What follows belongs to an exercise in optimizing a design on an open flow for small area and a short achievable clock period; a production flow would make more cautious choices. RTL that was checked went through simulation tests only; none was proved equivalent to the original. Not every run is shown, and edits may drop behaviour that the tests do not exercise. The RTL of run 13 was laid out without a check of its function.

==> flow/design.v <==
module div_non_restore_pip #(parameter N = 16) (
	input          clk,
	input  [N-1:0] dividend,
	input  [N-1:0] divisor,
	output [N-1:0] quotient
);
	reg [2*N-1:0] A[N:0];
	reg [  N-1:0] B[N:0], Q[N+1:1];
	always @(posedge clk) begin
		B[0] <= divisor;
		A[0] <= dividend + {16'hFFFF,~divisor} + 1'b1;
	end
	always @(posedge clk) begin
		if(A[0][2*N-1] == 1'b1) begin
			Q[1][0] <= 1'b0;
			A[1] 	<= {A[0][2*N-2:0],1'b0} + B[0];
		end 
		else begin
			Q[1][0] <= 1'b1;
			A[1] 	<= {A[0][2*N-2:0],1'b0} + {16'hFFFF,~B[0]} + 1'b1;
		end
		B[1] <= B[0];
	end
	genvar i;
	generate
		for (i=2; i<=N; i=i+1) begin: pipeline_block
			always @(posedge clk) begin
				if(A[i-1][2*N-1] == 1'b1) begin
					Q[i][0] <= 1'b0;
					A[i] 	<= {A[i-1][2*N-2:0],1'b0} + B[i-1];
				end 
				else begin
					Q[i][0] <= 1'b1;
					A[i] 	<= {A[i-1][2*N-2:0],1'b0} + {16'hFFFF,~B[i-1]} + 1'b1;
				end
				Q[i][N-1:1] <= Q[i-1][N-2:0];
				B[i] 		<= B[i-1];
			end
		end
	endgenerate
	always @(posedge clk) begin
		if(A[N][2*N-1] == 1'b1) begin
			Q[N+1][0] <= 1'b0;
		end 
		else begin
			Q[N+1][0] <= 1'b1;
		end
		Q[N+1][N-1:1] <= Q[N][N-2:0];
	end
	assign quotient = Q[N+1];
endmodule
==> flow/run.sh <==
#!/bin/bash
# synth_recipe.tcl (not shown) runs the flow's synth.tcl, then flattens the netlist and writes it again
# the make line also repeats each setting of config.mk as NAME=value (left out here)
make -C /OpenROAD-flow-scripts/flow DESIGN_CONFIG=/design/flow/config.mk WORK_HOME=/design/flow/orfs CLKGATE_MAP_FILE= SYNTH_SCRIPT=/design/flow/synth_recipe.tcl finish
==> flow/config.mk <==
export PLATFORM = sky130hd
export DESIGN_NAME = div_non_restore_pip
export DESIGN_NICKNAME = div_non_restore_pip
export VERILOG_FILES = /design/flow/design.v
export SDC_FILE = /design/flow/constraint.sdc
export NUM_CORES = 4
export LEC_CHECK = 0
export CAP_MARGIN = 20
export CORE_MARGIN = 2
export CORE_UTILIZATION = 40
export SLEW_MARGIN = 20
==> flow/constraint.sdc <==
create_clock -name core_clock -period 4.5 [get_ports {clk}]
set_input_delay 0.9000 -clock core_clock [delete_from_list [all_inputs] [get_ports {clk}]]
set_output_delay 0.9000 -clock core_clock [all_outputs]
set_load 0.01 [all_outputs]
==> results.py, run 1 <==
metrics = {
    "worst_hold_path": {
        "whs_path_depth": 0,
        "hold_class": "reg2reg",
        "min_from": "Q[10][5]",
    },
    "setup_path": {
        "path_max_fanout": 8,
        "worstPathCellList": "inv_1 > ha_1 > nand2b_1 > a221oi_1 > nor4_1 > o41a_1 > o21ai_0 > a21oi_1 > o21bai_1 > a32oi_1 > xnor2_1",
        "cp_data_required_time_ns": 5.08,
        "critPathKind": "reg2reg",
        "crit_path_max_incr_delay_ns": 0.58,
        "startpoint": "B[6][3]",
        "reg2regPathDepth": 11,
        "r2r-start": "B[6][3]",
        "slowest_stage": "o21bai_1",
        "crit_arrival_ns": 4.09,
        "worstSetupStartpointType": "flip-flop",
        "worst_setup_path_end_kind": "flip-flop",
    },
    "final_layout": {
        "multi_input_cells": 3975,
        "multi_input_area_um2": 28200,
        "drive_above_1_share_pct": 4.97,
        "ff_latch_area_um2": 17800,
        "final_nets": 6112,
        "stdcell_area_um2": 54200,
        "fin_cells": 7251,
        "diodes": 0,
        "multi_input_area_share_pct": 52.0,
        "buffers": 65,
        "bufAreaShareNonClock_pct": 1.12,
        "final_util_pct": 45.1,
        "num-clock-buffers": 130,
        "sh_seq_area_pct": 32.8,
        "filler_cell_count": 11800,
        "final_common_cell": "dfxtp_1",
        "inverters": 519,
        "dominant_cells": "multi-input gates",
        "syn2layout_area_growth_pct": 11.4,
        "clkCellAreaFrac_pct": 6.73,
        "final_cell_mix": "889 x dfxtp_1, 510 x inv_1, 510 x ha_1, 412 x a21oi_1, 403 x nor2_1",
    },
    "status": {
        "status": "complete, no violations",
    },
    "sta": {
        "drv_slew": 0,
        "slew_headroom_pct": 29.3,
        "fin_crit_ns": 3.51,
        "hold_viol_final": 0,
        "fin_crit_sh_pct": 78.0,
        "fin_ws_ns": 0.992,
        "max_freq_mhz": 285,
        "finalSetupViolations": 0,
        "rsz0062_at_grt": "false",
        "finalSetupTns_ns": 0,
        "hold_ws_ns": 0.322,
        "tightestPinTransition_ns": 1.06,
    },
    "synthesis": {
        "ys_seq_area_share_pct": 36.6,
        "avgSynthCellArea_um2": 8.75,
        "synth_edf_count": 0,
        "syn_area_um2": 48700,
        "synth_top_flop_cell": "dfxtp_1",
        "ys_ff_latch": 889,
        "syn-num-nets": 6121,
        "synth_warnings": 18,
        "synth_cells": 5560,
        "synthArstFlopShare_pct": 0,
        "synth_cell_types": 108,
    },
    "clock_tree": {
        "cts.htree.levels": 3,
        "ctsHoldBuffers": 0,
        "clk_path_buf_depth": 3,
        "cts_resized": 0,
        "cts_tree": "yes",
        "cts.sinks": 889,
        "root_buffer": "clkbuf_16",
        "postCtsSetupRepairBufs": 0,
        "path_clk_slew_ns": 0.06,
    },
    "grt": {
        "grt_overflow": 0,
        "grt_pass1_vias": 37600,
        "grt.met2_usage_pct": 32.4,
        "antenna_found_initial": 1,
        "grt_max_degree": 41,
        "grt.busiest_layer": "met2",
        "grt_pass1_wl_mm": 187,
        "use_met3_pct": 2.21,
        "grt.total_usage_pct": 17.7,
        "use_met1_pct": 21.0,
    },
    "floorplan": {
        "nWellTaps": 1612,
        "start_util_pct": 40.4,
        "core_um2": 120000,
        "die_area_um2": 124000,
        "boundaryPins": 49,
        "row_count": 127,
    },
    "placed_design": {
        "place_area_um2": 50600,
        "post-place-ws_ns": 0.255,
        "hpwl_mm": 86.6,
        "post-place-cells": 7060,
        "gp_congestion": 0.885,
    },
    "detailed_routing": {
        "drc": 0,
        "drt_pass1_iterations": 6,
        "ant_nets": 0,
        "vias_per_cell": 5.34,
        "vias": 38700,
        "wire_per_inst_um": 15.5,
        "drt_iter0_drc": 2807,
        "wl_mm": 113,
    },
    "run": {
        "drv_cap": 0,
    },
}
[run 1: critical path: cells and delay by family (launching register included)]
family / cells / cell delay (ns)
flip-flops: 1 / 0.37
AO/OA/AOI/OAI: 6 / 2.01
buffers and inverters: 1 / 0.06
XOR/XNOR: 1 / 0.29
adder cells (fa/ha/maj): 1 / 0.35
AND/OR/NAND/NOR: 2 / 0.33
[run 1: logic make-up (layout without fill, tap and decap cells)]
kind of cell | count (synthesis) | count (layout) | share of synthesized area, %
XOR/XNOR | 461 | 461 | 8.30
buffers and inverters | 696 | 775 | 5.45
adder cells (fa/ha/maj) | 528 | 528 | 13.9
multiplexers | 27 | 27 | 0.558
AO/OA/AOI/OAI | 1455 | 1455 | 19.6
AND/OR/NAND/NOR | 1504 | 1504 | 15.6
flip-flops | 889 | 889 | 36.6
[run 1: layer usage]
layer  vias to the layer above  wire length (um)
met3                       234              3890
met1                     18000             48700
li1                      19600                 -
met5                         -                 0
met4                         0              3390
met2                       855             56700
[run 1: final timing paths]
check / to / slack (ns)
hold / removal: Q[11][6] / 0.32
hold reg to reg: Q[11][6] / 0.32
setup / recovery: A[7][19] / 0.99
setup reg to reg: A[7][19] / 0.99
[run 1: cells in the mapped netlist (all sizes together) (17+ instances only)]
cell type,number,area share (%)
dfxtp,889,37
inv,512,3.9
ha,510,13
a21oi,414,4.3
nor2,404,3.1
xnor2,328,5.9
o21ai,288,3.0
nand2,271,2.1
nor3,172,1.8
clkbuf,141,1.1
xor2,133,2.4
nand3,99,1.0
a31oi,94,1.2
nand2b,76,0.98
or3,76,0.99
and3,68,0.87
nor4,66,0.86
o31ai,65,1.1
a21o,63,0.97
o21a,60,0.93
nor2b,59,0.76
o21bai,56,0.86
a211oi,48,0.74
o211ai,40,0.62
nand4,37,0.48
or2,37,0.48
buf,36,0.35
or4,32,0.49
and2,31,0.40
mux2i,26,0.53
o22ai,26,0.35
a32oi,25,0.45
o41ai,24,0.48
a221oi,22,0.41
a22oi,21,0.32
nor3b,21,0.33
fa,18,0.74
o31a,18,0.32
a2111oi,17,0.34
[run 1: state kept, by name, indices dropped and copies added, names as in the netlist]
register	count
A	512
B	241
Q	136
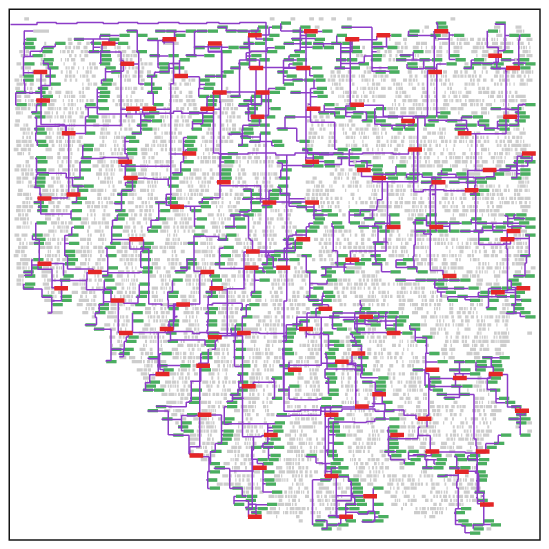
Run 1: clock distribution
Drawn at 1.5 px/um.
[clock wires] purple | length: 11600 um
[clock drivers] red | count: 101
[flip-flops] green | count: 889
flops lie: spread over the die
routed clock nets: 102
Worst-Skew Late Latency: 0.70 ns
Final Skew: 0.0325 ns

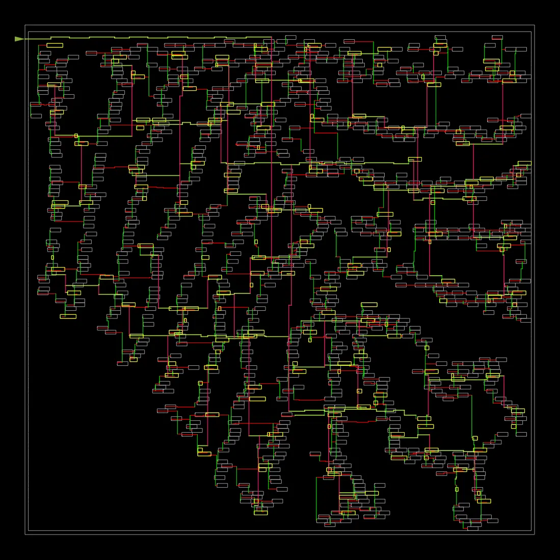
Run 1: the clock network
cts bufs inserted: 101
num sequential: 889

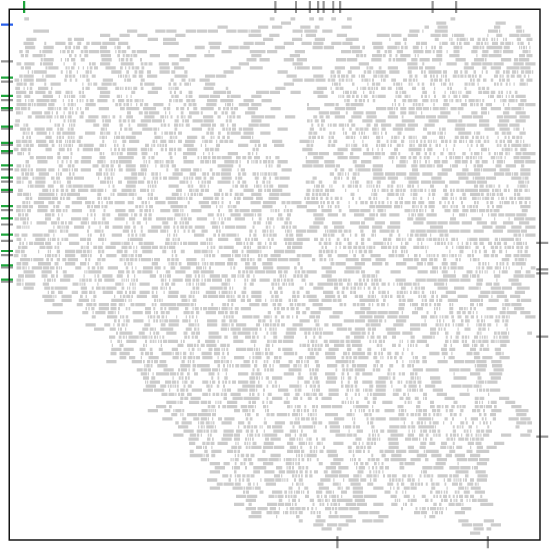
Run 1: pin placement
Drawn at 1.5 px/um. Pins as bars across the die edge, other pins in gray.
| port | color | pins | direction | edge |
|---|---|---|---|---|
| dividend | green | 16 | input | 15 left, 1 top |
| clk | blue | 1 | input | left |
all pins by edge: 32 left, 10 top, 5 right, 2 bottom
port bufs: 48
Die Wd: 353 um
Die H: 353 um

==> run 1 -> run 2 <==
==> flow/design.v (replaced) <==
module div_non_restore_pip #(parameter N = 16) (
	input          clk,
	input  [N-1:0] dividend,
	input  [N-1:0] divisor,
	output [N-1:0] quotient
);
	reg [N-1:0] R [0:N-1];
	reg [N-1:0] D [0:N-1];
	reg [N-1:0] Q [1:N-1];
	reg [N-1:0] QO, QF;
	always @(posedge clk) begin
		R[0] <= dividend;
		D[0] <= divisor;
	end
	genvar s;
	generate
		for (s = 1; s < N; s = s + 1) begin : stage
			wire [N+1:0] diff = {1'b0, R[s-1], 1'b0} - {2'b00, D[s-1]};
			wire         q    = ~diff[N+1];
			always @(posedge clk) begin
				R[s] <= q ? diff[N-1:0] : {R[s-1][N-2:0], 1'b0};
				D[s] <= D[s-1];
				Q[s] <= (s == 1) ? {{(N-1){1'b0}}, q} : {Q[s-1][N-2:0], q};
			end
		end
	endgenerate
	wire [N+1:0] dlast = {1'b0, R[N-1], 1'b0} - {2'b00, D[N-1]};
	always @(posedge clk) begin
		QO <= {Q[N-1][N-2:0], ~dlast[N+1]};
		QF <= QO;
	end
	assign quotient = QF;
endmodule
--- a/flow/config.mk
+++ b/flow/config.mk
@@ -8,4 +8,5 @@
 export CAP_MARGIN = 20
 export CORE_MARGIN = 2
 export CORE_UTILIZATION = 40
+export SETUP_SLACK_MARGIN = 2.0
 export SLEW_MARGIN = 20
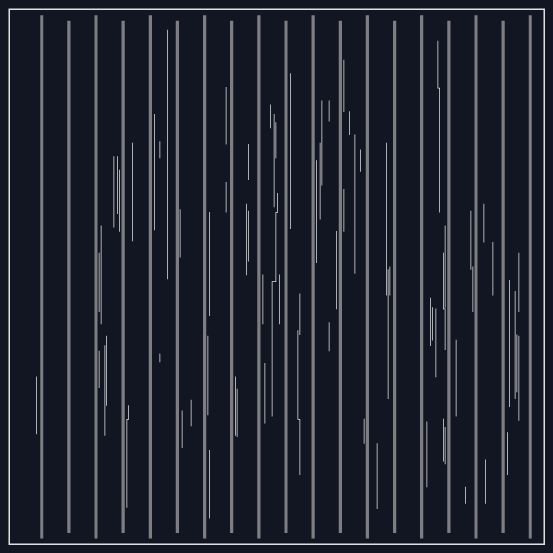
Run 2: met4 routing
Drawn at 2 px/um. Supply wires on this layer in gray.
longest straight run: 124 um
share of all routed wire: 4.3%
nets with wire on the layer: 56
wire length on this layer: 2650 um
main direction: vertical
DRT Wirelength: 61.5 mm
vias after detailed routing: 20100

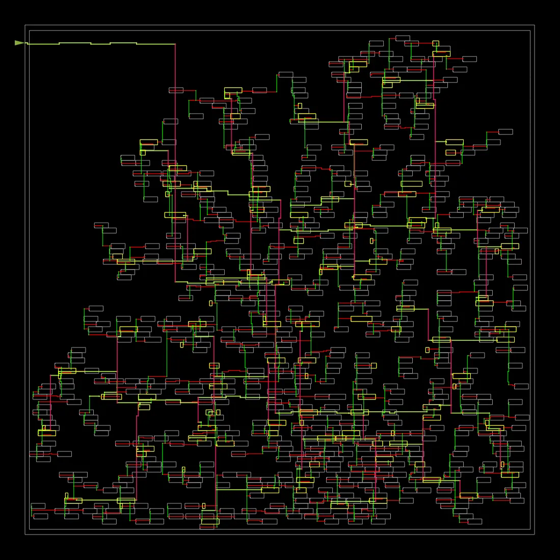
Run 2: the clock network
Worst-Skew Late Latency: 0.60 ns
Final Skew: 0.0187 ns
cts bufs inserted: 71
clock sink total: 664

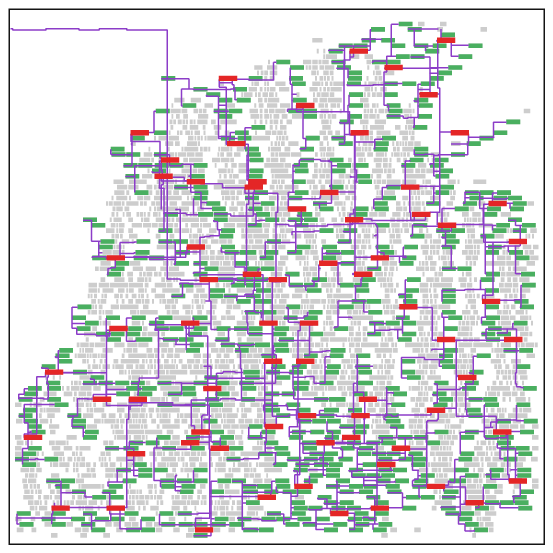
Run 2: clock distribution
Drawn at 2 px/um.

==> run 2 against run 1 <==
Net effect: worst setup slack better by 0.81 ns; via count is 48% lower; sequential share of layout area is 4.9 points higher; first-iteration DRC count is 68% lower; largest cell class unchanged.
==> results.py, run 2 <==
metrics = {
    "synthesis": {
        "netlist.area_leader.share_pct": 48.1,
        "synth.most_common_cell": "dfxtp_1",
        "synth_cells": 2709,
        "ys_top_cells_by_area": "dfxtp_1 48%, ha_1 11%, inv_1 4.5%",
        "syn-num-nets": 2997,
        "synth_common_cells": "664 x dfxtp_1, 328 x inv_1, 240 x ha_1, 197 x o21ai_0, 152 x nand2_1",
        "ys_ff_latch": 664,
        "synth_edf_count": 0,
        "synthArstFlopShare_pct": 0,
        "avgSynthCellArea_um2": 10.2,
        "ys_seq_area_share_pct": 48.1,
        "synth_top_area_cell": "dfxtp_1",
        "synth_cell_types": 70,
        "syn_area_um2": 27600,
        "synth_warnings": 4,
        "synth_top_flop_cell": "dfxtp_1",
    },
    "final_layout": {
        "ff_latch_area_um2": 13400,
        "syn2layout_area_growth_pct": 28.9,
        "multi_input_area_um2": 15100,
        "final_util_pct": 52.0,
        "stdcell_area_um2": 35600,
        "final_nets": 3290,
        "final_common_cell": "dfxtp_1",
        "final_cell_mix": "596 x dfxtp_1, 307 x inv_1, 175 x ha_1, 157 x o21ai_0, 145 x nand2_1",
        "diodes": 0,
        "filler_cell_count": 5879,
        "drive_above_1_share_pct": 27.1,
        "top_regs": "D: 256 flops, R: 256 flops, Q: 120 flops",
    },
    "setup_path": {
        "ff2ff_setup_slack_ns": 1.81,
        "crit_path_max_incr_delay_ns": 0.35,
        "cp.depth": 11,
        "reg2reg_to": "R[2][7]",
        "worstPathCellList": "inv_2 > ha_4 > nor2b_4 > o31a_1 > o2111ai_2 > nand2_1 > a311oi_2 > o21bai_2 > a21boi_4 > buf_6 > mux2_4",
        "path_delay_family": "compound AO/OA/AOI/OAI gates",
        "cp_data_required_time_ns": 4.99,
        "slowest_stage": "dfxtp_2",
        "reg2regPathDepth": 11,
        "r2r-start": "D[1][1]",
        "crit_arrival_ns": 3.18,
        "critPathKind": "reg2reg",
        "cp_num_buf_inv": 2,
        "cp-endpoint": "R[2][7]",
        "startpoint": "D[1][1]",
        "worstSetupStartpointType": "flip-flop",
        "path_max_fanout": 7,
        "worst_setup_path_end_kind": "flip-flop",
    },
    "sta": {
        "slew_headroom_pct": 55.1,
        "fin_crit_sh_pct": 59.9,
        "drv_slew": 0,
        "tightestPinTransition_ns": 0.667,
        "finalSetupTns_ns": 0,
        "hold_viol_final": 0,
        "fin_crit_ns": 2.69,
        "finalSetupViolations": 0,
        "max_freq_mhz": 371,
        "fin_ws_ns": 1.81,
        "rsz0062_at_grt": "true",
    },
    "clock_tree": {
        "path_clk_slew_ns": 0.06,
        "cts_tree": "yes",
        "root_buffer": "clkbuf_16",
        "ctsHoldBuffers": 0,
        "cts.htree.levels": 3,
        "clk_path_buf_depth": 3,
    },
    "worst_hold_path": {
        "hold_class": "reg2reg",
    },
    "grt": {
        "grt_pass1_vias": 20800,
        "antenna_found_initial": 0,
        "grt.total_usage_pct": 16.8,
        "grt_pass1_wl_mm": 98.5,
        "grt_max_degree": 15,
        "grt_overflow": 0,
    },
    "floorplan": {
        "start_util_pct": 40.3,
        "die_area_um2": 71100,
        "fp.dieH_um": 267,
        "core_um2": 68500,
        "boundaryPins": 49,
        "die_w_um": 267,
        "row_count": 96,
    },
    "detailed_routing": {
        "ant_nets": 0,
        "wire_per_inst_um": 15.6,
        "vias_per_cell": 5.11,
        "drc": 0,
        "drt_iter0_drc": 902,
        "drt_pass1_iterations": 5,
    },
    "placed_design": {
        "place_area_um2": 29100,
        "gp_congestion": 0.841,
        "post-place-ws_ns": 1.23,
        "hpwl_mm": 39.8,
        "portBuffers": 48,
    },
    "run": {
        "drv_cap": 0,
    },
    "status": {
        "status": "complete, no violations",
    },
}
==> run 2: changes by cell type in the layout (fill, tap and decap cells not counted), sizes merged, moves of 189 or more <==
cell	before	now
inv	520	331
a21oi	414	132
nor2	404	134
xnor2	328	82
ha	510	240
dfxtp	889	664
==> run 2: worst min path at each step <==
stage,end,startpoint,cells past startpoint,slack [ns]
after global placement,QO[10],Q[15][9],0,0.31
after global routing,Q[14][7],Q[13][6],0,0.32
final,Q[14][7],Q[13][6],0,0.32
after detailed placement,Q[11][1],Q[10][0],0,0.31
after CTS,Q[15][6],Q[14][5],0,0.31
after floorplan,QF[0],QO[0],0,0.31
==> run 2: per-stage QoR <==
stage	instances	hold slack, ns
floorplan	2709	0.310
global placement	3612	0.310
detailed placement	3612	0.312
CTS	3862	0.313
global route	3940	0.318
finish	3940	0.317
==> run 2: kinds of logic (layout without fill, tap and decap cells) <==
group	Yosys count	in the layout	synth area share [%]
xor+xnor	143	143	4.54
buf+inv	366	707	5.61
compound gates	653	656	15.7
mux	126	126	5.56
flops	664	664	48.1
simple gates	502	507	8.54
fa+ha+maj	255	255	12.0
==> run 2: repair_timing <==
action                     in CTS  in global routing
setup endpoints to repair     245                226
gates cloned                   14                  0
pin swaps                     123                152
buffers inserted              107                 78
gates resized for setup       308                254
==> run 2: layout make-up <==
| cell class | instances | area share, % |
|---|---|---|
| timing repair buffer | 250 | 6.77 |
| clock buffer | 106 | 5.93 |
| clock inverter | 23 | 0.742 |
| multi-input combinational | 1687 | 42.3 |
| inverter | 328 | 3.46 |
| tap | 882 | 3.10 |
| sequential | 664 | 37.7 |
==> run 2: routing by layer <==
metal  share of wire [%]  vias to the layer above  GRT usage (%)
met2                  54                      399           32.8
met5                   0                        -              0
met3                 3.4                      184           2.80
li1                    -                     9946              -
met4                 4.3                        0           7.58
met1                  39                     9585           17.5
==> run 2 -> run 3 <==
--- a/flow/config.mk
+++ b/flow/config.mk
@@ -8,5 +8,5 @@
 export CAP_MARGIN = 20
 export CORE_MARGIN = 2
 export CORE_UTILIZATION = 40
-export SETUP_SLACK_MARGIN = 2.0
+export SETUP_SLACK_MARGIN = 3.0
 export SLEW_MARGIN = 20
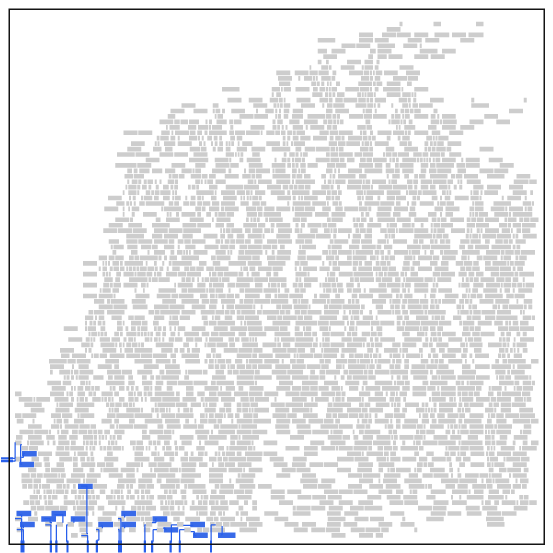
Run 3: nets reached from selected ports
Drawn at 2 px/um.
| port | color | bits | direction | end cells | buffers | wire |
|---|---|---|---|---|---|---|
| dividend | blue | 16 | input | 16 | 16 | 243 um |
IO Pins: 49

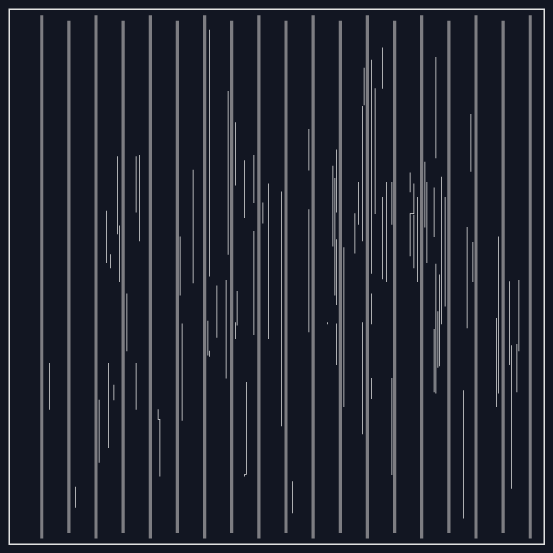
Run 3: met4 routing
Drawn at 2 px/um. Supply wires on this layer in gray.
wire length on this layer: 3150 um
main direction: vertical
vias after detailed routing: 20500
DRT Wirelength: 62.9 mm

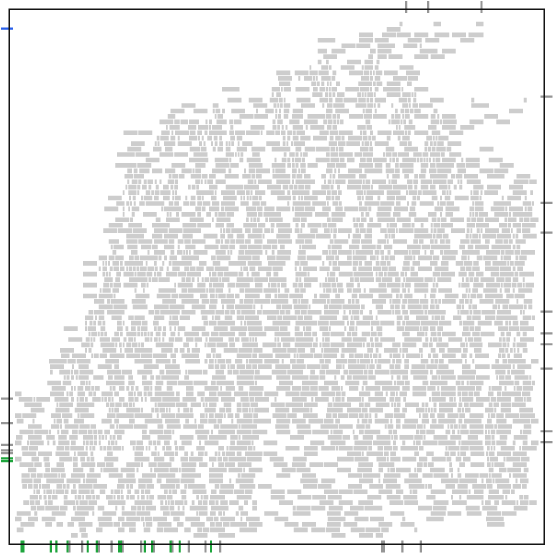
Run 3: pin placement
Drawn at 2 px/um. Pins as bars across the die edge, other pins in gray.
| port | color | pins | direction | edge |
|---|---|---|---|---|
| clk | blue | 1 | input | left |
| dividend | green | 16 | input | 14 bottom, 2 left |
all pins by edge: 29 bottom, 9 right, 8 left, 3 top
Die H: 267 um
Die Wd: 267 um

==> run 3 against run 2 <==
Net effect: sequential cell count did not move; fmax rose by 0.46%; final cell count rose by 1.5%; global-route usage rose by 0.23 points; non-clock buffer count rose by 60; clock skew rose by 0.0044 ns; synthesized cell count did not move; cell area rose by 4.2%; register-to-register slack barely moved; sequential share of layout area fell by 1.4 points; critical path type unchanged; critical endpoint is now R[8][14]; largest cell class unchanged; highest routed layer unchanged.
==> results.py, run 3 <==
metrics = {
    "status": {
        "status": "complete, no violations",
    },
    "floorplan": {
        "die_area_um2": 71100,
        "start_util_pct": 40.3,
        "row_count": 96,
        "core_um2": 68500,
    },
    "placed_design": {
        "hpwl_mm": 38.9,
        "post-place-cells": 3610,
        "place_area_um2": 29400,
        "gp_congestion": 0.823,
        "post-place-ws_ns": 1.06,
        "portBuffers": 48,
    },
    "clock_tree": {
        "clk_path_buf_depth": 3,
        "cts.sinks": 664,
        "root_buffer": "clkbuf_16",
        "cts_buffers": 71,
        "clock_latency_ns": 0.60,
        "cts.htree.levels": 3,
        "cts_tree": "yes",
        "path_clk_slew_ns": 0.06,
    },
    "grt": {
        "grt_max_degree": 15,
        "grt_overflow": 0,
        "antenna_found_initial": 0,
        "grt_pass1_vias": 21200,
        "grt.total_usage_pct": 17.1,
        "grt_pass1_wl_mm": 99.3,
    },
    "synthesis": {
        "synth_top_flop_cell": "dfxtp_1",
        "synth_cell_types": 70,
        "syn_area_um2": 27600,
        "ys_ff_latch": 664,
        "ys_top_cells_by_area": "dfxtp_1 48%, ha_1 11%, inv_1 4.5%",
        "ys_seq_area_share_pct": 48.1,
        "synth_cells": 2709,
        "synth_common_cells": "664 x dfxtp_1, 328 x inv_1, 240 x ha_1, 197 x o21ai_0, 152 x nand2_1",
        "avgSynthCellArea_um2": 10.2,
        "synthArstFlopShare_pct": 0,
        "syn-num-nets": 2997,
        "synth.most_common_cell": "dfxtp_1",
        "netlist.area_leader.share_pct": 48.1,
        "synth_edf_count": 0,
        "synth_top_area_cell": "dfxtp_1",
        "synth_warnings": 4,
    },
    "setup_path": {
        "crit_arrival_ns": 3.23,
        "worst_setup_path_end_kind": "flip-flop",
        "reg2reg_to": "R[8][14]",
        "worstSetupStartpointType": "flip-flop",
        "critPathKind": "reg2reg",
        "path_max_fanout": 5,
        "r2r-start": "D[7][0]",
        "ff2ff_setup_slack_ns": 1.82,
        "reg2regPathDepth": 11,
        "cp_data_required_time_ns": 5.05,
    },
    "final_layout": {
        "final_util_pct": 54.2,
        "fin_cells": 3999,
        "final_common_cell": "dfxtp_1",
        "diodes": 0,
        "drive_above_1_share_pct": 35.5,
        "top_regs": "D: 256 flops, R: 256 flops, Q: 120 flops",
        "final_cell_mix": "573 x dfxtp_1, 294 x inv_1, 168 x ha_1, 152 x buf_4, 120 x nor2_1",
        "final_nets": 3353,
        "stdcell_area_um2": 37100,
        "syn2layout_area_growth_pct": 34.3,
    },
    "worst_hold_path": {
        "holdPathEnd": "Q[11][9]",
        "hold_class": "reg2reg",
        "min_from": "Q[10][8]",
        "whs_path_depth": 0,
    },
    "sta": {
        "finalSetupViolations": 0,
        "hold_ws_ns": 0.310,
        "fin_crit_ns": 2.68,
        "max_freq_mhz": 373,
        "fin_ws_ns": 1.82,
        "finalSetupTns_ns": 0,
        "tightestPinTransition_ns": 0.665,
        "drv_slew": 0,
        "fin_crit_sh_pct": 59.6,
        "slew_headroom_pct": 55.2,
        "rsz0062_at_grt": "true",
        "hold_viol_final": 0,
        "skew_ns": 0.0230,
    },
    "detailed_routing": {
        "ant_nets": 0,
        "drc": 0,
        "drt_pass1_iterations": 5,
        "vias_per_cell": 5.12,
        "wire_per_inst_um": 15.7,
        "drt_iter0_drc": 824,
    },
    "run": {
        "drv_cap": 0,
    },
}
-- run 3: worst max-delay path: stages, from the launching register on --
cell and delay, ns:
dfxtp_1 0.42, inv_1 0.09, fa_2 0.39, a21o_1 0.18
a21oi_2 0.17, o21bai_1 0.13, o221a_2 0.34, o41ai_4 0.22
buf_4 0.20, nor3_2 0.05, a311oi_1 0.26, mux2_4 0.19
-- run 3: kinds of logic after synthesis --
| kind of cell | after synthesis | share of synthesized area [%] |
|---|---|---|
| flip-flops | 664 | 48.1 |
| AO/OA/AOI/OAI | 653 | 15.7 |
| AND/OR/NAND/NOR | 502 | 8.54 |
| buffers and inverters | 366 | 5.61 |
| adder cells (fa/ha/maj) | 255 | 12.0 |
| XOR/XNOR | 143 | 4.54 |
| multiplexers | 126 | 5.56 |
-- run 3: timing repair --
item                       4_1_cts  5_1_grt
gates resized for setup        527      325
setup endpoints to repair      272      272
pin swaps                      189      164
cloned                          16        1
setup buffers                  172       75
hold buffers                     0        0
-- run 3: how the worst max path moves through the flow --
| stage | start | end | slack (ns) | cells past startpoint |
|---|---|---|---|---|
| floorplan | D[2][10] | R[3][10] | 1.91 | 12 |
| global placement | D[1][1] | R[2][14] | 1.06 | 11 |
| detailed placement | D[1][1] | R[2][13] | 1.06 | 11 |
| CTS | D[1][1] | R[2][7] | 1.78 | 12 |
| global route | D[7][0] | R[8][14] | 1.72 | 11 |
| finish | D[7][0] | R[8][14] | 1.82 | 11 |
-- run 3: cell type report --
cell class	count	area (um^2)
Clock inverter	32	302
Tap cell	882	1100
Fill cell	5724	31400
Timing Repair Buffer	310	3120
Inverter	328	1250
Multi-Input combinational cell	1690	15800
Clock buffer	93	2020
Sequential cell	664	13400
-- run 3: routing by layer --
layer / part of all wire (%) / up-vias / track usage, %
met5: 0 / - / 0
met4: 5.0 / 0 / 8.52
met3: 3.3 / 184 / 2.89
met2: 55 / 409 / 34.4
met1: 36 / 9820 / 16.4
li1: - / 10100 / -
==> run 3 -> run 4 <==
--- a/flow/config.mk
+++ b/flow/config.mk
@@ -8,5 +8,4 @@
 export CAP_MARGIN = 20
 export CORE_MARGIN = 2
 export CORE_UTILIZATION = 40
-export SETUP_SLACK_MARGIN = 3.0
 export SLEW_MARGIN = 20
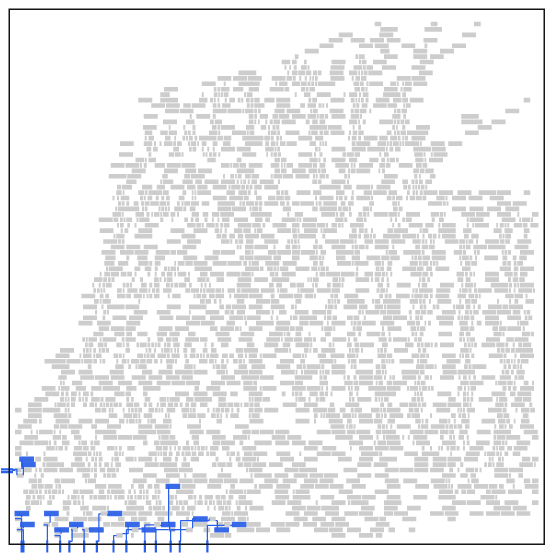
Run 4: nets reached from selected ports
Drawn at 2 px/um.

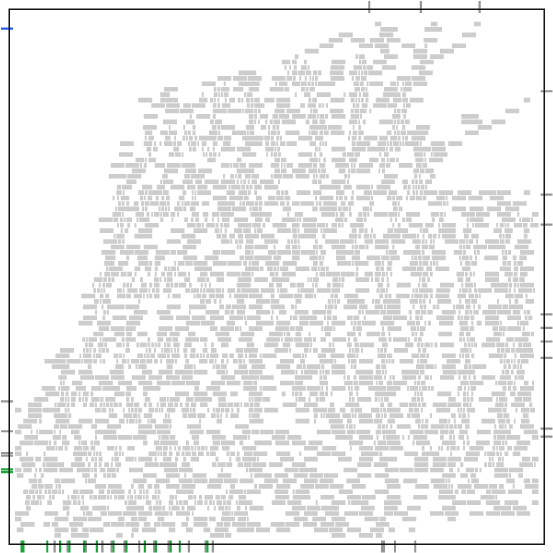
Run 4: pin placement
Drawn at 2 px/um. Pins as bars across the die edge, other pins in gray.
| port | color | pins | direction | edge |
|---|---|---|---|---|
| clk | blue | 1 | input | left |
| dividend | green | 16 | input | 14 bottom, 2 left |
all pins by edge: 30 bottom, 9 right, 7 left, 3 top

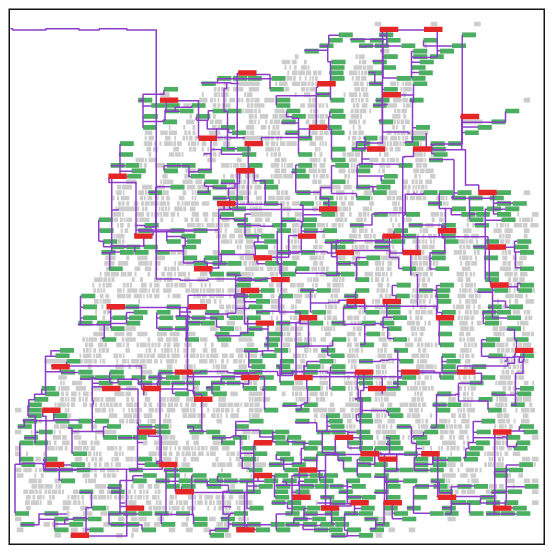
Run 4: clock distribution
Drawn at 2 px/um.
[clock wires] purple | length: 7900 um
[flip-flops] green | count: 664
[clock drivers] red | count: 70
routed clock nets: 71
Final Skew: 0.0327 ns
Worst-Skew Late Latency: 0.62 ns

==> run 4 against run 3 <==
Net effect: highest routed layer unchanged; critical path type unchanged; non-clock buffer count fell by 253; die area did not move; worst setup slack got worse by 0.70 ns; sequential cell count did not move; fmax fell by 21%.
==> results.py, run 4 <==
metrics = {
    "status": {
        "status": "complete, no violations",
    },
    "sta": {
        "drv_slew": 0,
        "fin_crit_sh_pct": 75.1,
        "tightestPinTransition_ns": 1.11,
        "max_freq_mhz": 296,
        "fin_crit_ns": 3.38,
        "finalSetupTns_ns": 0,
        "finalSetupViolations": 0,
        "hold_ws_ns": 0.313,
        "slew_headroom_pct": 25.3,
        "fin_ws_ns": 1.12,
        "hold_viol_final": 0,
        "rsz0062_at_grt": "false",
    },
    "clock_tree": {
        "cts.htree.levels": 3,
        "cts.sinks": 664,
        "clk_path_buf_depth": 3,
        "cts_tree": "yes",
        "cts_buffers": 70,
        "root_buffer": "clkbuf_16",
        "ctsHoldBuffers": 0,
        "path_clk_slew_ns": 0.06,
        "cts_resized": 0,
        "postCtsSetupRepairBufs": 0,
    },
    "setup_path": {
        "cp_data_required_time_ns": 4.98,
        "path_max_fanout": 16,
        "critPathKind": "reg2reg",
        "r2r-start": "D[6][6]",
        "crit_arrival_ns": 3.86,
        "ff2ff_setup_slack_ns": 1.12,
        "worstSetupStartpointType": "flip-flop",
        "reg2reg_to": "R[7][13]",
        "worst_setup_path_end_kind": "flip-flop",
        "reg2regPathDepth": 10,
        "startpoint": "D[6][6]",
    },
    "synthesis": {
        "syn-num-nets": 2997,
        "synth_cell_types": 70,
        "synth_edf_count": 0,
        "ys_ff_latch": 664,
        "synthArstFlopShare_pct": 0,
        "netlist.area_leader.share_pct": 48.1,
        "synth_cells": 2709,
        "ys_top_cells_by_area": "dfxtp_1 48%, ha_1 11%, inv_1 4.5%",
        "syn_area_um2": 27600,
        "synth_warnings": 4,
        "synth_top_area_cell": "dfxtp_1",
        "avgSynthCellArea_um2": 10.2,
        "synth.most_common_cell": "dfxtp_1",
        "synth_common_cells": "664 x dfxtp_1, 328 x inv_1, 240 x ha_1, 197 x o21ai_0, 152 x nand2_1",
        "ys_seq_area_share_pct": 48.1,
        "synth_top_flop_cell": "dfxtp_1",
    },
    "detailed_routing": {
        "vias_per_cell": 5.01,
        "drt_pass1_iterations": 8,
        "wire_per_inst_um": 13.9,
        "drc": 0,
        "drt_iter0_drc": 956,
        "vias": 18700,
        "ant_nets": 0,
        "wl_mm": 51.9,
    },
    "final_layout": {
        "final_nets": 3088,
        "diodes": 0,
        "top_regs": "D: 256 flops, R: 256 flops, Q: 120 flops",
        "stdcell_area_um2": 31400,
        "final_util_pct": 45.8,
        "final_common_cell": "dfxtp_1",
        "filler_cell_count": 6322,
        "syn2layout_area_growth_pct": 13.7,
        "drive_above_1_share_pct": 10.2,
        "fin_cells": 3735,
        "final_cell_mix": "664 x dfxtp_1, 328 x inv_1, 240 x ha_1, 197 x o21ai_0, 152 x nand2_1",
    },
    "grt": {
        "grt_max_degree": 26,
        "grt_overflow": 0,
        "antenna_found_initial": 0,
        "grt.total_usage_pct": 14.8,
        "grt_pass1_wl_mm": 87.8,
        "grt_pass1_vias": 19200,
    },
    "worst_hold_path": {
        "min_from": "Q[12][3]",
        "holdPathEnd": "Q[13][4]",
        "hold_class": "reg2reg",
        "whs_path_depth": 0,
    },
    "floorplan": {
        "start_util_pct": 40.3,
        "core_um2": 68500,
        "fp.dieH_um": 267,
        "row_count": 96,
        "boundaryPins": 49,
        "die_w_um": 267,
        "die_area_um2": 71100,
    },
    "run": {
        "drv_cap": 0,
    },
    "placed_design": {
        "portBuffers": 48,
        "hpwl_mm": 39.3,
        "post-place-cells": 3610,
        "post-place-ws_ns": 1.12,
        "place_area_um2": 28900,
        "gp_congestion": 0.853,
    },
}
## run 4: cell counts after synthesis
Identical to the previous run, type by type.
## run 4: cells by family after synthesis
group	after synthesis	share of synthesized area, %
flip-flops	664	48.1
AO/OA/AOI/OAI	653	15.7
AND/OR/NAND/NOR	502	8.54
buffers and inverters	366	5.61
adder cells (fa/ha/maj)	255	12.0
XOR/XNOR	143	4.54
multiplexers	126	5.56
## run 4: layer usage
layer	global-route usage, %	wire length, um	up-vias
met1	15.2	21100	8746
li1	-	-	9504
met5	0	0	-
met4	6.35	1720	0
met2	28.9	27300	322
met3	2.77	1800	133
## run 4: how the worst max path moves through the flow
stage                     to  cells after the start
floorplan           R[3][12]                      9
global placement    R[8][13]                     10
detailed placement   R[7][2]                     10
CTS                 R[7][13]                     10
global route         R[2][5]                     10
finish              R[7][13]                     10
## run 4: cell type report
cell class / instances / area, um^2 / area share [%]
flip-flops and latches: 664 / 13300 / 42.4
repair buffers: 57 / 548 / 1.75
clock inverters: 27 / 430 / 1.37
well taps: 882 / 1100 / 3.52
inverters: 328 / 1230 / 3.92
clock buffers: 98 / 2000 / 6.37
multi-input cells: 1679 / 12800 / 40.7
## run 4: worst max-delay path, stage by stage, from the launching register on
cell and delay, ns:
dfxtp_1 0.35, inv_1 0.05, ha_1 0.33, a21oi_1 0.22, nor2_1 0.07, a211oi_1 0.44
o2bb2ai_1 0.14, a311oi_1 0.29, o21bai_1 0.15, a21boi_2 0.77, mux2_2 0.42
==> run 4 -> run 5 <==
==> flow/flow/run.sh (new file) <==
#!/bin/bash
bash standard.sh > standard.log 2>&1
==> flow/standard.sh (new file) <==
#!/bin/bash
# synth_recipe.tcl (not shown) runs the flow's synth.tcl, then flattens the netlist and writes it again
# the make line also repeats each setting of config.mk as NAME=value (left out here)
make -C /OpenROAD-flow-scripts/flow DESIGN_CONFIG=/design/flow/config.mk WORK_HOME=/design/flow/orfs CLKGATE_MAP_FILE= SYNTH_SCRIPT=/design/flow/synth_recipe.tcl "${@:-finish}"
removed: flow/run.sh
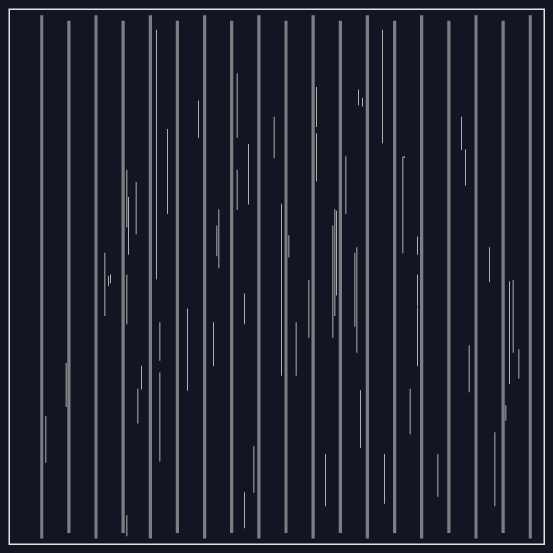
Run 5: met4 routing
Drawn at 2 px/um. Supply wires on this layer in gray.
nets with wire on the layer: 38
main direction: vertical
wire length on this layer: 1720 um
share of all routed wire: 3.3%
DRT Wirelength: 51.9 mm
vias after detailed routing: 18700

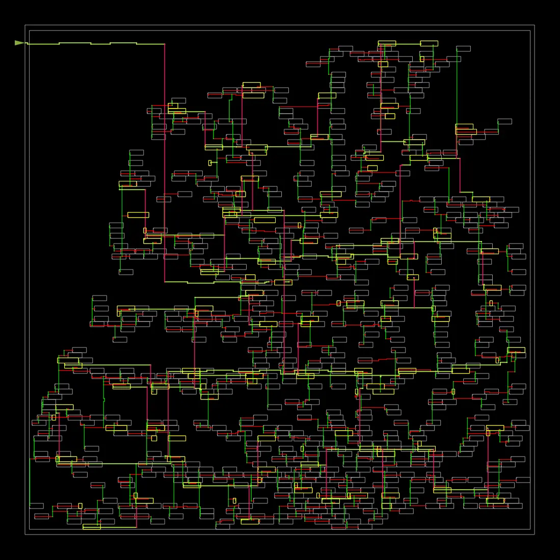
Run 5: the clock network
cts bufs inserted: 70
num sequential: 664
clkbuf count: 98

==> run 5 against run 4 <==
Net effect: still clean on timing, DRC and antenna; utilization is the same; first-iteration DRC count is the same; count of clock-buffer cells in the layout is the same; synthesized cell count is the same; cell area is the same; sequential share of layout area is the same; die area is the same; critical path depth is the same; critical path type unchanged; critical endpoint unchanged.
==> results.py, run 5 <==
metrics = {
    "status": {
        "status": "complete, no violations",
    },
    "setup_path": {
        "critPathKind": "reg2reg",
        "cp_data_required_time_ns": 4.98,
        "slowest_stage": "a21boi_2",
        "reg2regPathDepth": 10,
        "worst_setup_path_end_kind": "flip-flop",
        "crit_arrival_ns": 3.86,
        "r2r-start": "D[6][6]",
        "worstSetupStartpointType": "flip-flop",
        "reg2reg_to": "R[7][13]",
    },
    "clock_tree": {
        "clk_path_buf_depth": 3,
        "cts_tree": "yes",
        "root_buffer": "clkbuf_16",
        "cts.htree.levels": 3,
        "postCtsSetupRepairBufs": 0,
        "cts_resized": 0,
        "clock_latency_ns": 0.62,
    },
    "synthesis": {
        "synth_edf_count": 0,
        "synth_top_flop_cell": "dfxtp_1",
        "synth.most_common_cell": "dfxtp_1",
        "synthArstFlopShare_pct": 0,
        "netlist.area_leader.share_pct": 48.1,
        "ys_top_cells_by_area": "dfxtp_1 48%, ha_1 11%, inv_1 4.5%",
        "synth_top_area_cell": "dfxtp_1",
        "avgSynthCellArea_um2": 10.2,
        "syn_area_um2": 27600,
    },
    "grt": {
        "grt_overflow": 0,
        "grt_pass1_vias": 19200,
        "antenna_found_initial": 0,
        "use_met3_pct": 2.77,
        "grt.total_usage_pct": 14.8,
        "grt.busiest_layer": "met2",
        "grt_max_degree": 26,
        "grt.met2_usage_pct": 28.9,
        "use_met1_pct": 15.2,
    },
    "detailed_routing": {
        "wire_per_inst_um": 13.9,
        "drt_pass1_iterations": 8,
        "vias_per_cell": 5.01,
        "drt_iter0_drc": 956,
    },
    "worst_hold_path": {
        "min_from": "Q[12][3]",
        "holdPathEnd": "Q[13][4]",
        "whs_path_depth": 0,
    },
    "final_layout": {
        "diodes": 0,
        "final_common_cell": "dfxtp_1",
        "final_cell_mix": "664 x dfxtp_1, 328 x inv_1, 240 x ha_1, 197 x o21ai_0, 152 x nand2_1",
        "multi_input_area_um2": 12800,
        "final_nets": 3088,
        "top_regs": "D: 256 flops, R: 256 flops, Q: 120 flops",
        "filler_cell_count": 6322,
        "ff_latch_area_um2": 13300,
        "syn2layout_area_growth_pct": 13.7,
    },
    "sta": {
        "slew_headroom_pct": 25.3,
        "finalSetupViolations": 0,
        "fin_crit_sh_pct": 75.1,
        "hold_ws_ns": 0.313,
        "fin_crit_ns": 3.38,
        "tightestPinTransition_ns": 1.11,
        "skew_ns": 0.0327,
        "max_freq_mhz": 296,
        "rsz0062_at_grt": "false",
        "finalSetupTns_ns": 0,
    },
    "placed_design": {
        "hpwl_mm": 39.3,
        "post-place-ws_ns": 1.12,
        "gp_congestion": 0.853,
    },
    "floorplan": {
        "die_w_um": 267,
        "fp.dieH_um": 267,
        "start_util_pct": 40.3,
    },
    "run": {
        "drv_cap": 0,
    },
}
## run 5: cell counts in the layout (fill, tap and decap cells not counted)
Identical to the previous run, type by type.
## run 5: metrics by stage
step           utilization [%]  area [um^2]  cells
3_3_place_gp              42.3        28900   3610
6_report                  45.8        31400   3735
5_1_grt                   45.8        31400   3735
3_5_place_dp              42.3        28900   3610
4_1_cts                   45.8        31400   3735
2_1_floorplan                -        27600   2709
## run 5: area by class of cell
cell class,count,area share (%)
Clock buffer,98,6.37
Inverter,328,3.92
Clock inverter,27,1.37
Tap cell,882,3.52
Multi-Input combinational cell,1679,40.7
Timing Repair Buffer,57,1.75
Sequential cell,664,42.4
## run 5: how the worst max path moves through the flow
| stage | start | endpoint | slack, ns |
|---|---|---|---|
| after floorplan | D[2][0] | R[3][12] | 1.84 |
| after global placement | D[7][1] | R[8][13] | 1.19 |
| after detailed placement | D[6][6] | R[7][2] | 1.12 |
| after CTS | D[6][1] | R[7][13] | 1.11 |
| after global routing | D[1][1] | R[2][5] | 0.85 |
| final | D[6][6] | R[7][13] | 1.12 |
## run 5: cell families (layout without fill, tap and decap cells)
group | Yosys count | count (layout) | synth area share, %
DFF | 664 | 664 | 48.1
AOI/OAI and AO/OA | 653 | 653 | 15.7
and+or+nand+nor | 502 | 502 | 8.54
buffers and inverters | 366 | 510 | 5.61
adders and majority gates | 255 | 255 | 12.0
xor gates and xnor gates | 143 | 143 | 4.54
muxes | 126 | 126 | 5.56
## run 5: metal layers
metal  share of wire (%)  wire [um]  up-vias
met5                   0          0        -
met4                 3.3       1720        0
met3                 3.5       1800      133
met2                  53      27300      322
met1                  41      21100     8746
li1                    -          -     9504
## run 5: worst reg2reg max path: stages (launching register included)
cell,delay (ns)
dfxtp_1,0.35
inv_1,0.05
ha_1,0.33
a21oi_1,0.22
nor2_1,0.07
a211oi_1,0.44
o2bb2ai_1,0.14
a311oi_1,0.29
o21bai_1,0.15
a21boi_2,0.77
mux2_2,0.42
==> run 5 -> run 6 <==
==> flow/flow/run.sh (replaced) <==
#!/bin/bash
# Own flow: the standard layout, with the synthesis's final ABC mapping
# run from flow/abc.script (delay-oriented) instead of ORFS's abc_speed.script.
set -euo pipefail
W=$(pwd)
export MY_ABC_SCRIPT=$W/flow/abc.script
export MY_ABC_D=${MY_ABC_D:-1000}
cat flow/abc_override.tcl synth_recipe.tcl > my_synth.tcl
sed "s#SYNTH_SCRIPT=[^ ]*#SYNTH_SCRIPT=$W/my_synth.tcl#" standard.sh > my_standard.sh
bash my_standard.sh > flow.log 2>&1
==> flow/flow/abc.script (new file) <==
&get -n
&st
&dch
&nf -p
&put
buffer -p
upsize {D}
dnsize {D}
==> flow/flow/abc_override.tcl (new file) <==
# Use our own ABC script and delay target for the final technology mapping
# (the generic abc inside yosys synth is unchanged).
proc abc {args} {
  set here [file dirname [file normalize [info script]]]
  set i [lsearch $args -script]
  if {$i >= 0} { lset args [expr {$i+1}] $::env(MY_ABC_SCRIPT) }
  set i [lsearch $args -D]
  if {$i >= 0} { lset args [expr {$i+1}] $::env(MY_ABC_D) } else { lappend args -D $::env(MY_ABC_D) }
  puts "abc (own script): $args"
  yosys abc {*}$args
}
--- a/flow/config.mk
+++ b/flow/config.mk
@@ -8,4 +8,5 @@
 export CAP_MARGIN = 20
 export CORE_MARGIN = 2
 export CORE_UTILIZATION = 40
+export SETUP_SLACK_MARGIN = 2.5
 export SLEW_MARGIN = 20
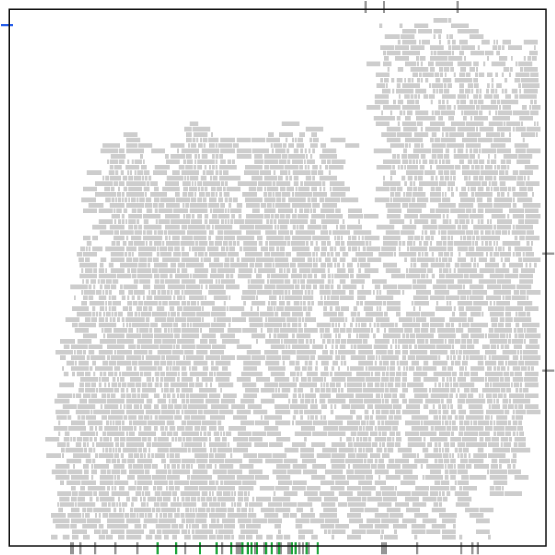
Run 6: pin placement
Drawn at 2 px/um. Pins as bars across the die edge, other pins in gray.
| port | color | pins | direction | edge |
|---|---|---|---|---|
| clk | blue | 1 | input | left |
| dividend | green | 16 | input | bottom |
all pins by edge: 43 bottom, 3 top, 2 right, 1 left
Die Wd: 268 um
Die H: 268 um

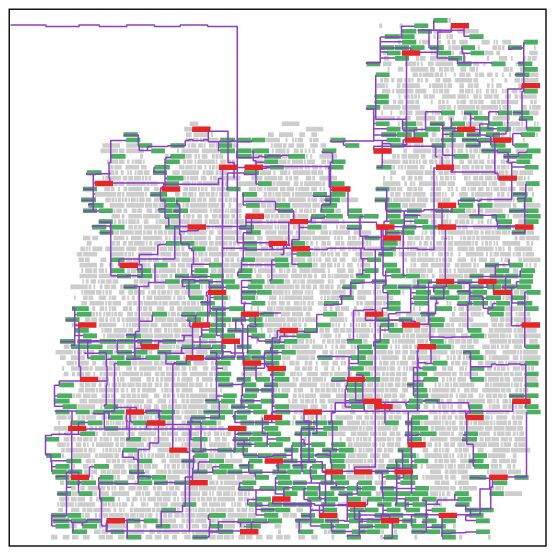
Run 6: clock distribution
Drawn at 2 px/um.
[clock wires] purple | length: 7920 um
[clock drivers] red | count: 71
[flip-flops] green | count: 664
flops lie: spread over the die
Worst-Skew Late Latency: 0.63 ns
Final Skew: 0.0245 ns

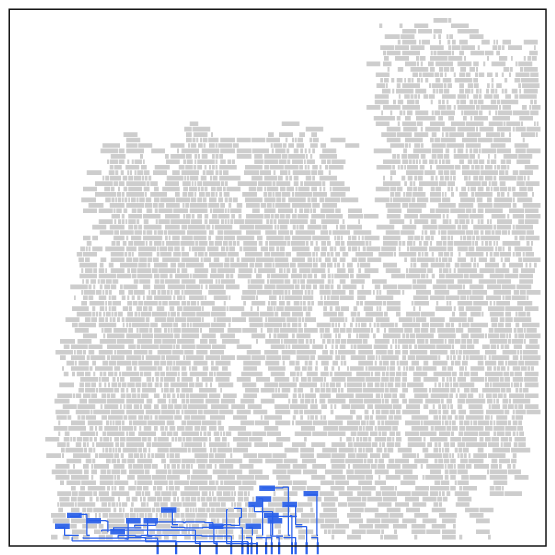
Run 6: nets reached from selected ports
Drawn at 2 px/um.
| port | color | bits | direction | end cells | buffers | wire |
|---|---|---|---|---|---|---|
| dividend | blue | 16 | input | 16 | 16 | 772 um |

==> run 6 against run 5 <==
Net effect: sequential share of layout area decreased by 9.1 points; via count rose by 22%; final cell count is 16% higher; synthesized area increased by 0.71%; fmax is 56% higher; non-clock buffer count up 320; count of clock-buffer cells in the layout shrank 11; cell area is 31% higher; global-route usage grew 5.1 points; clock skew shrank 0.0082 ns; sequential cell count unchanged; critical endpoint is now R[3][12]; highest routed layer is now met5.
==> results.py, run 6 <==
metrics = {
    "status": {
        "status": "complete, no violations",
    },
    "setup_path": {
        "r2r-start": "D[2][8]",
        "worst_path_most_repeated_cell": "buf_12",
        "worstPathCellList": "inv_2 > ha_4 > nand4_1 > nor4_4 > a211oi_2 > buf_4 > o21ai_4 > buf_12 > buf_12 > nor2_4 > a21oi_1",
        "path_delay_family": "buffers and inverters",
        "worstSetupStartpointType": "flip-flop",
        "critPathKind": "reg2reg",
        "crit_arrival_ns": 2.68,
        "startpoint": "D[2][8]",
        "cp_data_required_time_ns": 5.01,
        "worst_setup_path_end_kind": "flip-flop",
        "ff2ff_setup_slack_ns": 2.33,
        "cp_num_buf_inv": 4,
        "crit_path_max_incr_delay_ns": 0.36,
        "slowest_stage": "dfxtp_2",
        "path_max_fanout": 8,
    },
    "clock_tree": {
        "root_buffer": "clkbuf_16",
        "ctsHoldBuffers": 0,
        "cts.htree.levels": 3,
        "cts_tree": "yes",
        "path_clk_slew_ns": 0.06,
        "cts_buffers": 71,
        "clk_path_buf_depth": 3,
        "cts.sinks": 664,
    },
    "placed_design": {
        "place_area_um2": 29200,
        "hpwl_mm": 48.2,
        "gp_congestion": 0.876,
        "post-place-cells": 3898,
        "post-place-ws_ns": 1.66,
        "portBuffers": 48,
    },
    "sta": {
        "finalSetupViolations": 0,
        "hold_viol_final": 0,
        "slew_headroom_pct": 65.2,
        "finalSetupTns_ns": 0,
        "fin_ws_ns": 2.33,
        "max_freq_mhz": 461,
        "rsz0062_at_grt": "true",
        "tightestPinTransition_ns": 0.523,
        "fin_crit_sh_pct": 48.2,
        "hold_ws_ns": 0.319,
        "drv_slew": 0,
        "fin_crit_ns": 2.17,
    },
    "final_layout": {
        "final_nets": 3650,
        "ff_latch_area_um2": 13600,
        "filler_cell_count": 5122,
        "drive_above_1_share_pct": 46.1,
        "top_regs": "D: 256 flops, R: 256 flops, Q: 120 flops",
        "final_common_cell": "dfxtp_1",
        "multi_input_area_um2": 18900,
        "fin_cells": 4346,
        "final_util_pct": 59.7,
        "diodes": 0,
        "final_cell_mix": "438 x dfxtp_1, 273 x a21oi_1, 228 x inv_1, 225 x buf_4, 200 x dfxtp_2",
        "stdcell_area_um2": 41000,
        "syn2layout_area_growth_pct": 47.6,
    },
    "synthesis": {
        "syn_area_um2": 27800,
        "synthArstFlopShare_pct": 0,
        "ys_ff_latch": 664,
        "synth_cells": 2950,
        "synth_common_cells": "664 x dfxtp_1, 479 x a21oi_1, 286 x nor2_1, 285 x inv_1, 240 x ha_1",
        "syn-num-nets": 3238,
        "avgSynthCellArea_um2": 9.43,
        "synth_edf_count": 0,
        "ys_seq_area_share_pct": 47.8,
        "synth.most_common_cell": "dfxtp_1",
        "ys_top_cells_by_area": "dfxtp_1 48%, ha_1 11%, a21oi_1 8.6%",
        "synth_warnings": 4,
        "synth_top_flop_cell": "dfxtp_1",
        "netlist.area_leader.share_pct": 47.8,
        "synth_cell_types": 37,
        "synth_top_area_cell": "dfxtp_1",
    },
    "detailed_routing": {
        "wire_per_inst_um": 18.5,
        "drt_iter0_drc": 1588,
        "ant_nets": 0,
        "vias": 22800,
        "vias_per_cell": 5.24,
        "drc": 0,
        "drt_pass1_iterations": 6,
        "wl_mm": 80.6,
    },
    "grt": {
        "grt_overflow": 0,
        "grt_max_degree": 25,
        "antenna_found_initial": 1,
        "grt.total_usage_pct": 19.9,
        "grt_pass1_wl_mm": 115,
        "grt_pass1_vias": 22200,
    },
    "run": {
        "drv_cap": 0,
    },
    "floorplan": {
        "row_count": 96,
        "die_area_um2": 71600,
        "core_um2": 68700,
        "boundaryPins": 49,
        "start_util_pct": 40.5,
    },
    "worst_hold_path": {
        "hold_class": "reg2reg",
        "min_from": "Q[9][5]",
    },
}
## run 6: worst paths after layout
kind | endpoint | depth (start not counted)
worst max-delay path | R[3][12] | 11
worst min-delay path | Q[10][6] | 0
worst max register to register | R[3][12] | 11
worst min register to register | Q[10][6] | 0
## run 6: what timing repair did
action / in CTS / in global routing
resized for setup: 798 / 737
pin swaps: 136 / 170
cloned: 19 / 13
setup buffers: 157 / 133
endpoints found under the setup margin: 270 / 242
## run 6: cell type report
cell class | count | area share, %
multi-input cells | 1963 | 46.1
clock inverters | 39 | 1.34
inverters | 285 | 2.62
well taps | 931 | 2.84
clock buffers | 87 | 4.70
flip-flops and latches | 664 | 33.2
repair buffers | 377 | 9.18
## run 6: worst reg2reg max path, stage by stage (launching register included)
cell and delay, ns:
dfxtp_2 0.36, inv_2 0.05, ha_4 0.29, nand4_1 0.16
nor4_4 0.20, a211oi_2 0.08, buf_4 0.17, o21ai_4 0.17
buf_12 0.16, buf_12 0.15, nor2_4 0.04, a21oi_1 0.21
## run 6: cell families (layout without fill, tap and decap cells)
family	Yosys count	after routing	share of synthesized area (%)
muxes	15	15	0.607
and+or+nand+nor	652	652	10.1
DFF	664	664	47.8
buffers and inverters	330	788	5.13
xor gates and xnor gates	210	210	6.61
AOI/OAI and AO/OA	824	831	17.8
adders and majority gates	255	255	11.9
## run 6: routing by layer
metal,up-vias,global-route usage [%],share of wire (%)
met5,-,0,0.022
met4,2,9.03,4.8
met3,245,3.09,4.1
met2,633,36.1,51
met1,10900,23.0,40
li1,11000,-,-
==> run 6 -> run 7 <==
--- a/flow/config.mk
+++ b/flow/config.mk
@@ -7,6 +7,6 @@
 export LEC_CHECK = 0
 export CAP_MARGIN = 20
 export CORE_MARGIN = 2
-export CORE_UTILIZATION = 40
-export SETUP_SLACK_MARGIN = 2.5
+export CORE_UTILIZATION = 70
+export PLACE_DENSITY = 0.85
 export SLEW_MARGIN = 20
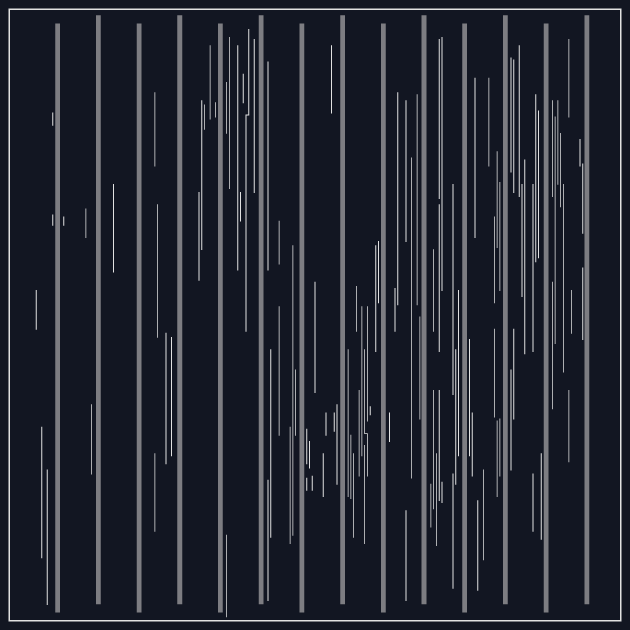
Run 7: met4 routing
Drawn at 3 px/um. Supply wires on this layer in gray.
wire length on this layer: 3890 um
share of all routed wire: 5.7%
vias after detailed routing: 21100
DRT Wirelength: 68.0 mm

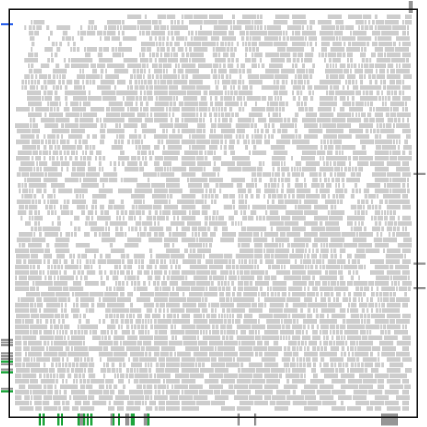
Run 7: pin placement
Drawn at 2 px/um. Pins as bars across the die edge, other pins in gray.
Die H: 203 um
Die Wd: 203 um

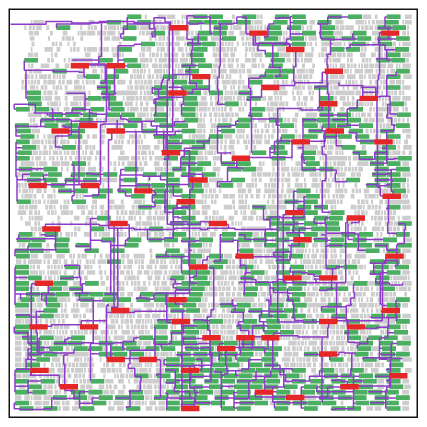
Run 7: clock distribution
Drawn at 2 px/um.
[clock wires] purple | length: 7150 um
[flip-flops] green | count: 664
[clock drivers] red | count: 61
flops lie: spread over the die
Worst-Skew Late Latency: 0.65 ns

==> run 7 against run 6 <==
Net effect: fmax down 26%; worst setup slack worse by 0.75 ns; clock skew up 0.015 ns; non-clock buffer count down 319; critical endpoint is now R[11][12]; routed wire length down 16%.
==> results.py, run 7 <==
metrics = {
    "synthesis": {
        "ys_top_cells_by_area": "dfxtp_1 48%, ha_1 11%, a21oi_1 8.6%",
        "netlist.area_leader.share_pct": 47.8,
        "synth_common_cells": "664 x dfxtp_1, 479 x a21oi_1, 286 x nor2_1, 285 x inv_1, 240 x ha_1",
        "syn_area_um2": 27800,
        "synth_top_flop_cell": "dfxtp_1",
        "syn-num-nets": 3238,
        "synth_cell_types": 37,
        "ys_seq_area_share_pct": 47.8,
        "avgSynthCellArea_um2": 9.43,
        "synth_warnings": 4,
        "synth.most_common_cell": "dfxtp_1",
    },
    "clock_tree": {
        "cts_resized": 0,
        "cts_tree": "yes",
        "root_buffer": "clkbuf_16",
        "postCtsSetupRepairBufs": 0,
        "path_clk_slew_ns": 0.07,
        "ctsHoldBuffers": 0,
        "cts.htree.levels": 2,
        "cts.sinks": 664,
        "clk_path_buf_depth": 3,
    },
    "sta": {
        "skew_ns": 0.0399,
        "hold_viol_final": 0,
        "drv_slew": 0,
        "finalSetupTns_ns": 0,
        "fin_crit_ns": 2.92,
        "rsz0062_at_grt": "false",
        "fin_ws_ns": 1.58,
        "tightestPinTransition_ns": 0.795,
        "hold_ws_ns": 0.320,
    },
    "setup_path": {
        "crit_path_max_incr_delay_ns": 0.60,
        "cp_data_required_time_ns": 5.07,
        "worst_setup_path_end_kind": "flip-flop",
        "path_max_fanout": 18,
        "critPathKind": "reg2reg",
        "slowest_stage": "o21ai_2",
        "worstPathCellList": "inv_1 > ha_1 > nand2_1 > o21ai_0 > a211oi_1 > o21ai_2 > buf_4 > nor2_1 > a21oi_1",
        "path_delay_family": "compound AO/OA/AOI/OAI gates",
    },
    "grt": {
        "antenna_found_initial": 0,
        "grt_overflow": 0,
        "grt.total_usage_pct": 32.9,
        "grt_pass1_wl_mm": 108,
    },
    "final_layout": {
        "drive_above_1_share_pct": 6.95,
        "syn2layout_area_growth_pct": 11.4,
        "fin_cells": 3604,
        "final_nets": 3314,
        "final_common_cell": "dfxtp_1",
        "final_cell_mix": "664 x dfxtp_1, 479 x a21oi_1, 286 x nor2_1, 285 x inv_1, 240 x ha_1",
        "diodes": 0,
    },
    "floorplan": {
        "start_util_pct": 70.5,
        "boundaryPins": 49,
        "row_count": 73,
    },
    "detailed_routing": {
        "drc": 0,
        "drt_pass1_iterations": 7,
        "ant_nets": 0,
        "vias_per_cell": 5.85,
        "wire_per_inst_um": 18.9,
    },
    "placed_design": {
        "portBuffers": 48,
        "post-place-ws_ns": 1.62,
        "hpwl_mm": 50.4,
        "post-place-cells": 3488,
        "gp_congestion": 0.973,
    },
    "status": {
        "status": "complete, no violations",
    },
    "run": {
        "drv_cap": 0,
    },
}
run 7: cell counts after synthesis:
No cell type changed its count.
run 7: path summary, 6_finish.rpt:
| path | start | endpoint | slack [ns] | cells after the start |
|---|---|---|---|---|
| setup / recovery | D[10][4] | R[11][12] | 1.58 | 9 |
| hold / removal | Q[10][2] | Q[11][3] | 0.32 | 0 |
| setup reg to reg | D[10][4] | R[11][12] | 1.58 | 9 |
| hold reg to reg | Q[10][2] | Q[11][3] | 0.32 | 0 |
run 7: cell type report:
class	count	area, um^2
well taps	525	657
multi-input cells	1956	13100
fillers	2602	8490
repair buffers	58	556
flip-flops and latches	664	13300
clock inverters	36	561
inverters	285	1070
clock buffers	80	1710
run 7: through the flow:
stage,cell area (um^2),utilization [%]
final,31000,78.5
after global routing,31000,78.5
after CTS,30900,78.4
after detailed placement,28700,72.6
after global placement,28700,72.6
after floorplan,27800,-
run 7: layer usage:
layer | vias up | share of wire, % | global-route usage (%)
li1 | 10200 | - | -
met1 | 9807 | 40 | 37.9
met2 | 816 | 50 | 58.8
met3 | 244 | 5.0 | 4.46
met4 | 0 | 5.7 | 18.7
met5 | - | 0 | 0
run 7: cells by family after synthesis:
logic type / after synthesis / share of synthesized area (%)
AO/OA/AOI/OAI: 824 / 17.8
adder cells (fa/ha/maj): 255 / 11.9
AND/OR/NAND/NOR: 652 / 10.1
multiplexers: 15 / 0.607
buffers and inverters: 330 / 5.13
flip-flops: 664 / 47.8
XOR/XNOR: 210 / 6.61
==> run 7 -> run 8 <==
--- a/flow/config.mk
+++ b/flow/config.mk
@@ -9,4 +9,6 @@
 export CORE_MARGIN = 2
 export CORE_UTILIZATION = 70
 export PLACE_DENSITY = 0.85
+export SETUP_SLACK_MARGIN = 2.3
 export SLEW_MARGIN = 20
+export TNS_END_PERCENT = 100
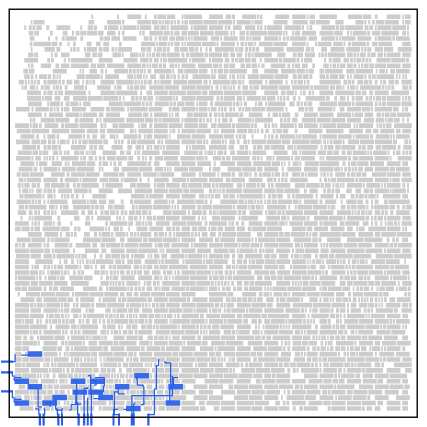
Run 8: nets reached from selected ports
Drawn at 2 px/um.

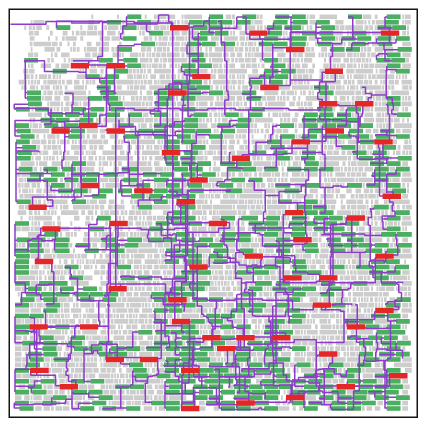
Run 8: clock distribution
Drawn at 2 px/um.
[clock drivers] red | count: 61
[flip-flops] green | count: 664
[clock wires] purple | length: 8100 um
routed clock nets: 62
flops lie: spread over the die
Worst-Skew Late Latency: 0.69 ns
Final Skew: 0.0578 ns

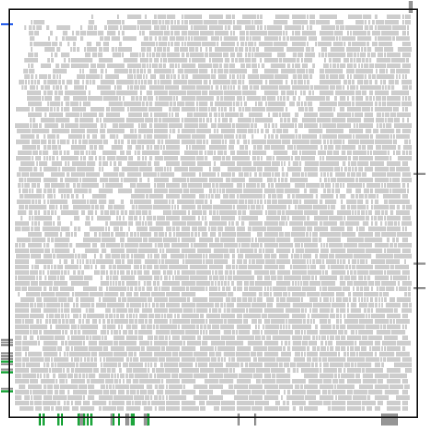
Run 8: pin placement
Drawn at 2 px/um. Pins as bars across the die edge, other pins in gray.

==> run 8 against run 7 <==
Net effect: synthesized cell count unchanged; utilization up 9.6 points; via count up 17%; critical path depth down 1; hold slack worse by 0.024 ns; die area unchanged; non-clock buffer count up 118; global-route usage up 3.7 points; sequential cell count unchanged; count of clock-buffer cells in the layout unchanged; still clean on timing, DRC and antenna.
==> results.py, run 8 <==
metrics = {
    "detailed_routing": {
        "wire_per_inst_um": 25.3,
        "vias": 24600,
        "drt_iter0_drc": 3205,
        "vias_per_cell": 6.57,
        "wl_mm": 94.5,
        "drt_pass1_iterations": 12,
        "ant_nets": 0,
    },
    "synthesis": {
        "synthArstFlopShare_pct": 0,
        "synth_common_cells": "664 x dfxtp_1, 479 x a21oi_1, 286 x nor2_1, 285 x inv_1, 240 x ha_1",
        "ys_ff_latch": 664,
        "ys_seq_area_share_pct": 47.8,
        "synth_top_flop_cell": "dfxtp_1",
        "avgSynthCellArea_um2": 9.43,
        "syn_area_um2": 27800,
        "synth_cells": 2950,
        "synth_cell_types": 37,
        "syn-num-nets": 3238,
        "synth_warnings": 4,
        "netlist.area_leader.share_pct": 47.8,
    },
    "sta": {
        "rsz0062_at_grt": "true",
        "tightestPinTransition_ns": 0.921,
        "fin_crit_sh_pct": 68.3,
        "finalSetupTns_ns": 0,
        "finalSetupViolations": 0,
        "hold_viol_final": 0,
        "max_freq_mhz": 325,
        "drv_slew": 0,
    },
    "clock_tree": {
        "cts.sinks": 664,
        "path_clk_slew_ns": 0.08,
        "ctsHoldBuffers": 0,
        "root_buffer": "clkbuf_16",
        "cts_buffers": 61,
        "cts_tree": "yes",
        "clk_path_buf_depth": 3,
        "cts.htree.levels": 2,
    },
    "final_layout": {
        "final_nets": 3441,
        "final_cell_mix": "596 x dfxtp_1, 393 x a21oi_1, 279 x inv_1, 273 x nor2_1, 188 x nand2_1",
        "filler_cell_count": 1702,
        "top_regs": "D: 256 flops, R: 256 flops, Q: 120 flops",
    },
    "grt": {
        "grt.total_usage_pct": 36.6,
        "grt_max_degree": 18,
        "grt_pass1_wl_mm": 119,
        "grt_overflow": 0,
    },
    "setup_path": {
        "path_max_fanout": 5,
        "worst_setup_path_end_kind": "flip-flop",
        "reg2regPathDepth": 8,
        "worstSetupStartpointType": "flip-flop",
        "worst_path_most_repeated_cell": "a21oi_1",
        "critPathKind": "reg2reg",
        "cp_data_required_time_ns": 5.06,
        "cp-endpoint": "R[11][10]",
        "crit_path_max_incr_delay_ns": 0.60,
        "startpoint": "D[10][0]",
        "slowest_stage": "nor2b_2",
        "path_delay_family": "simple AND/OR/NAND/NOR gates",
        "ff2ff_setup_slack_ns": 1.42,
        "worstPathCellList": "inv_1 > fa_1 > nand3_1 > a21oi_1 > nor2b_2 > o21bai_1 > xnor2_1 > a21oi_1",
        "r2r-start": "D[10][0]",
    },
    "worst_hold_path": {
        "whs_path_depth": 0,
        "holdPathEnd": "D[14][3]",
        "min_from": "D[13][3]",
        "hold_class": "reg2reg",
    },
    "floorplan": {
        "fp.dieH_um": 203,
        "core_um2": 39500,
        "die_area_um2": 41300,
        "boundaryPins": 49,
        "row_count": 73,
        "start_util_pct": 70.5,
    },
    "status": {
        "status": "complete, no violations",
    },
    "placed_design": {
        "hpwl_mm": 50.4,
    },
    "run": {
        "drv_cap": 0,
    },
}
[run 8: cell counts after synthesis]
No cell type changed its count.
[run 8: what timing repair did]
action / CTS / global route
pin swaps: 52 / 95
endpoints found under the setup margin: 269 / 239
resized for setup: 202 / 420
cloned: 11 / 1
buffers inserted: 69 / 46
[run 8: cell type report]
class | count | area (um^2) | area share (%)
Inverter | 285 | 1070 | 3.08
Timing Repair Buffer | 176 | 1670 | 4.81
Multi-Input combinational cell | 1965 | 15700 | 45.1
Sequential cell | 664 | 13400 | 38.5
Tap cell | 525 | 657 | 1.89
Antenna cell | 7 | 17.5 | 0.0504
Clock buffer | 80 | 1710 | 4.91
Clock inverter | 36 | 561 | 1.61
[run 8: worst reg2reg max path, stage by stage, from the launching register on]
cell and delay, ns:
dfxtp_2 0.45, inv_1 0.14, fa_1 0.48, nand3_1 0.18
a21oi_1 0.31, nor2b_2 0.60, o21bai_1 0.21, xnor2_1 0.44
a21oi_1 0.15
[run 8: layer usage]
| metal | share of wire [%] | track usage (%) | vias to the layer above |
|---|---|---|---|
| met2 | 47 | 64.5 | 1890 |
| met3 | 9.5 | 6.22 | 748 |
| met1 | 34 | 40.7 | 11400 |
| met4 | 9.4 | 24.1 | 10 |
| li1 | - | - | 10500 |
| met5 | 0.21 | 0 | - |
[run 8: cells by family (layout without fill, tap and decap cells)]
kind of cell	after synthesis	after routing	synth area share [%]
adders and majority gates	255	255	11.9
muxes	15	15	0.607
buffers and inverters	330	577	5.13
xor gates and xnor gates	210	210	6.61
AOI/OAI and AO/OA	824	833	17.8
and+or+nand+nor	652	652	10.1
other	0	7	0
DFF	664	664	47.8
[run 8: per-stage QoR]
stage / util, % / setup WS [ns] / area (um^2) / hold slack (ns) / instances
after floorplan: - / 2.61 / 27800 / 0.310 / 2950
after global placement: 72.6 / 1.63 / 28700 / 0.310 / 3488
after detailed placement: 72.6 / 1.62 / 28700 / 0.313 / 3488
after CTS: 82.5 / 2.26 / 32500 / 0.322 / 3684
after global routing: 88.1 / 1.36 / 34800 / 0.316 / 3733
final: 88.1 / 1.42 / 34800 / 0.296 / 3738
==> run 8 -> run 9 <==
--- a/flow/config.mk
+++ b/flow/config.mk
@@ -7,8 +7,7 @@
 export LEC_CHECK = 0
 export CAP_MARGIN = 20
 export CORE_MARGIN = 2
-export CORE_UTILIZATION = 70
-export PLACE_DENSITY = 0.85
-export SETUP_SLACK_MARGIN = 2.3
+export CORE_UTILIZATION = 80
+export PLACE_DENSITY = 0.9
+export SETUP_SLACK_MARGIN = 2.6
 export SLEW_MARGIN = 20
-export TNS_END_PERCENT = 100
==> run 9 against run 8 <==
Net effect: the flow now stops in clock tree synthesis (4_1_cts); synthesized cell count unchanged; synthesized area unchanged.
==> results.py, run 9 <==
metrics = {
    "status": {
        "status": "did not finish",
        "stop_stage": "clock tree synthesis (4_1_cts)",
        "firstError": "[ERROR DPL-0038] Utilization greater than 100%, impossible to legalize",
    },
    "clock_tree": {
        "postCtsSetupRepairBufs": 319,
        "cts_buffers": 61,
        "cts_resized": 1521,
        "cts.htree.levels": 2,
        "ctsHoldBuffers": 0,
        "cts.sinks": 664,
        "clk_path_buf_depth": 3,
        "root_buffer": "clkbuf_16",
    },
    "synthesis": {
        "ys_ff_latch": 664,
        "syn-num-nets": 3238,
        "syn_area_um2": 27800,
        "ys_seq_area_share_pct": 47.8,
        "synth_top_flop_cell": "dfxtp_1",
        "synth_warnings": 4,
        "netlist.area_leader.share_pct": 47.8,
        "synth_common_cells": "664 x dfxtp_1, 479 x a21oi_1, 286 x nor2_1, 285 x inv_1, 240 x ha_1",
        "synth_edf_count": 0,
        "synthArstFlopShare_pct": 0,
        "synth_top_area_cell": "dfxtp_1",
        "synth.most_common_cell": "dfxtp_1",
        "synth_cells": 2950,
        "ys_top_cells_by_area": "dfxtp_1 48%, ha_1 11%, a21oi_1 8.6%",
        "avgSynthCellArea_um2": 9.43,
        "synth_cell_types": 37,
    },
    "floorplan": {
        "fp.dieH_um": 190,
        "row_count": 68,
        "boundaryPins": 49,
        "die_w_um": 190,
        "start_util_pct": 80.9,
    },
    "placed_design": {
        "hpwl_mm": 51.0,
        "post-place-cells": 3418,
        "portBuffers": 48,
        "gp_congestion": 1.01,
    },
}
==> run 9: per-stage QoR <==
stage,hold WS [ns],instance area [um^2],setup slack (ns),util (%)
2_1_floorplan,0.310,27800,2.61,-
3_3_place_gp,0.310,28600,1.58,83.1
3_5_place_dp,0.312,28600,1.52,83.1
==> run 9: how the worst max path moves through the flow <==
stage	slack, ns	end	startpoint	depth (start not counted)
floorplan	2.61	R[10][0]	D[9][14]	8
global placement	1.58	R[12][1]	D[11][6]	7
detailed placement	1.52	R[4][1]	D[3][7]	7
==> run 9: cell families after synthesis <==
family	synth area share (%)
AOI/OAI and AO/OA	17.8
xor gates and xnor gates	6.61
adders and majority gates	11.9
buffers and inverters	5.13
DFF	47.8
muxes	0.607
and+or+nand+nor	10.1
==> run 9 -> run 10 <==
--- a/flow/design.v
+++ b/flow/design.v
@@ -20,7 +20,11 @@
 			always @(posedge clk) begin
 				R[s] <= q ? diff[N-1:0] : {R[s-1][N-2:0], 1'b0};
 				D[s] <= D[s-1];
-				Q[s] <= (s == 1) ? {{(N-1){1'b0}}, q} : {Q[s-1][N-2:0], q};
+			end
+			if (s == 1) begin : qfirst
+				always @(posedge clk) Q[s] <= {{(N-1){1'b0}}, q};
+			end else begin : qnext
+				always @(posedge clk) Q[s] <= {Q[s-1][N-2:0], q};
 			end
 		end
 	endgenerate
--- a/flow/config.mk
+++ b/flow/config.mk
@@ -7,7 +7,7 @@
 export LEC_CHECK = 0
 export CAP_MARGIN = 20
 export CORE_MARGIN = 2
-export CORE_UTILIZATION = 80
-export PLACE_DENSITY = 0.9
-export SETUP_SLACK_MARGIN = 2.6
+export CORE_UTILIZATION = 55
+export PLACE_DENSITY = 0.75
+export SETUP_SLACK_MARGIN = 2.4
 export SLEW_MARGIN = 20
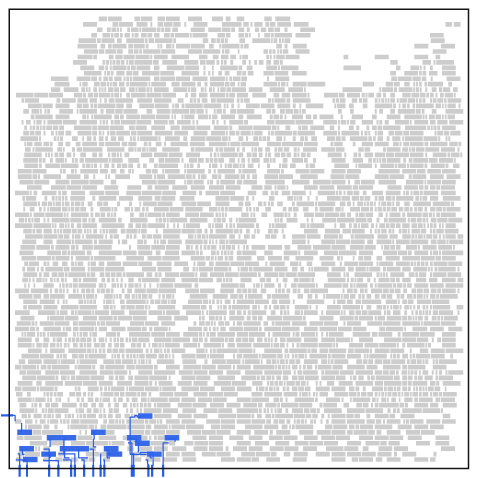
Run 10: nets reached from selected ports
Drawn at 2 px/um.

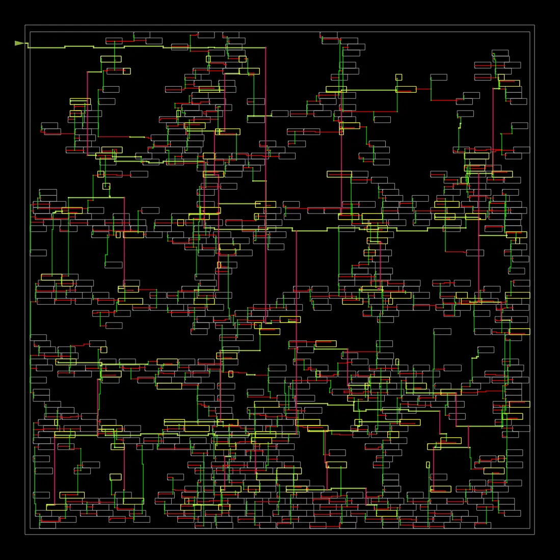
Run 10: the clock network
cts bufs inserted: 68
Worst-Skew Late Latency: 0.61 ns
clkbuf count: 83
Final Skew: 0.0188 ns

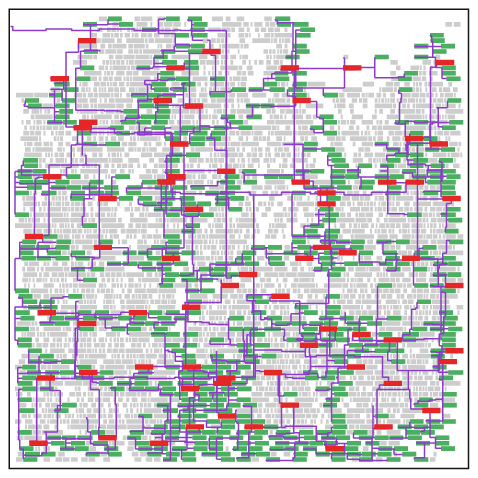
Run 10: clock distribution
Drawn at 2 px/um.
[clock wires] purple | length: 7610 um
[flip-flops] green | count: 664
[clock drivers] red | count: 68
routed clock nets: 69
flops lie: spread over the die

==> run 10 against run 9 <==
Net effect: synthesized cell count unchanged; the run now finishes clean; synthesized area unchanged.
==> results.py, run 10 <==
metrics = {
    "clock_tree": {
        "ctsHoldBuffers": 0,
        "root_buffer": "clkbuf_16",
        "path_clk_slew_ns": 0.06,
        "clk_path_buf_depth": 3,
        "cts.htree.levels": 3,
        "cts_tree": "yes",
        "cts.sinks": 664,
    },
    "sta": {
        "finalSetupViolations": 0,
        "max_freq_mhz": 455,
        "fin_crit_ns": 2.20,
        "drv_slew": 0,
        "rsz0062_at_grt": "true",
        "hold_viol_final": 0,
        "finalSetupTns_ns": 0,
        "hold_ws_ns": 0.321,
        "tightestPinTransition_ns": 0.566,
        "slew_headroom_pct": 62.3,
        "fin_crit_sh_pct": 48.9,
    },
    "synthesis": {
        "synth_top_area_cell": "dfxtp_1",
        "synth_common_cells": "664 x dfxtp_1, 479 x a21oi_1, 286 x nor2_1, 285 x inv_1, 240 x ha_1",
        "synth_warnings": 4,
        "avgSynthCellArea_um2": 9.43,
        "ys_seq_area_share_pct": 47.8,
        "ys_ff_latch": 664,
        "synth.most_common_cell": "dfxtp_1",
        "synth_top_flop_cell": "dfxtp_1",
        "synth_cell_types": 37,
        "syn-num-nets": 3238,
        "synth_cells": 2950,
        "ys_top_cells_by_area": "dfxtp_1 48%, ha_1 11%, a21oi_1 8.6%",
        "synth_edf_count": 0,
        "synthArstFlopShare_pct": 0,
        "netlist.area_leader.share_pct": 47.8,
        "syn_area_um2": 27800,
    },
    "detailed_routing": {
        "wl_mm": 77.8,
        "drt_iter0_drc": 1572,
        "vias": 22500,
        "drt_pass1_iterations": 7,
        "ant_nets": 0,
        "drc": 0,
        "vias_per_cell": 5.63,
        "wire_per_inst_um": 19.4,
    },
    "status": {
        "status": "complete, no violations",
    },
    "grt": {
        "antenna_found_initial": 2,
        "grt_pass1_vias": 22100,
        "grt_pass1_wl_mm": 112,
        "grt_overflow": 0,
        "grt.total_usage_pct": 26.5,
        "grt_max_degree": 19,
    },
    "floorplan": {
        "core_um2": 50100,
        "boundaryPins": 49,
        "row_count": 82,
        "die_w_um": 229,
        "die_area_um2": 52400,
        "fp.dieH_um": 229,
        "start_util_pct": 55.5,
    },
    "final_layout": {
        "multi_input_area_um2": 17200,
        "final_common_cell": "dfxtp_1",
        "syn2layout_area_growth_pct": 36.1,
        "ff_latch_area_um2": 13500,
        "filler_cell_count": 3207,
        "final_cell_mix": "536 x dfxtp_1, 345 x a21oi_1, 257 x inv_1, 221 x nor2_1, 186 x buf_4",
        "drive_above_1_share_pct": 34.4,
        "fin_cells": 4002,
        "diodes": 0,
        "final_nets": 3568,
        "top_regs": "D: 256 flops, R: 256 flops, Q: 120 flops",
    },
    "setup_path": {
        "critPathKind": "reg2reg",
        "worst_setup_path_end_kind": "flip-flop",
        "worstSetupStartpointType": "flip-flop",
        "path_max_fanout": 4,
        "cp_data_required_time_ns": 4.97,
        "crit_arrival_ns": 2.67,
    },
    "placed_design": {
        "gp_congestion": 0.942,
        "portBuffers": 48,
        "hpwl_mm": 49.2,
        "post-place-cells": 3637,
    },
    "run": {
        "drv_cap": 0,
    },
    "worst_hold_path": {
        "hold_class": "reg2reg",
    },
}
==> run 10: cell counts after synthesis <==
Identical to the previous run, type by type.
==> run 10: layout make-up <==
cell class / instances / share of cell area, %
clock inverters: 37 / 1.38
well taps: 672 / 2.22
inverters: 285 / 2.84
clock buffers: 83 / 4.94
repair buffers: 294 / 7.52
flip-flops and latches: 664 / 35.6
multi-input cells: 1967 / 45.5
==> run 10: cell families after synthesis <==
family | share of synthesized area, %
DFF | 47.8
xor gates and xnor gates | 6.61
AOI/OAI and AO/OA | 17.8
adders and majority gates | 11.9
muxes | 0.607
and+or+nand+nor | 10.1
buffers and inverters | 5.13
==> run 10: timing repair <==
action                                  CTS  global route
pin swaps                                77           145
endpoints found under the setup margin  269           252
hold endpoints to repair                  0             0
buffers inserted                         85           137
resized for setup                       392           583
cloned                                   15             8
==> run 10: final timing paths <==
path	startpoint	slack, ns	cells after the start	to
setup / recovery	R[11][1]	2.30	7	R[12][15]
hold / removal	Q[14][0]	0.32	0	Q[15][1]
setup reg to reg	R[11][1]	2.30	7	R[12][15]
hold reg to reg	Q[14][0]	0.32	0	Q[15][1]
==> run 10: critical path, cell delays in order (launching register included) <==
cell and delay [ns]:
dfxtp_1 0.44, ha_4 0.25, a21oi_1 0.25, o21ai_2 0.14
a21oi_1 0.43, o41ai_1 0.17, xnor2_1 0.26, a21oi_2 0.12
==> run 10: layer usage <==
layer | global-route usage, % | vias up | routed length (um) | part of all wire (%)
li1 | - | 10800 | - | -
met1 | 31.1 | 10800 | 30900 | 40
met2 | 48.1 | 759 | 40200 | 52
met3 | 3.98 | 238 | 3380 | 4.3
met4 | 10.9 | 0 | 3340 | 4.3
met5 | 0 | - | 0 | 0
==> run 10: metrics by stage <==
step	setup WS [ns]	util, %	instance area (um^2)
floorplan	2.61	-	27800
global placement	1.61	57.6	28900
detailed placement	1.62	57.6	28900
CTS	2.36	68.1	34100
global route	2.23	75.6	37900
finish	2.30	75.6	37900
==> run 10 -> run 11 <==
--- a/flow/config.mk
+++ b/flow/config.mk
@@ -7,7 +7,6 @@
 export LEC_CHECK = 0
 export CAP_MARGIN = 20
 export CORE_MARGIN = 2
-export CORE_UTILIZATION = 55
-export PLACE_DENSITY = 0.75
-export SETUP_SLACK_MARGIN = 2.4
+export CORE_UTILIZATION = 40
+export SETUP_SLACK_MARGIN = 2.5
 export SLEW_MARGIN = 20
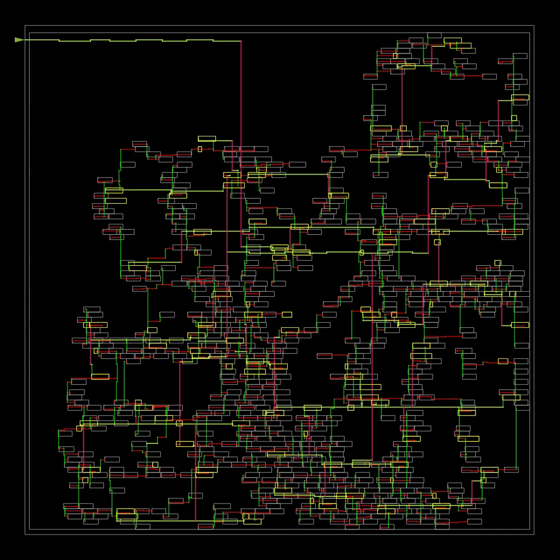
Run 11: the clock network
Final Skew: 0.0245 ns
Worst-Skew Late Latency: 0.63 ns
cts bufs inserted: 71

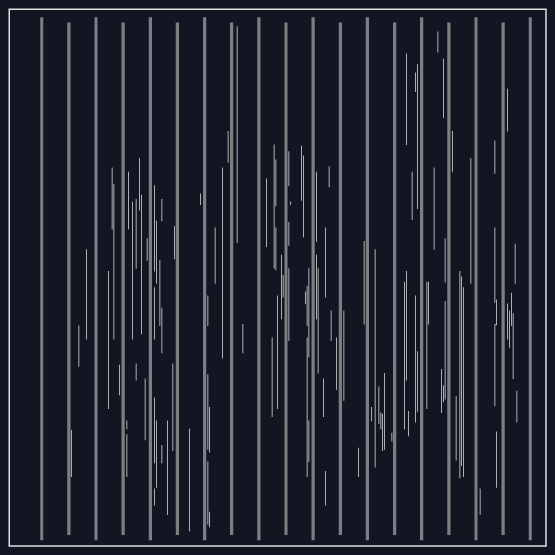
Run 11: met4 routing
Drawn at 2 px/um. Supply wires on this layer in gray.
longest straight run: 109 um
main direction: vertical
vias after detailed routing: 22800
DRT Wirelength: 80.6 mm

==> run 11 against run 10 <==
Net effect: clock skew rose by 0.0057 ns; non-clock buffer count rose by 83; final cell count rose by 8.6%; utilization fell by 16 points; largest cell class unchanged; critical path depth rose by 4; critical endpoint is now R[3][12]; fmax rose by 1.4%; global-route usage fell by 6.6 points; synthesized area did not move; sequential share of layout area fell by 2.4 points; cell area rose by 8.4%; worst setup slack improved by 0.031 ns.
==> results.py, run 11 <==
metrics = {
    "status": {
        "status": "complete, no violations",
    },
    "synthesis": {
        "netlist.area_leader.share_pct": 47.8,
        "synth_common_cells": "664 x dfxtp_1, 479 x a21oi_1, 286 x nor2_1, 285 x inv_1, 240 x ha_1",
        "ys_ff_latch": 664,
        "synth_warnings": 4,
        "synth.most_common_cell": "dfxtp_1",
        "syn-num-nets": 3238,
        "ys_seq_area_share_pct": 47.8,
        "ys_top_cells_by_area": "dfxtp_1 48%, ha_1 11%, a21oi_1 8.6%",
        "synth_edf_count": 0,
        "synthArstFlopShare_pct": 0,
        "synth_top_flop_cell": "dfxtp_1",
    },
    "grt": {
        "grt_pass1_wl_mm": 115,
        "grt.busiest_layer": "met2",
        "grt_pass1_vias": 22200,
        "antenna_found_initial": 1,
        "grt.met2_usage_pct": 36.1,
        "use_met1_pct": 23.0,
        "grt_max_degree": 25,
    },
    "setup_path": {
        "worst_setup_path_end_kind": "flip-flop",
        "path_max_fanout": 8,
        "reg2regPathDepth": 11,
        "crit_arrival_ns": 2.68,
        "cp_data_required_time_ns": 5.01,
        "ff2ff_setup_slack_ns": 2.33,
        "critPathKind": "reg2reg",
    },
    "final_layout": {
        "diodes": 0,
        "filler_cell_count": 5122,
        "fin_cells": 4346,
        "multi_input_area_um2": 18900,
        "top_regs": "D: 256 flops, R: 256 flops, Q: 120 flops",
        "final_nets": 3650,
        "syn2layout_area_growth_pct": 47.6,
        "final_common_cell": "dfxtp_1",
        "stdcell_area_um2": 41000,
        "drive_above_1_share_pct": 46.1,
    },
    "worst_hold_path": {
        "holdPathEnd": "Q[10][6]",
        "min_from": "Q[9][5]",
        "hold_class": "reg2reg",
        "whs_path_depth": 0,
    },
    "floorplan": {
        "fp.dieH_um": 268,
        "boundaryPins": 49,
        "die_w_um": 268,
        "row_count": 96,
        "start_util_pct": 40.5,
        "die_area_um2": 71600,
        "core_um2": 68700,
    },
    "sta": {
        "hold_viol_final": 0,
        "fin_crit_ns": 2.17,
        "tightestPinTransition_ns": 0.523,
        "drv_slew": 0,
        "fin_crit_sh_pct": 48.2,
        "finalSetupViolations": 0,
        "slew_headroom_pct": 65.2,
        "rsz0062_at_grt": "true",
    },
    "placed_design": {
        "portBuffers": 48,
        "gp_congestion": 0.876,
        "hpwl_mm": 48.2,
        "post-place-cells": 3898,
        "place_area_um2": 29200,
    },
    "clock_tree": {
        "path_clk_slew_ns": 0.06,
        "clk_path_buf_depth": 3,
        "root_buffer": "clkbuf_16",
        "cts_tree": "yes",
    },
    "detailed_routing": {
        "vias_per_cell": 5.24,
        "ant_nets": 0,
        "drt_pass1_iterations": 6,
        "wire_per_inst_um": 18.5,
        "drt_iter0_drc": 1588,
    },
    "run": {
        "drv_cap": 0,
    },
}
[run 11: kinds of logic after synthesis]
kind of cell,count (synthesis),synth area share (%)
AOI/OAI and AO/OA,824,17.8
xor gates and xnor gates,210,6.61
adders and majority gates,255,11.9
buffers and inverters,330,5.13
DFF,664,47.8
muxes,15,0.607
and+or+nand+nor,652,10.1
[run 11: per-layer routing]
layer  part of all wire (%)  wire length, um  vias up
met4                    4.8             3830        2
met3                    4.1             3280      245
met5                  0.022               18        -
met2                     51            41200      633
met1                     40            32300    10900
li1                       -                -    11000
[run 11: worst max path at each step]
stage	cells after the start	from	end
global placement	9	D[2][7]	R[3][13]
global route	11	D[6][8]	R[7][5]
CTS	8	D[12][14]	R[13][0]
floorplan	8	D[9][14]	R[10][0]
finish	11	D[2][8]	R[3][12]
detailed placement	9	D[2][7]	R[3][12]
[run 11: worst max-delay path, stage by stage, from the launching register on]
cell,delay [ns]
dfxtp_2,0.36
inv_2,0.05
ha_4,0.29
nand4_1,0.16
nor4_4,0.20
a211oi_2,0.08
buf_4,0.17
o21ai_4,0.17
buf_12,0.16
buf_12,0.15
nor2_4,0.04
a21oi_1,0.21
[run 11: cell type report]
type                       count  area share (%)
clock inverter                39            1.34
multi-input combinational   1963            46.1
tap                          931            2.84
sequential                   664            33.2
timing repair buffer         377            9.18
clock buffer                  87            4.70
inverter                     285            2.62
[run 11: metrics by stage]
stage	util, %	setup slack, ns	hold WS, ns
floorplan	-	2.61	0.310
global placement	42.5	1.60	0.310
detailed placement	42.5	1.66	0.312
CTS	53.9	2.41	0.324
global route	59.7	2.27	0.315
finish	59.7	2.33	0.319
[run 11: timing repair]
item                       CTS  global route
gates cloned                19            13
setup buffers              157           133
gates resized for setup    798           737
setup endpoints to repair  270           242
pin swaps                  136           170
==> run 11 -> run 12 <==
==> flow/flow/run.sh (replaced) <==
#!/bin/bash
# Own flow: the standard layout, with the synthesis's final ABC mapping
# run from flow/abc.script (delay-oriented) instead of ORFS's abc_speed.script.
# flow/make_args, if present, holds extra make variable settings.
set -euo pipefail
W=$(pwd)
export MY_ABC_SCRIPT=$W/flow/abc.script
export MY_ABC_D=${MY_ABC_D:-1000}
EXTRA=()
if [[ -f flow/make_args ]]; then read -r -a EXTRA < flow/make_args; fi
cat flow/abc_override.tcl synth_recipe.tcl > my_synth.tcl
sed "s#SYNTH_SCRIPT=[^ ]*#SYNTH_SCRIPT=$W/my_synth.tcl#" standard.sh > my_standard.sh
bash my_standard.sh "${EXTRA[@]}" finish > flow.log 2>&1
==> flow/flow/make_args (new file) <==
ADDER_MAP_FILE=
--- a/flow/config.mk
+++ b/flow/config.mk
@@ -7,6 +7,10 @@
 export LEC_CHECK = 0
 export CAP_MARGIN = 20
 export CORE_MARGIN = 2
-export CORE_UTILIZATION = 40
-export SETUP_SLACK_MARGIN = 2.5
+export CORE_UTILIZATION = 55
+export CTS_BUF_LIST = sky130_fd_sc_hd__clkbuf_16
+export CTS_CLUSTER_DIAMETER = 80
+export CTS_CLUSTER_SIZE = 30
+export PLACE_DENSITY = 0.75
+export SETUP_SLACK_MARGIN = 2.3
 export SLEW_MARGIN = 20
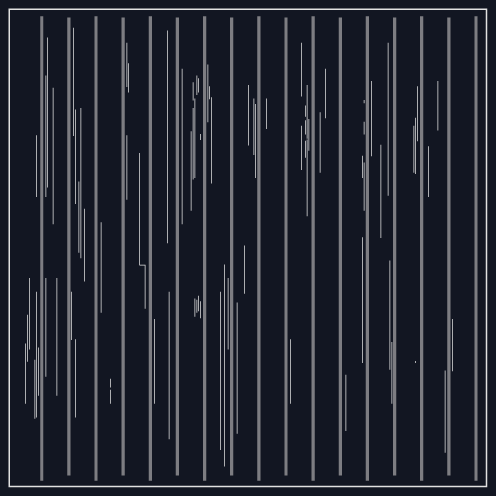
Run 12: met4 routing
Drawn at 2 px/um. Supply wires on this layer in gray.
nets with wire on the layer: 69
wire length on this layer: 2830 um
main direction: vertical
longest straight run: 106 um
vias after detailed routing: 22800
DRT Wirelength: 76.1 mm

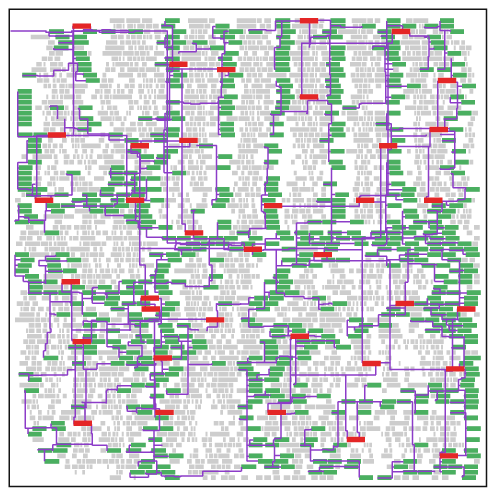
Run 12: clock distribution
Drawn at 2 px/um.
[clock wires] purple | length: 6700 um
[flip-flops] green | count: 664
[clock drivers] red | count: 36
routed clock nets: 37

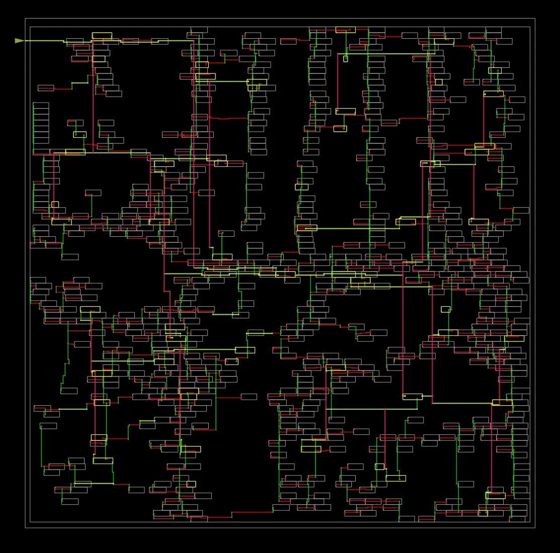
Run 12: the clock network
clkbuf count: 37
Final Skew: 0.0342 ns
cts bufs inserted: 36

==> run 12 against run 11 <==
Net effect: worst setup slack got worse by 0.030 ns; clock skew rose by 0.0097 ns; hold slack improved by 0.0036 ns; via count rose by 0.35%; sequential cell count did not move; synthesized area rose by 8.2%.
==> results.py, run 12 <==
metrics = {
    "sta": {
        "rsz0062_at_grt": "true",
        "max_freq_mhz": 455,
        "fin_crit_sh_pct": 48.8,
        "finalSetupTns_ns": 0,
        "tightestPinTransition_ns": 0.571,
        "drv_slew": 0,
        "fin_crit_ns": 2.20,
        "finalSetupViolations": 0,
        "hold_ws_ns": 0.322,
        "hold_viol_final": 0,
        "slew_headroom_pct": 61.0,
    },
    "setup_path": {
        "path_max_fanout": 13,
        "path_delay_family": "compound AO/OA/AOI/OAI gates",
        "reg2regPathDepth": 8,
        "slowest_stage": "dfxtp_1",
        "crit_arrival_ns": 2.67,
        "crit_path_max_incr_delay_ns": 0.46,
        "startpoint": "D[10][4]",
        "worst_setup_path_end_kind": "flip-flop",
        "reg2reg_to": "R[11][6]",
        "worstSetupStartpointType": "flip-flop",
        "worstPathCellList": "xnor2_4 > buf_4 > a21oi_2 > o21ai_2 > a211oi_4 > o21a_4 > clkinv_8 > mux2_4",
        "r2r-start": "D[10][4]",
        "ff2ff_setup_slack_ns": 2.30,
        "critPathKind": "reg2reg",
        "cp_num_buf_inv": 2,
        "cp_data_required_time_ns": 4.97,
    },
    "clock_tree": {
        "clk_path_buf_depth": 3,
        "path_clk_slew_ns": 0.11,
        "cts_tree": "yes",
        "cts.htree.levels": 2,
        "cts.sinks": 664,
        "ctsHoldBuffers": 0,
        "clock_latency_ns": 0.59,
        "root_buffer": "clkbuf_16",
    },
    "detailed_routing": {
        "drt_iter0_drc": 1585,
        "drc": 0,
        "drt_pass1_iterations": 9,
        "vias_per_cell": 5.86,
        "ant_nets": 0,
        "wire_per_inst_um": 19.5,
    },
    "status": {
        "status": "complete, no violations",
    },
    "placed_design": {
        "hpwl_mm": 55.3,
        "post-place-cells": 3673,
        "place_area_um2": 31200,
        "gp_congestion": 1.02,
        "portBuffers": 48,
    },
    "floorplan": {
        "row_count": 85,
        "boundaryPins": 49,
        "die_area_um2": 56600,
        "fp.dieH_um": 238,
        "die_w_um": 238,
        "start_util_pct": 55.8,
        "core_um2": 53900,
    },
    "final_layout": {
        "final_common_cell": "dfxtp_1",
        "final_nets": 3216,
        "drive_above_1_share_pct": 28.3,
        "fin_cells": 3899,
        "syn2layout_area_growth_pct": 21.8,
        "final_cell_mix": "563 x dfxtp_1, 195 x nand2_1, 195 x a21oi_1, 170 x nor2b_1, 166 x buf_4",
        "diodes": 0,
        "stdcell_area_um2": 36700,
        "top_regs": "D: 256 flops, R: 256 flops, Q: 120 flops",
    },
    "run": {
        "drv_cap": 0,
    },
    "worst_hold_path": {
        "hold_class": "reg2reg",
        "min_from": "Q[5][0]",
        "whs_path_depth": 0,
        "holdPathEnd": "Q[6][1]",
    },
    "grt": {
        "antenna_found_initial": 1,
        "grt_overflow": 0,
        "grt_max_degree": 31,
        "grt_pass1_vias": 22000,
        "grt_pass1_wl_mm": 116,
        "grt.total_usage_pct": 25.5,
    },
    "synthesis": {
        "synth_cell_types": 59,
        "ys_top_cells_by_area": "dfxtp_1 44%, xnor2_1 7.7%, mux2_4 5.2%",
        "avgSynthCellArea_um2": 10.2,
        "synth_warnings": 4,
        "ys_ff_latch": 664,
        "netlist.area_leader.share_pct": 44.2,
        "synth_top_flop_cell": "dfxtp_1",
        "synthArstFlopShare_pct": 0,
        "synth.most_common_cell": "dfxtp_1",
        "synth_common_cells": "664 x dfxtp_1, 264 x xnor2_1, 223 x nand2_1, 209 x a21oi_1, 170 x nor2b_1",
        "syn_area_um2": 30100,
        "syn-num-nets": 2977,
        "synth_edf_count": 0,
        "synth_cells": 2944,
        "ys_seq_area_share_pct": 44.2,
        "synth_top_area_cell": "dfxtp_1",
    },
}
run 12: through the flow:
step                setup WS [ns]  util, %
global placement             1.95     57.9
floorplan                    2.35        -
detailed placement           1.92     57.9
CTS                          2.27     64.6
global route                 2.25     68.0
finish                       2.30     68.0
run 12: layout make-up:
cell class,instances,area (um^2)
clock buffers,37,926
clock inverters,21,329
fillers,4065,17300
inverters,113,552
multi-input cells,2152,18800
flip-flops and latches,664,13400
well taps,696,871
repair buffers,215,1730
repair inverters,1,8.76
run 12: how the worst max path moves through the flow:
stage / slack [ns] / depth (start not counted) / endpoint
3_5_place_dp: 1.92 / 7 / R[5][2]
4_1_cts: 2.27 / 7 / R[11][3]
3_3_place_gp: 1.95 / 7 / R[5][2]
5_1_grt: 2.25 / 6 / R[13][12]
6_report: 2.30 / 8 / R[11][6]
2_1_floorplan: 2.35 / 8 / R[15][10]
run 12: kinds of logic after synthesis:
| family | count (synthesis) | synth area share (%) |
|---|---|---|
| compound gates | 769 | 19.0 |
| xor+xnor | 415 | 12.7 |
| fa+ha+maj | 33 | 1.10 |
| buf+inv | 128 | 2.31 |
| flops | 664 | 44.2 |
| mux | 165 | 7.42 |
| simple gates | 770 | 13.4 |
run 12: repair_timing:
action,in CTS,in global routing
cloned,0,1
gates resized for setup,329,245
setup endpoints to repair,232,191
buffers inserted,54,113
pin swaps,62,109
run 12: metal layers:
metal	GRT usage (%)	routed length, um
met4	9.91	2830
met5	0	0
met3	2.82	3180
met1	33.4	33900
met2	43.2	36100
==> run 12 -> run 13 <==
==> flow/design.v (replaced) <==
module div_non_restore_pip #(parameter N = 16) (
	input          clk,
	input  [N-1:0] dividend,
	input  [N-1:0] divisor,
	output [N-1:0] quotient
);
	reg [N-1:0] R0, D0;
	reg [N:0]   R [1:N-1];
	reg [N-1:0] D [1:N-1];
	reg [N-1:0] Q [1:N-1];
	reg [N-1:0] QO, QF;
	always @(posedge clk) begin
		R0 <= dividend;
		D0 <= divisor;
	end
	always @(posedge clk) begin
		R[1] <= {R0, 1'b0} - {1'b0, D0};
		D[1] <= D0;
		Q[1] <= {N{1'b0}};
	end
	genvar s;
	generate
		for (s = 2; s < N; s = s + 1) begin : stage
			wire neg = R[s-1][N];
			always @(posedge clk) begin
				R[s] <= {R[s-1][N-1:0], 1'b0} + (neg ? {1'b0, D[s-1]} : ~{1'b0, D[s-1]} + 1'b1);
				D[s] <= D[s-1];
				Q[s] <= {Q[s-1][N-2:0], ~neg};
			end
		end
	endgenerate
	wire        negl = R[N-1][N];
	wire [N:0]  rl   = {R[N-1][N-1:0], 1'b0} + (negl ? {1'b0, D[N-1]} : ~{1'b0, D[N-1]} + 1'b1);
	always @(posedge clk) begin
		QO <= {Q[N-1][N-3:0], ~negl, ~rl[N]};
		QF <= QO;
	end
	assign quotient = QF;
endmodule
==> flow/flow/run.sh (replaced) <==
#!/bin/bash
# Own flow: the standard layout, with the synthesis's final ABC mapping
# run from flow/abc.script (delay-oriented) instead of ORFS's abc_speed.script.
set -euo pipefail
W=$(pwd)
export MY_ABC_SCRIPT=$W/flow/abc.script
export MY_ABC_D=${MY_ABC_D:-1000}
cat flow/abc_override.tcl synth_recipe.tcl > my_synth.tcl
sed "s#SYNTH_SCRIPT=[^ ]*#SYNTH_SCRIPT=$W/my_synth.tcl#" standard.sh > my_standard.sh
bash my_standard.sh > flow.log 2>&1
==> flow/config.mk (replaced) <==
export PLATFORM = sky130hd
export DESIGN_NAME = div_non_restore_pip
export DESIGN_NICKNAME = div_non_restore_pip
export VERILOG_FILES = /design/flow/design.v
export SDC_FILE = /design/flow/constraint.sdc
export NUM_CORES = 4
export LEC_CHECK = 0
export CAP_MARGIN = 20
export CORE_MARGIN = 2
export CORE_UTILIZATION = 40
export SETUP_SLACK_MARGIN = 2.5
export SLEW_MARGIN = 20
removed: flow/flow/make_args
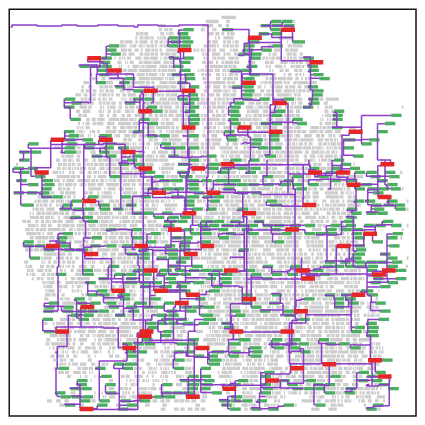
Run 13: clock distribution
Drawn at 1.5 px/um.
[flip-flops] green | count: 649
[clock wires] purple | length: 7980 um
[clock drivers] red | count: 72
flops lie: spread over the die
routed clock nets: 73
Final Skew: 0.0203 ns
Worst-Skew Late Latency: 0.61 ns

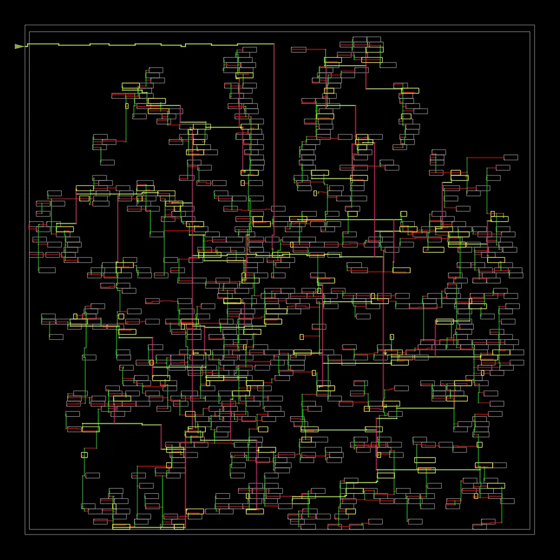
Run 13: the clock network
cts bufs inserted: 72
clock sink total: 649

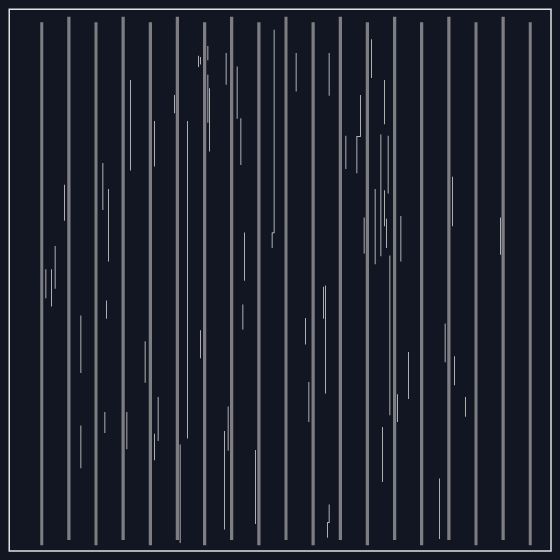
Run 13: met4 routing
Drawn at 2 px/um. Supply wires on this layer in gray.
DRT Wirelength: 78.2 mm
vias after detailed routing: 23000

==> run 13 against run 12 <==
Net effect: utilization shrank 7.8 points; count of clock-buffer cells in the layout is 56 higher; still clean; first-iteration DRC count fell by 28%; cell area increased by 15%; register-to-register slack got worse by 0.67 ns; worst setup slack worse by 0.67 ns; global-route usage is 6.3 points lower; sequential share of layout area decreased by 5.3 points; critical path type unchanged.
==> results.py, run 13 <==
metrics = {
    "floorplan": {
        "die_w_um": 270,
        "row_count": 97,
        "start_util_pct": 40.5,
        "die_area_um2": 73000,
        "fp.dieH_um": 270,
        "core_um2": 70000,
        "boundaryPins": 49,
    },
    "synthesis": {
        "ys_seq_area_share_pct": 45.9,
        "synth_top_area_cell": "dfxtp_1",
        "netlist.area_leader.share_pct": 45.9,
        "ys_top_cells_by_area": "dfxtp_1 46%, ha_1 11%, xor2_1 9.7%",
        "avgSynthCellArea_um2": 9.62,
        "synth.most_common_cell": "dfxtp_1",
        "synth_warnings": 4,
        "synthArstFlopShare_pct": 0,
        "synth_cells": 2944,
        "synth_common_cells": "649 x dfxtp_1, 363 x a21oi_1, 314 x xor2_1, 273 x nor2_1, 257 x ha_1",
        "ys_ff_latch": 649,
        "syn-num-nets": 3249,
        "synth_edf_count": 0,
        "synth_top_flop_cell": "dfxtp_1",
        "syn_area_um2": 28300,
        "synth_cell_types": 53,
    },
    "clock_tree": {
        "path_clk_slew_ns": 0.06,
        "clk_path_buf_depth": 3,
        "root_buffer": "clkbuf_16",
        "cts_tree": "yes",
        "cts.htree.levels": 3,
        "ctsHoldBuffers": 0,
    },
    "grt": {
        "grt.total_usage_pct": 19.2,
        "grt_pass1_vias": 23100,
        "antenna_found_initial": 0,
        "grt_max_degree": 19,
        "grt_pass1_wl_mm": 117,
        "grt_overflow": 0,
    },
    "sta": {
        "max_freq_mhz": 349,
        "drv_slew": 0,
        "hold_viol_final": 0,
        "fin_crit_ns": 2.87,
        "hold_ws_ns": 0.314,
        "finalSetupTns_ns": 0,
        "slew_headroom_pct": 41.3,
        "finalSetupViolations": 0,
        "fin_ws_ns": 1.63,
        "tightestPinTransition_ns": 0.872,
        "fin_crit_sh_pct": 63.7,
        "rsz0062_at_grt": "true",
    },
    "detailed_routing": {
        "wl_met3_mm": 2.82,
        "vias_per_cell": 5.25,
        "drt_pass1_iterations": 5,
        "wl_met2_mm": 39.1,
        "ant_nets": 0,
        "drc": 0,
        "highest_layer": "met4",
        "wl_met1_mm": 34.6,
        "wire_per_inst_um": 17.8,
        "drt_iter0_drc": 1134,
    },
    "final_layout": {
        "ff_latch_area_um2": 13200,
        "stdcell_area_um2": 42100,
        "syn2layout_area_growth_pct": 48.7,
        "filler_cell_count": 5331,
        "top_regs": "D: 240 flops, R: 240 flops, Q: 105 flops",
        "multi_input_area_um2": 21400,
        "drive_above_1_share_pct": 44.9,
        "final_nets": 3699,
        "final_cell_mix": "561 x dfxtp_1, 276 x xor2_1, 254 x buf_4, 212 x nor2_1, 139 x a21oi_2",
        "final_common_cell": "dfxtp_1",
    },
    "placed_design": {
        "place_area_um2": 31100,
        "gp_congestion": 0.905,
        "portBuffers": 48,
        "post-place-ws_ns": 1.40,
        "hpwl_mm": 49.5,
    },
    "worst_hold_path": {
        "hold_class": "reg2reg",
    },
    "status": {
        "status": "complete, no violations",
    },
    "setup_path": {
        "slowest_stage": "or4_4",
        "crit_path_max_incr_delay_ns": 0.55,
        "cp_data_required_time_ns": 4.99,
        "crit_arrival_ns": 3.36,
        "worst_path_most_repeated_cell": "buf_6",
        "worstPathCellList": "or4_4 > buf_6 > nor4_4 > nor2_1 > xor2_1 > ha_4 > nand2_4 > o21ai_2 > a21oi_2 > buf_6 > o41ai_4 > xnor2_1",
        "worstSetupStartpointType": "flip-flop",
        "worst_setup_path_end_kind": "flip-flop",
        "critPathKind": "reg2reg",
        "path_max_fanout": 4,
    },
    "run": {
        "drv_cap": 0,
    },
}
## run 13: cell count changes after synthesis, moves of 145 or more
cell,change
xor2_1,+186
nor2b_1,-149
xnor2_1,-145
ha_1,+257
a21oi_1,+154
nor2_1,+158
## run 13: critical path: cells and delay by family, from the launching register on
family	cells	cell delay, ns
adder cells (fa/ha/maj)	1	0.32
AND/OR/NAND/NOR	4	0.82
AO/OA/AOI/OAI	3	0.70
XOR/XNOR	2	0.30
flip-flops	1	0.32
buffers and inverters	2	0.29
## run 13: worst paths after layout
kind	startpoint	cells past startpoint	slack, ns	to
setup / recovery	D[12][1]	12	1.63	R[13][16]
hold / removal	Q[13][11]	0	0.31	Q[14][12]
setup reg to reg	D[12][1]	12	1.63	R[13][16]
hold reg to reg	Q[13][11]	0	0.31	Q[14][12]
## run 13: per-layer routing
layer,vias up,GRT usage (%)
met5,-,0
met4,0,5.39
met3,142,2.84
met2,430,33.1
met1,11300,24.9
li1,11200,-
## run 13: stage by stage
stage          utilization [%]  cells
2_1_floorplan                -   2944
3_3_place_gp              44.5   3906
3_5_place_dp              44.5   3906
4_1_cts                   54.2   4258
5_1_grt                   60.1   4388
6_report                  60.2   4389
## run 13: logic make-up (layout without fill, tap and decap cells)
group,count (synthesis),count (layout),synth area share (%)
mux,4,4,0.155
compound gates,719,719,14.4
flops,649,649,45.9
fa+ha+maj,272,272,12.4
buf+inv,124,628,1.64
other cells,0,1,0
xor+xnor,434,434,13.4
simple gates,742,742,12.1
## run 13: repair_timing
item,4_1_cts,5_1_grt
setup buffers,224,130
gates resized for setup,729,629
setup endpoints to repair,195,186
pin swaps,400,386
cloned,0,0
## run 13: layout make-up
type / instances / share of cell area, %
multi-input cells: 2171 / 50.8
flip-flops and latches: 649 / 31.4
repair buffers: 403 / 8.28
clock buffers: 93 / 4.82
well taps: 940 / 2.79
clock inverters: 35 / 0.953
inverters: 97 / 0.942
diodes: 1 / 0.00594

==> notes/layouts.md <==
Pictures saved along the way, in no particular order.

The clock network.
picture 1
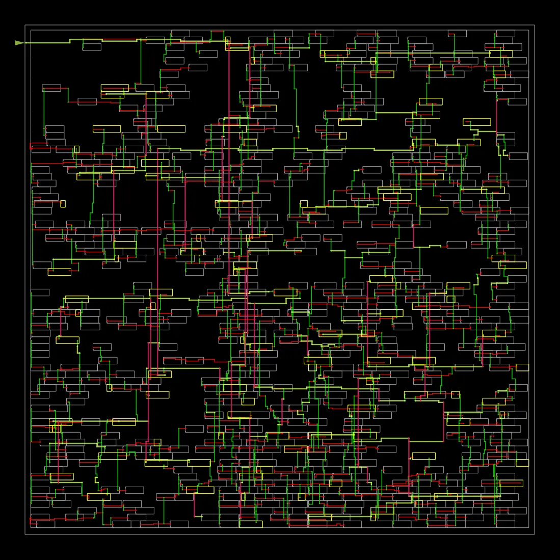
picture 2
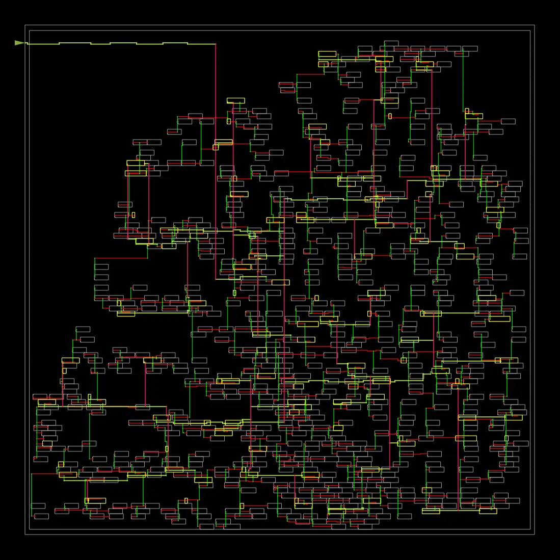
Run 8 is picture 1.
Run 3 is picture 2.


==> notes/layouts.md <==
Pictures saved along the way, in no particular order.

Pin placement.
Plate I
Drawn at 2 px/um. Pins as bars across the die edge, other pins in gray.
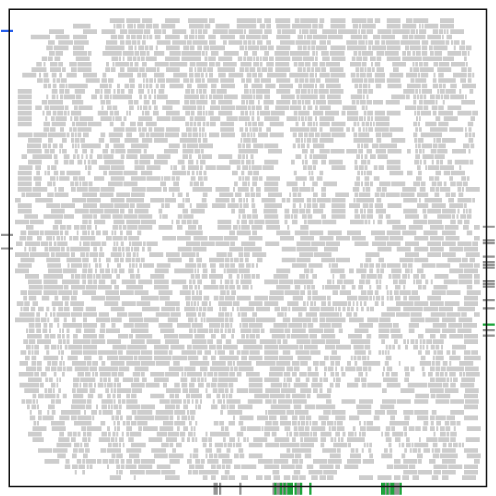
Plate II
Drawn at 1.5 px/um. Pins as bars across the die edge, other pins in gray.
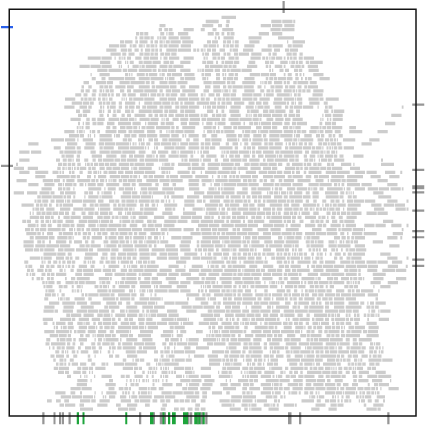
Plate III
Drawn at 2 px/um. Pins as bars across the die edge, other pins in gray.
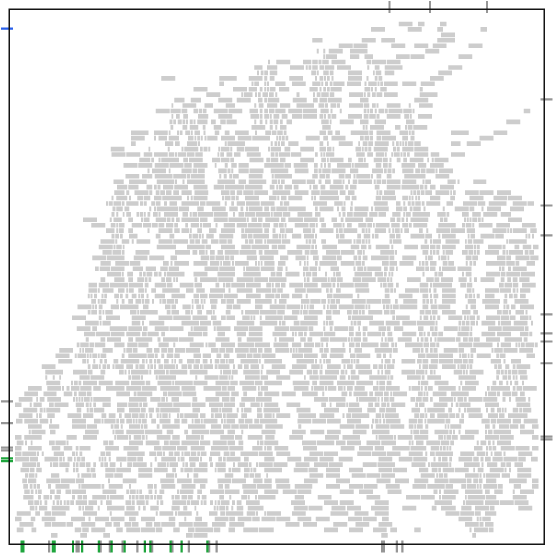
Plate IV
Drawn at 2 px/um. Pins as bars across the die edge, other pins in gray.
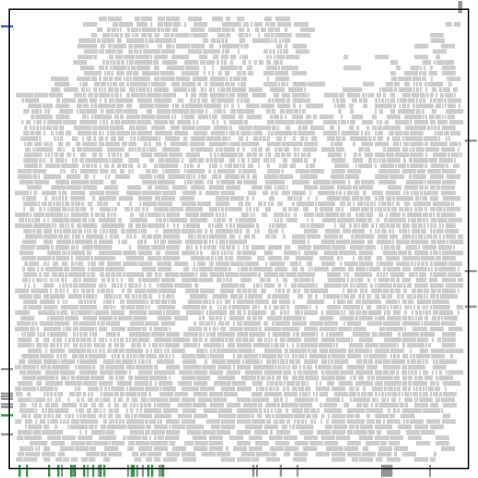
For run 2, see Plate III.
For run 10, see Plate IV.
For run 12, see Plate I.
For run 13, see Plate II.

Key to Plate IV:
| port | color | pins | direction | edge |
|---|---|---|---|---|
| clk | blue | 1 | input | left |
| dividend | green | 16 | input | 15 bottom, 1 left |

port drivers added, routing unchanged:
The results above use ideal ports. As a check the final layouts listed here were re-extracted and re-timed, cells and wires unchanged.
Step 1 sets driving cells, clkbuf_16 on the clock port and buf_2 on the other inputs (assumed; they add their load-dependent delay and slew).
Step 2 adds t to the input delays and takes it off the output delays; t is the mean of the earliest and latest rising clock arrival at the registers after step 1. Input paths then give back, and output paths get back, about the clock's delay inside the block.
Three values: ideal, step 1, step 2; two values: the first two.
run	t (ns)	setup slack, ns	worst setup path at the end
run 1	0.758	0.992 / 0.992 / 0.286	input to register
run 2	0.655	1.805 / 1.805 / 1.805	register to register
run 3	0.651	1.817 / 1.817 / 1.817	register to register
run 4	0.670	1.122 / 1.122 / 1.122	register to register
run 5	0.670	1.122 / 1.122 / 1.122	register to register
run 6	0.673	2.332 / 2.332 / 2.332	register to register
run 7	0.692	1.583 / 1.583 / 1.583	register to register
run 8	0.726	1.425 / 1.425 / 1.425	register to register
run 10	0.668	2.301 / 2.301 / 2.301	register to register
run 11	0.673	2.332 / 2.332 / 2.332	register to register
run 12	0.634	2.302 / 2.302 / 2.302	register to register
run 13	0.661	1.632 / 1.632 / 1.632	register to register
After both steps setup and hold are still met in every run listed. The setup slack of run 1, which loses most, moves by 0.000 ns with the drivers and by -0.706 ns with both steps.
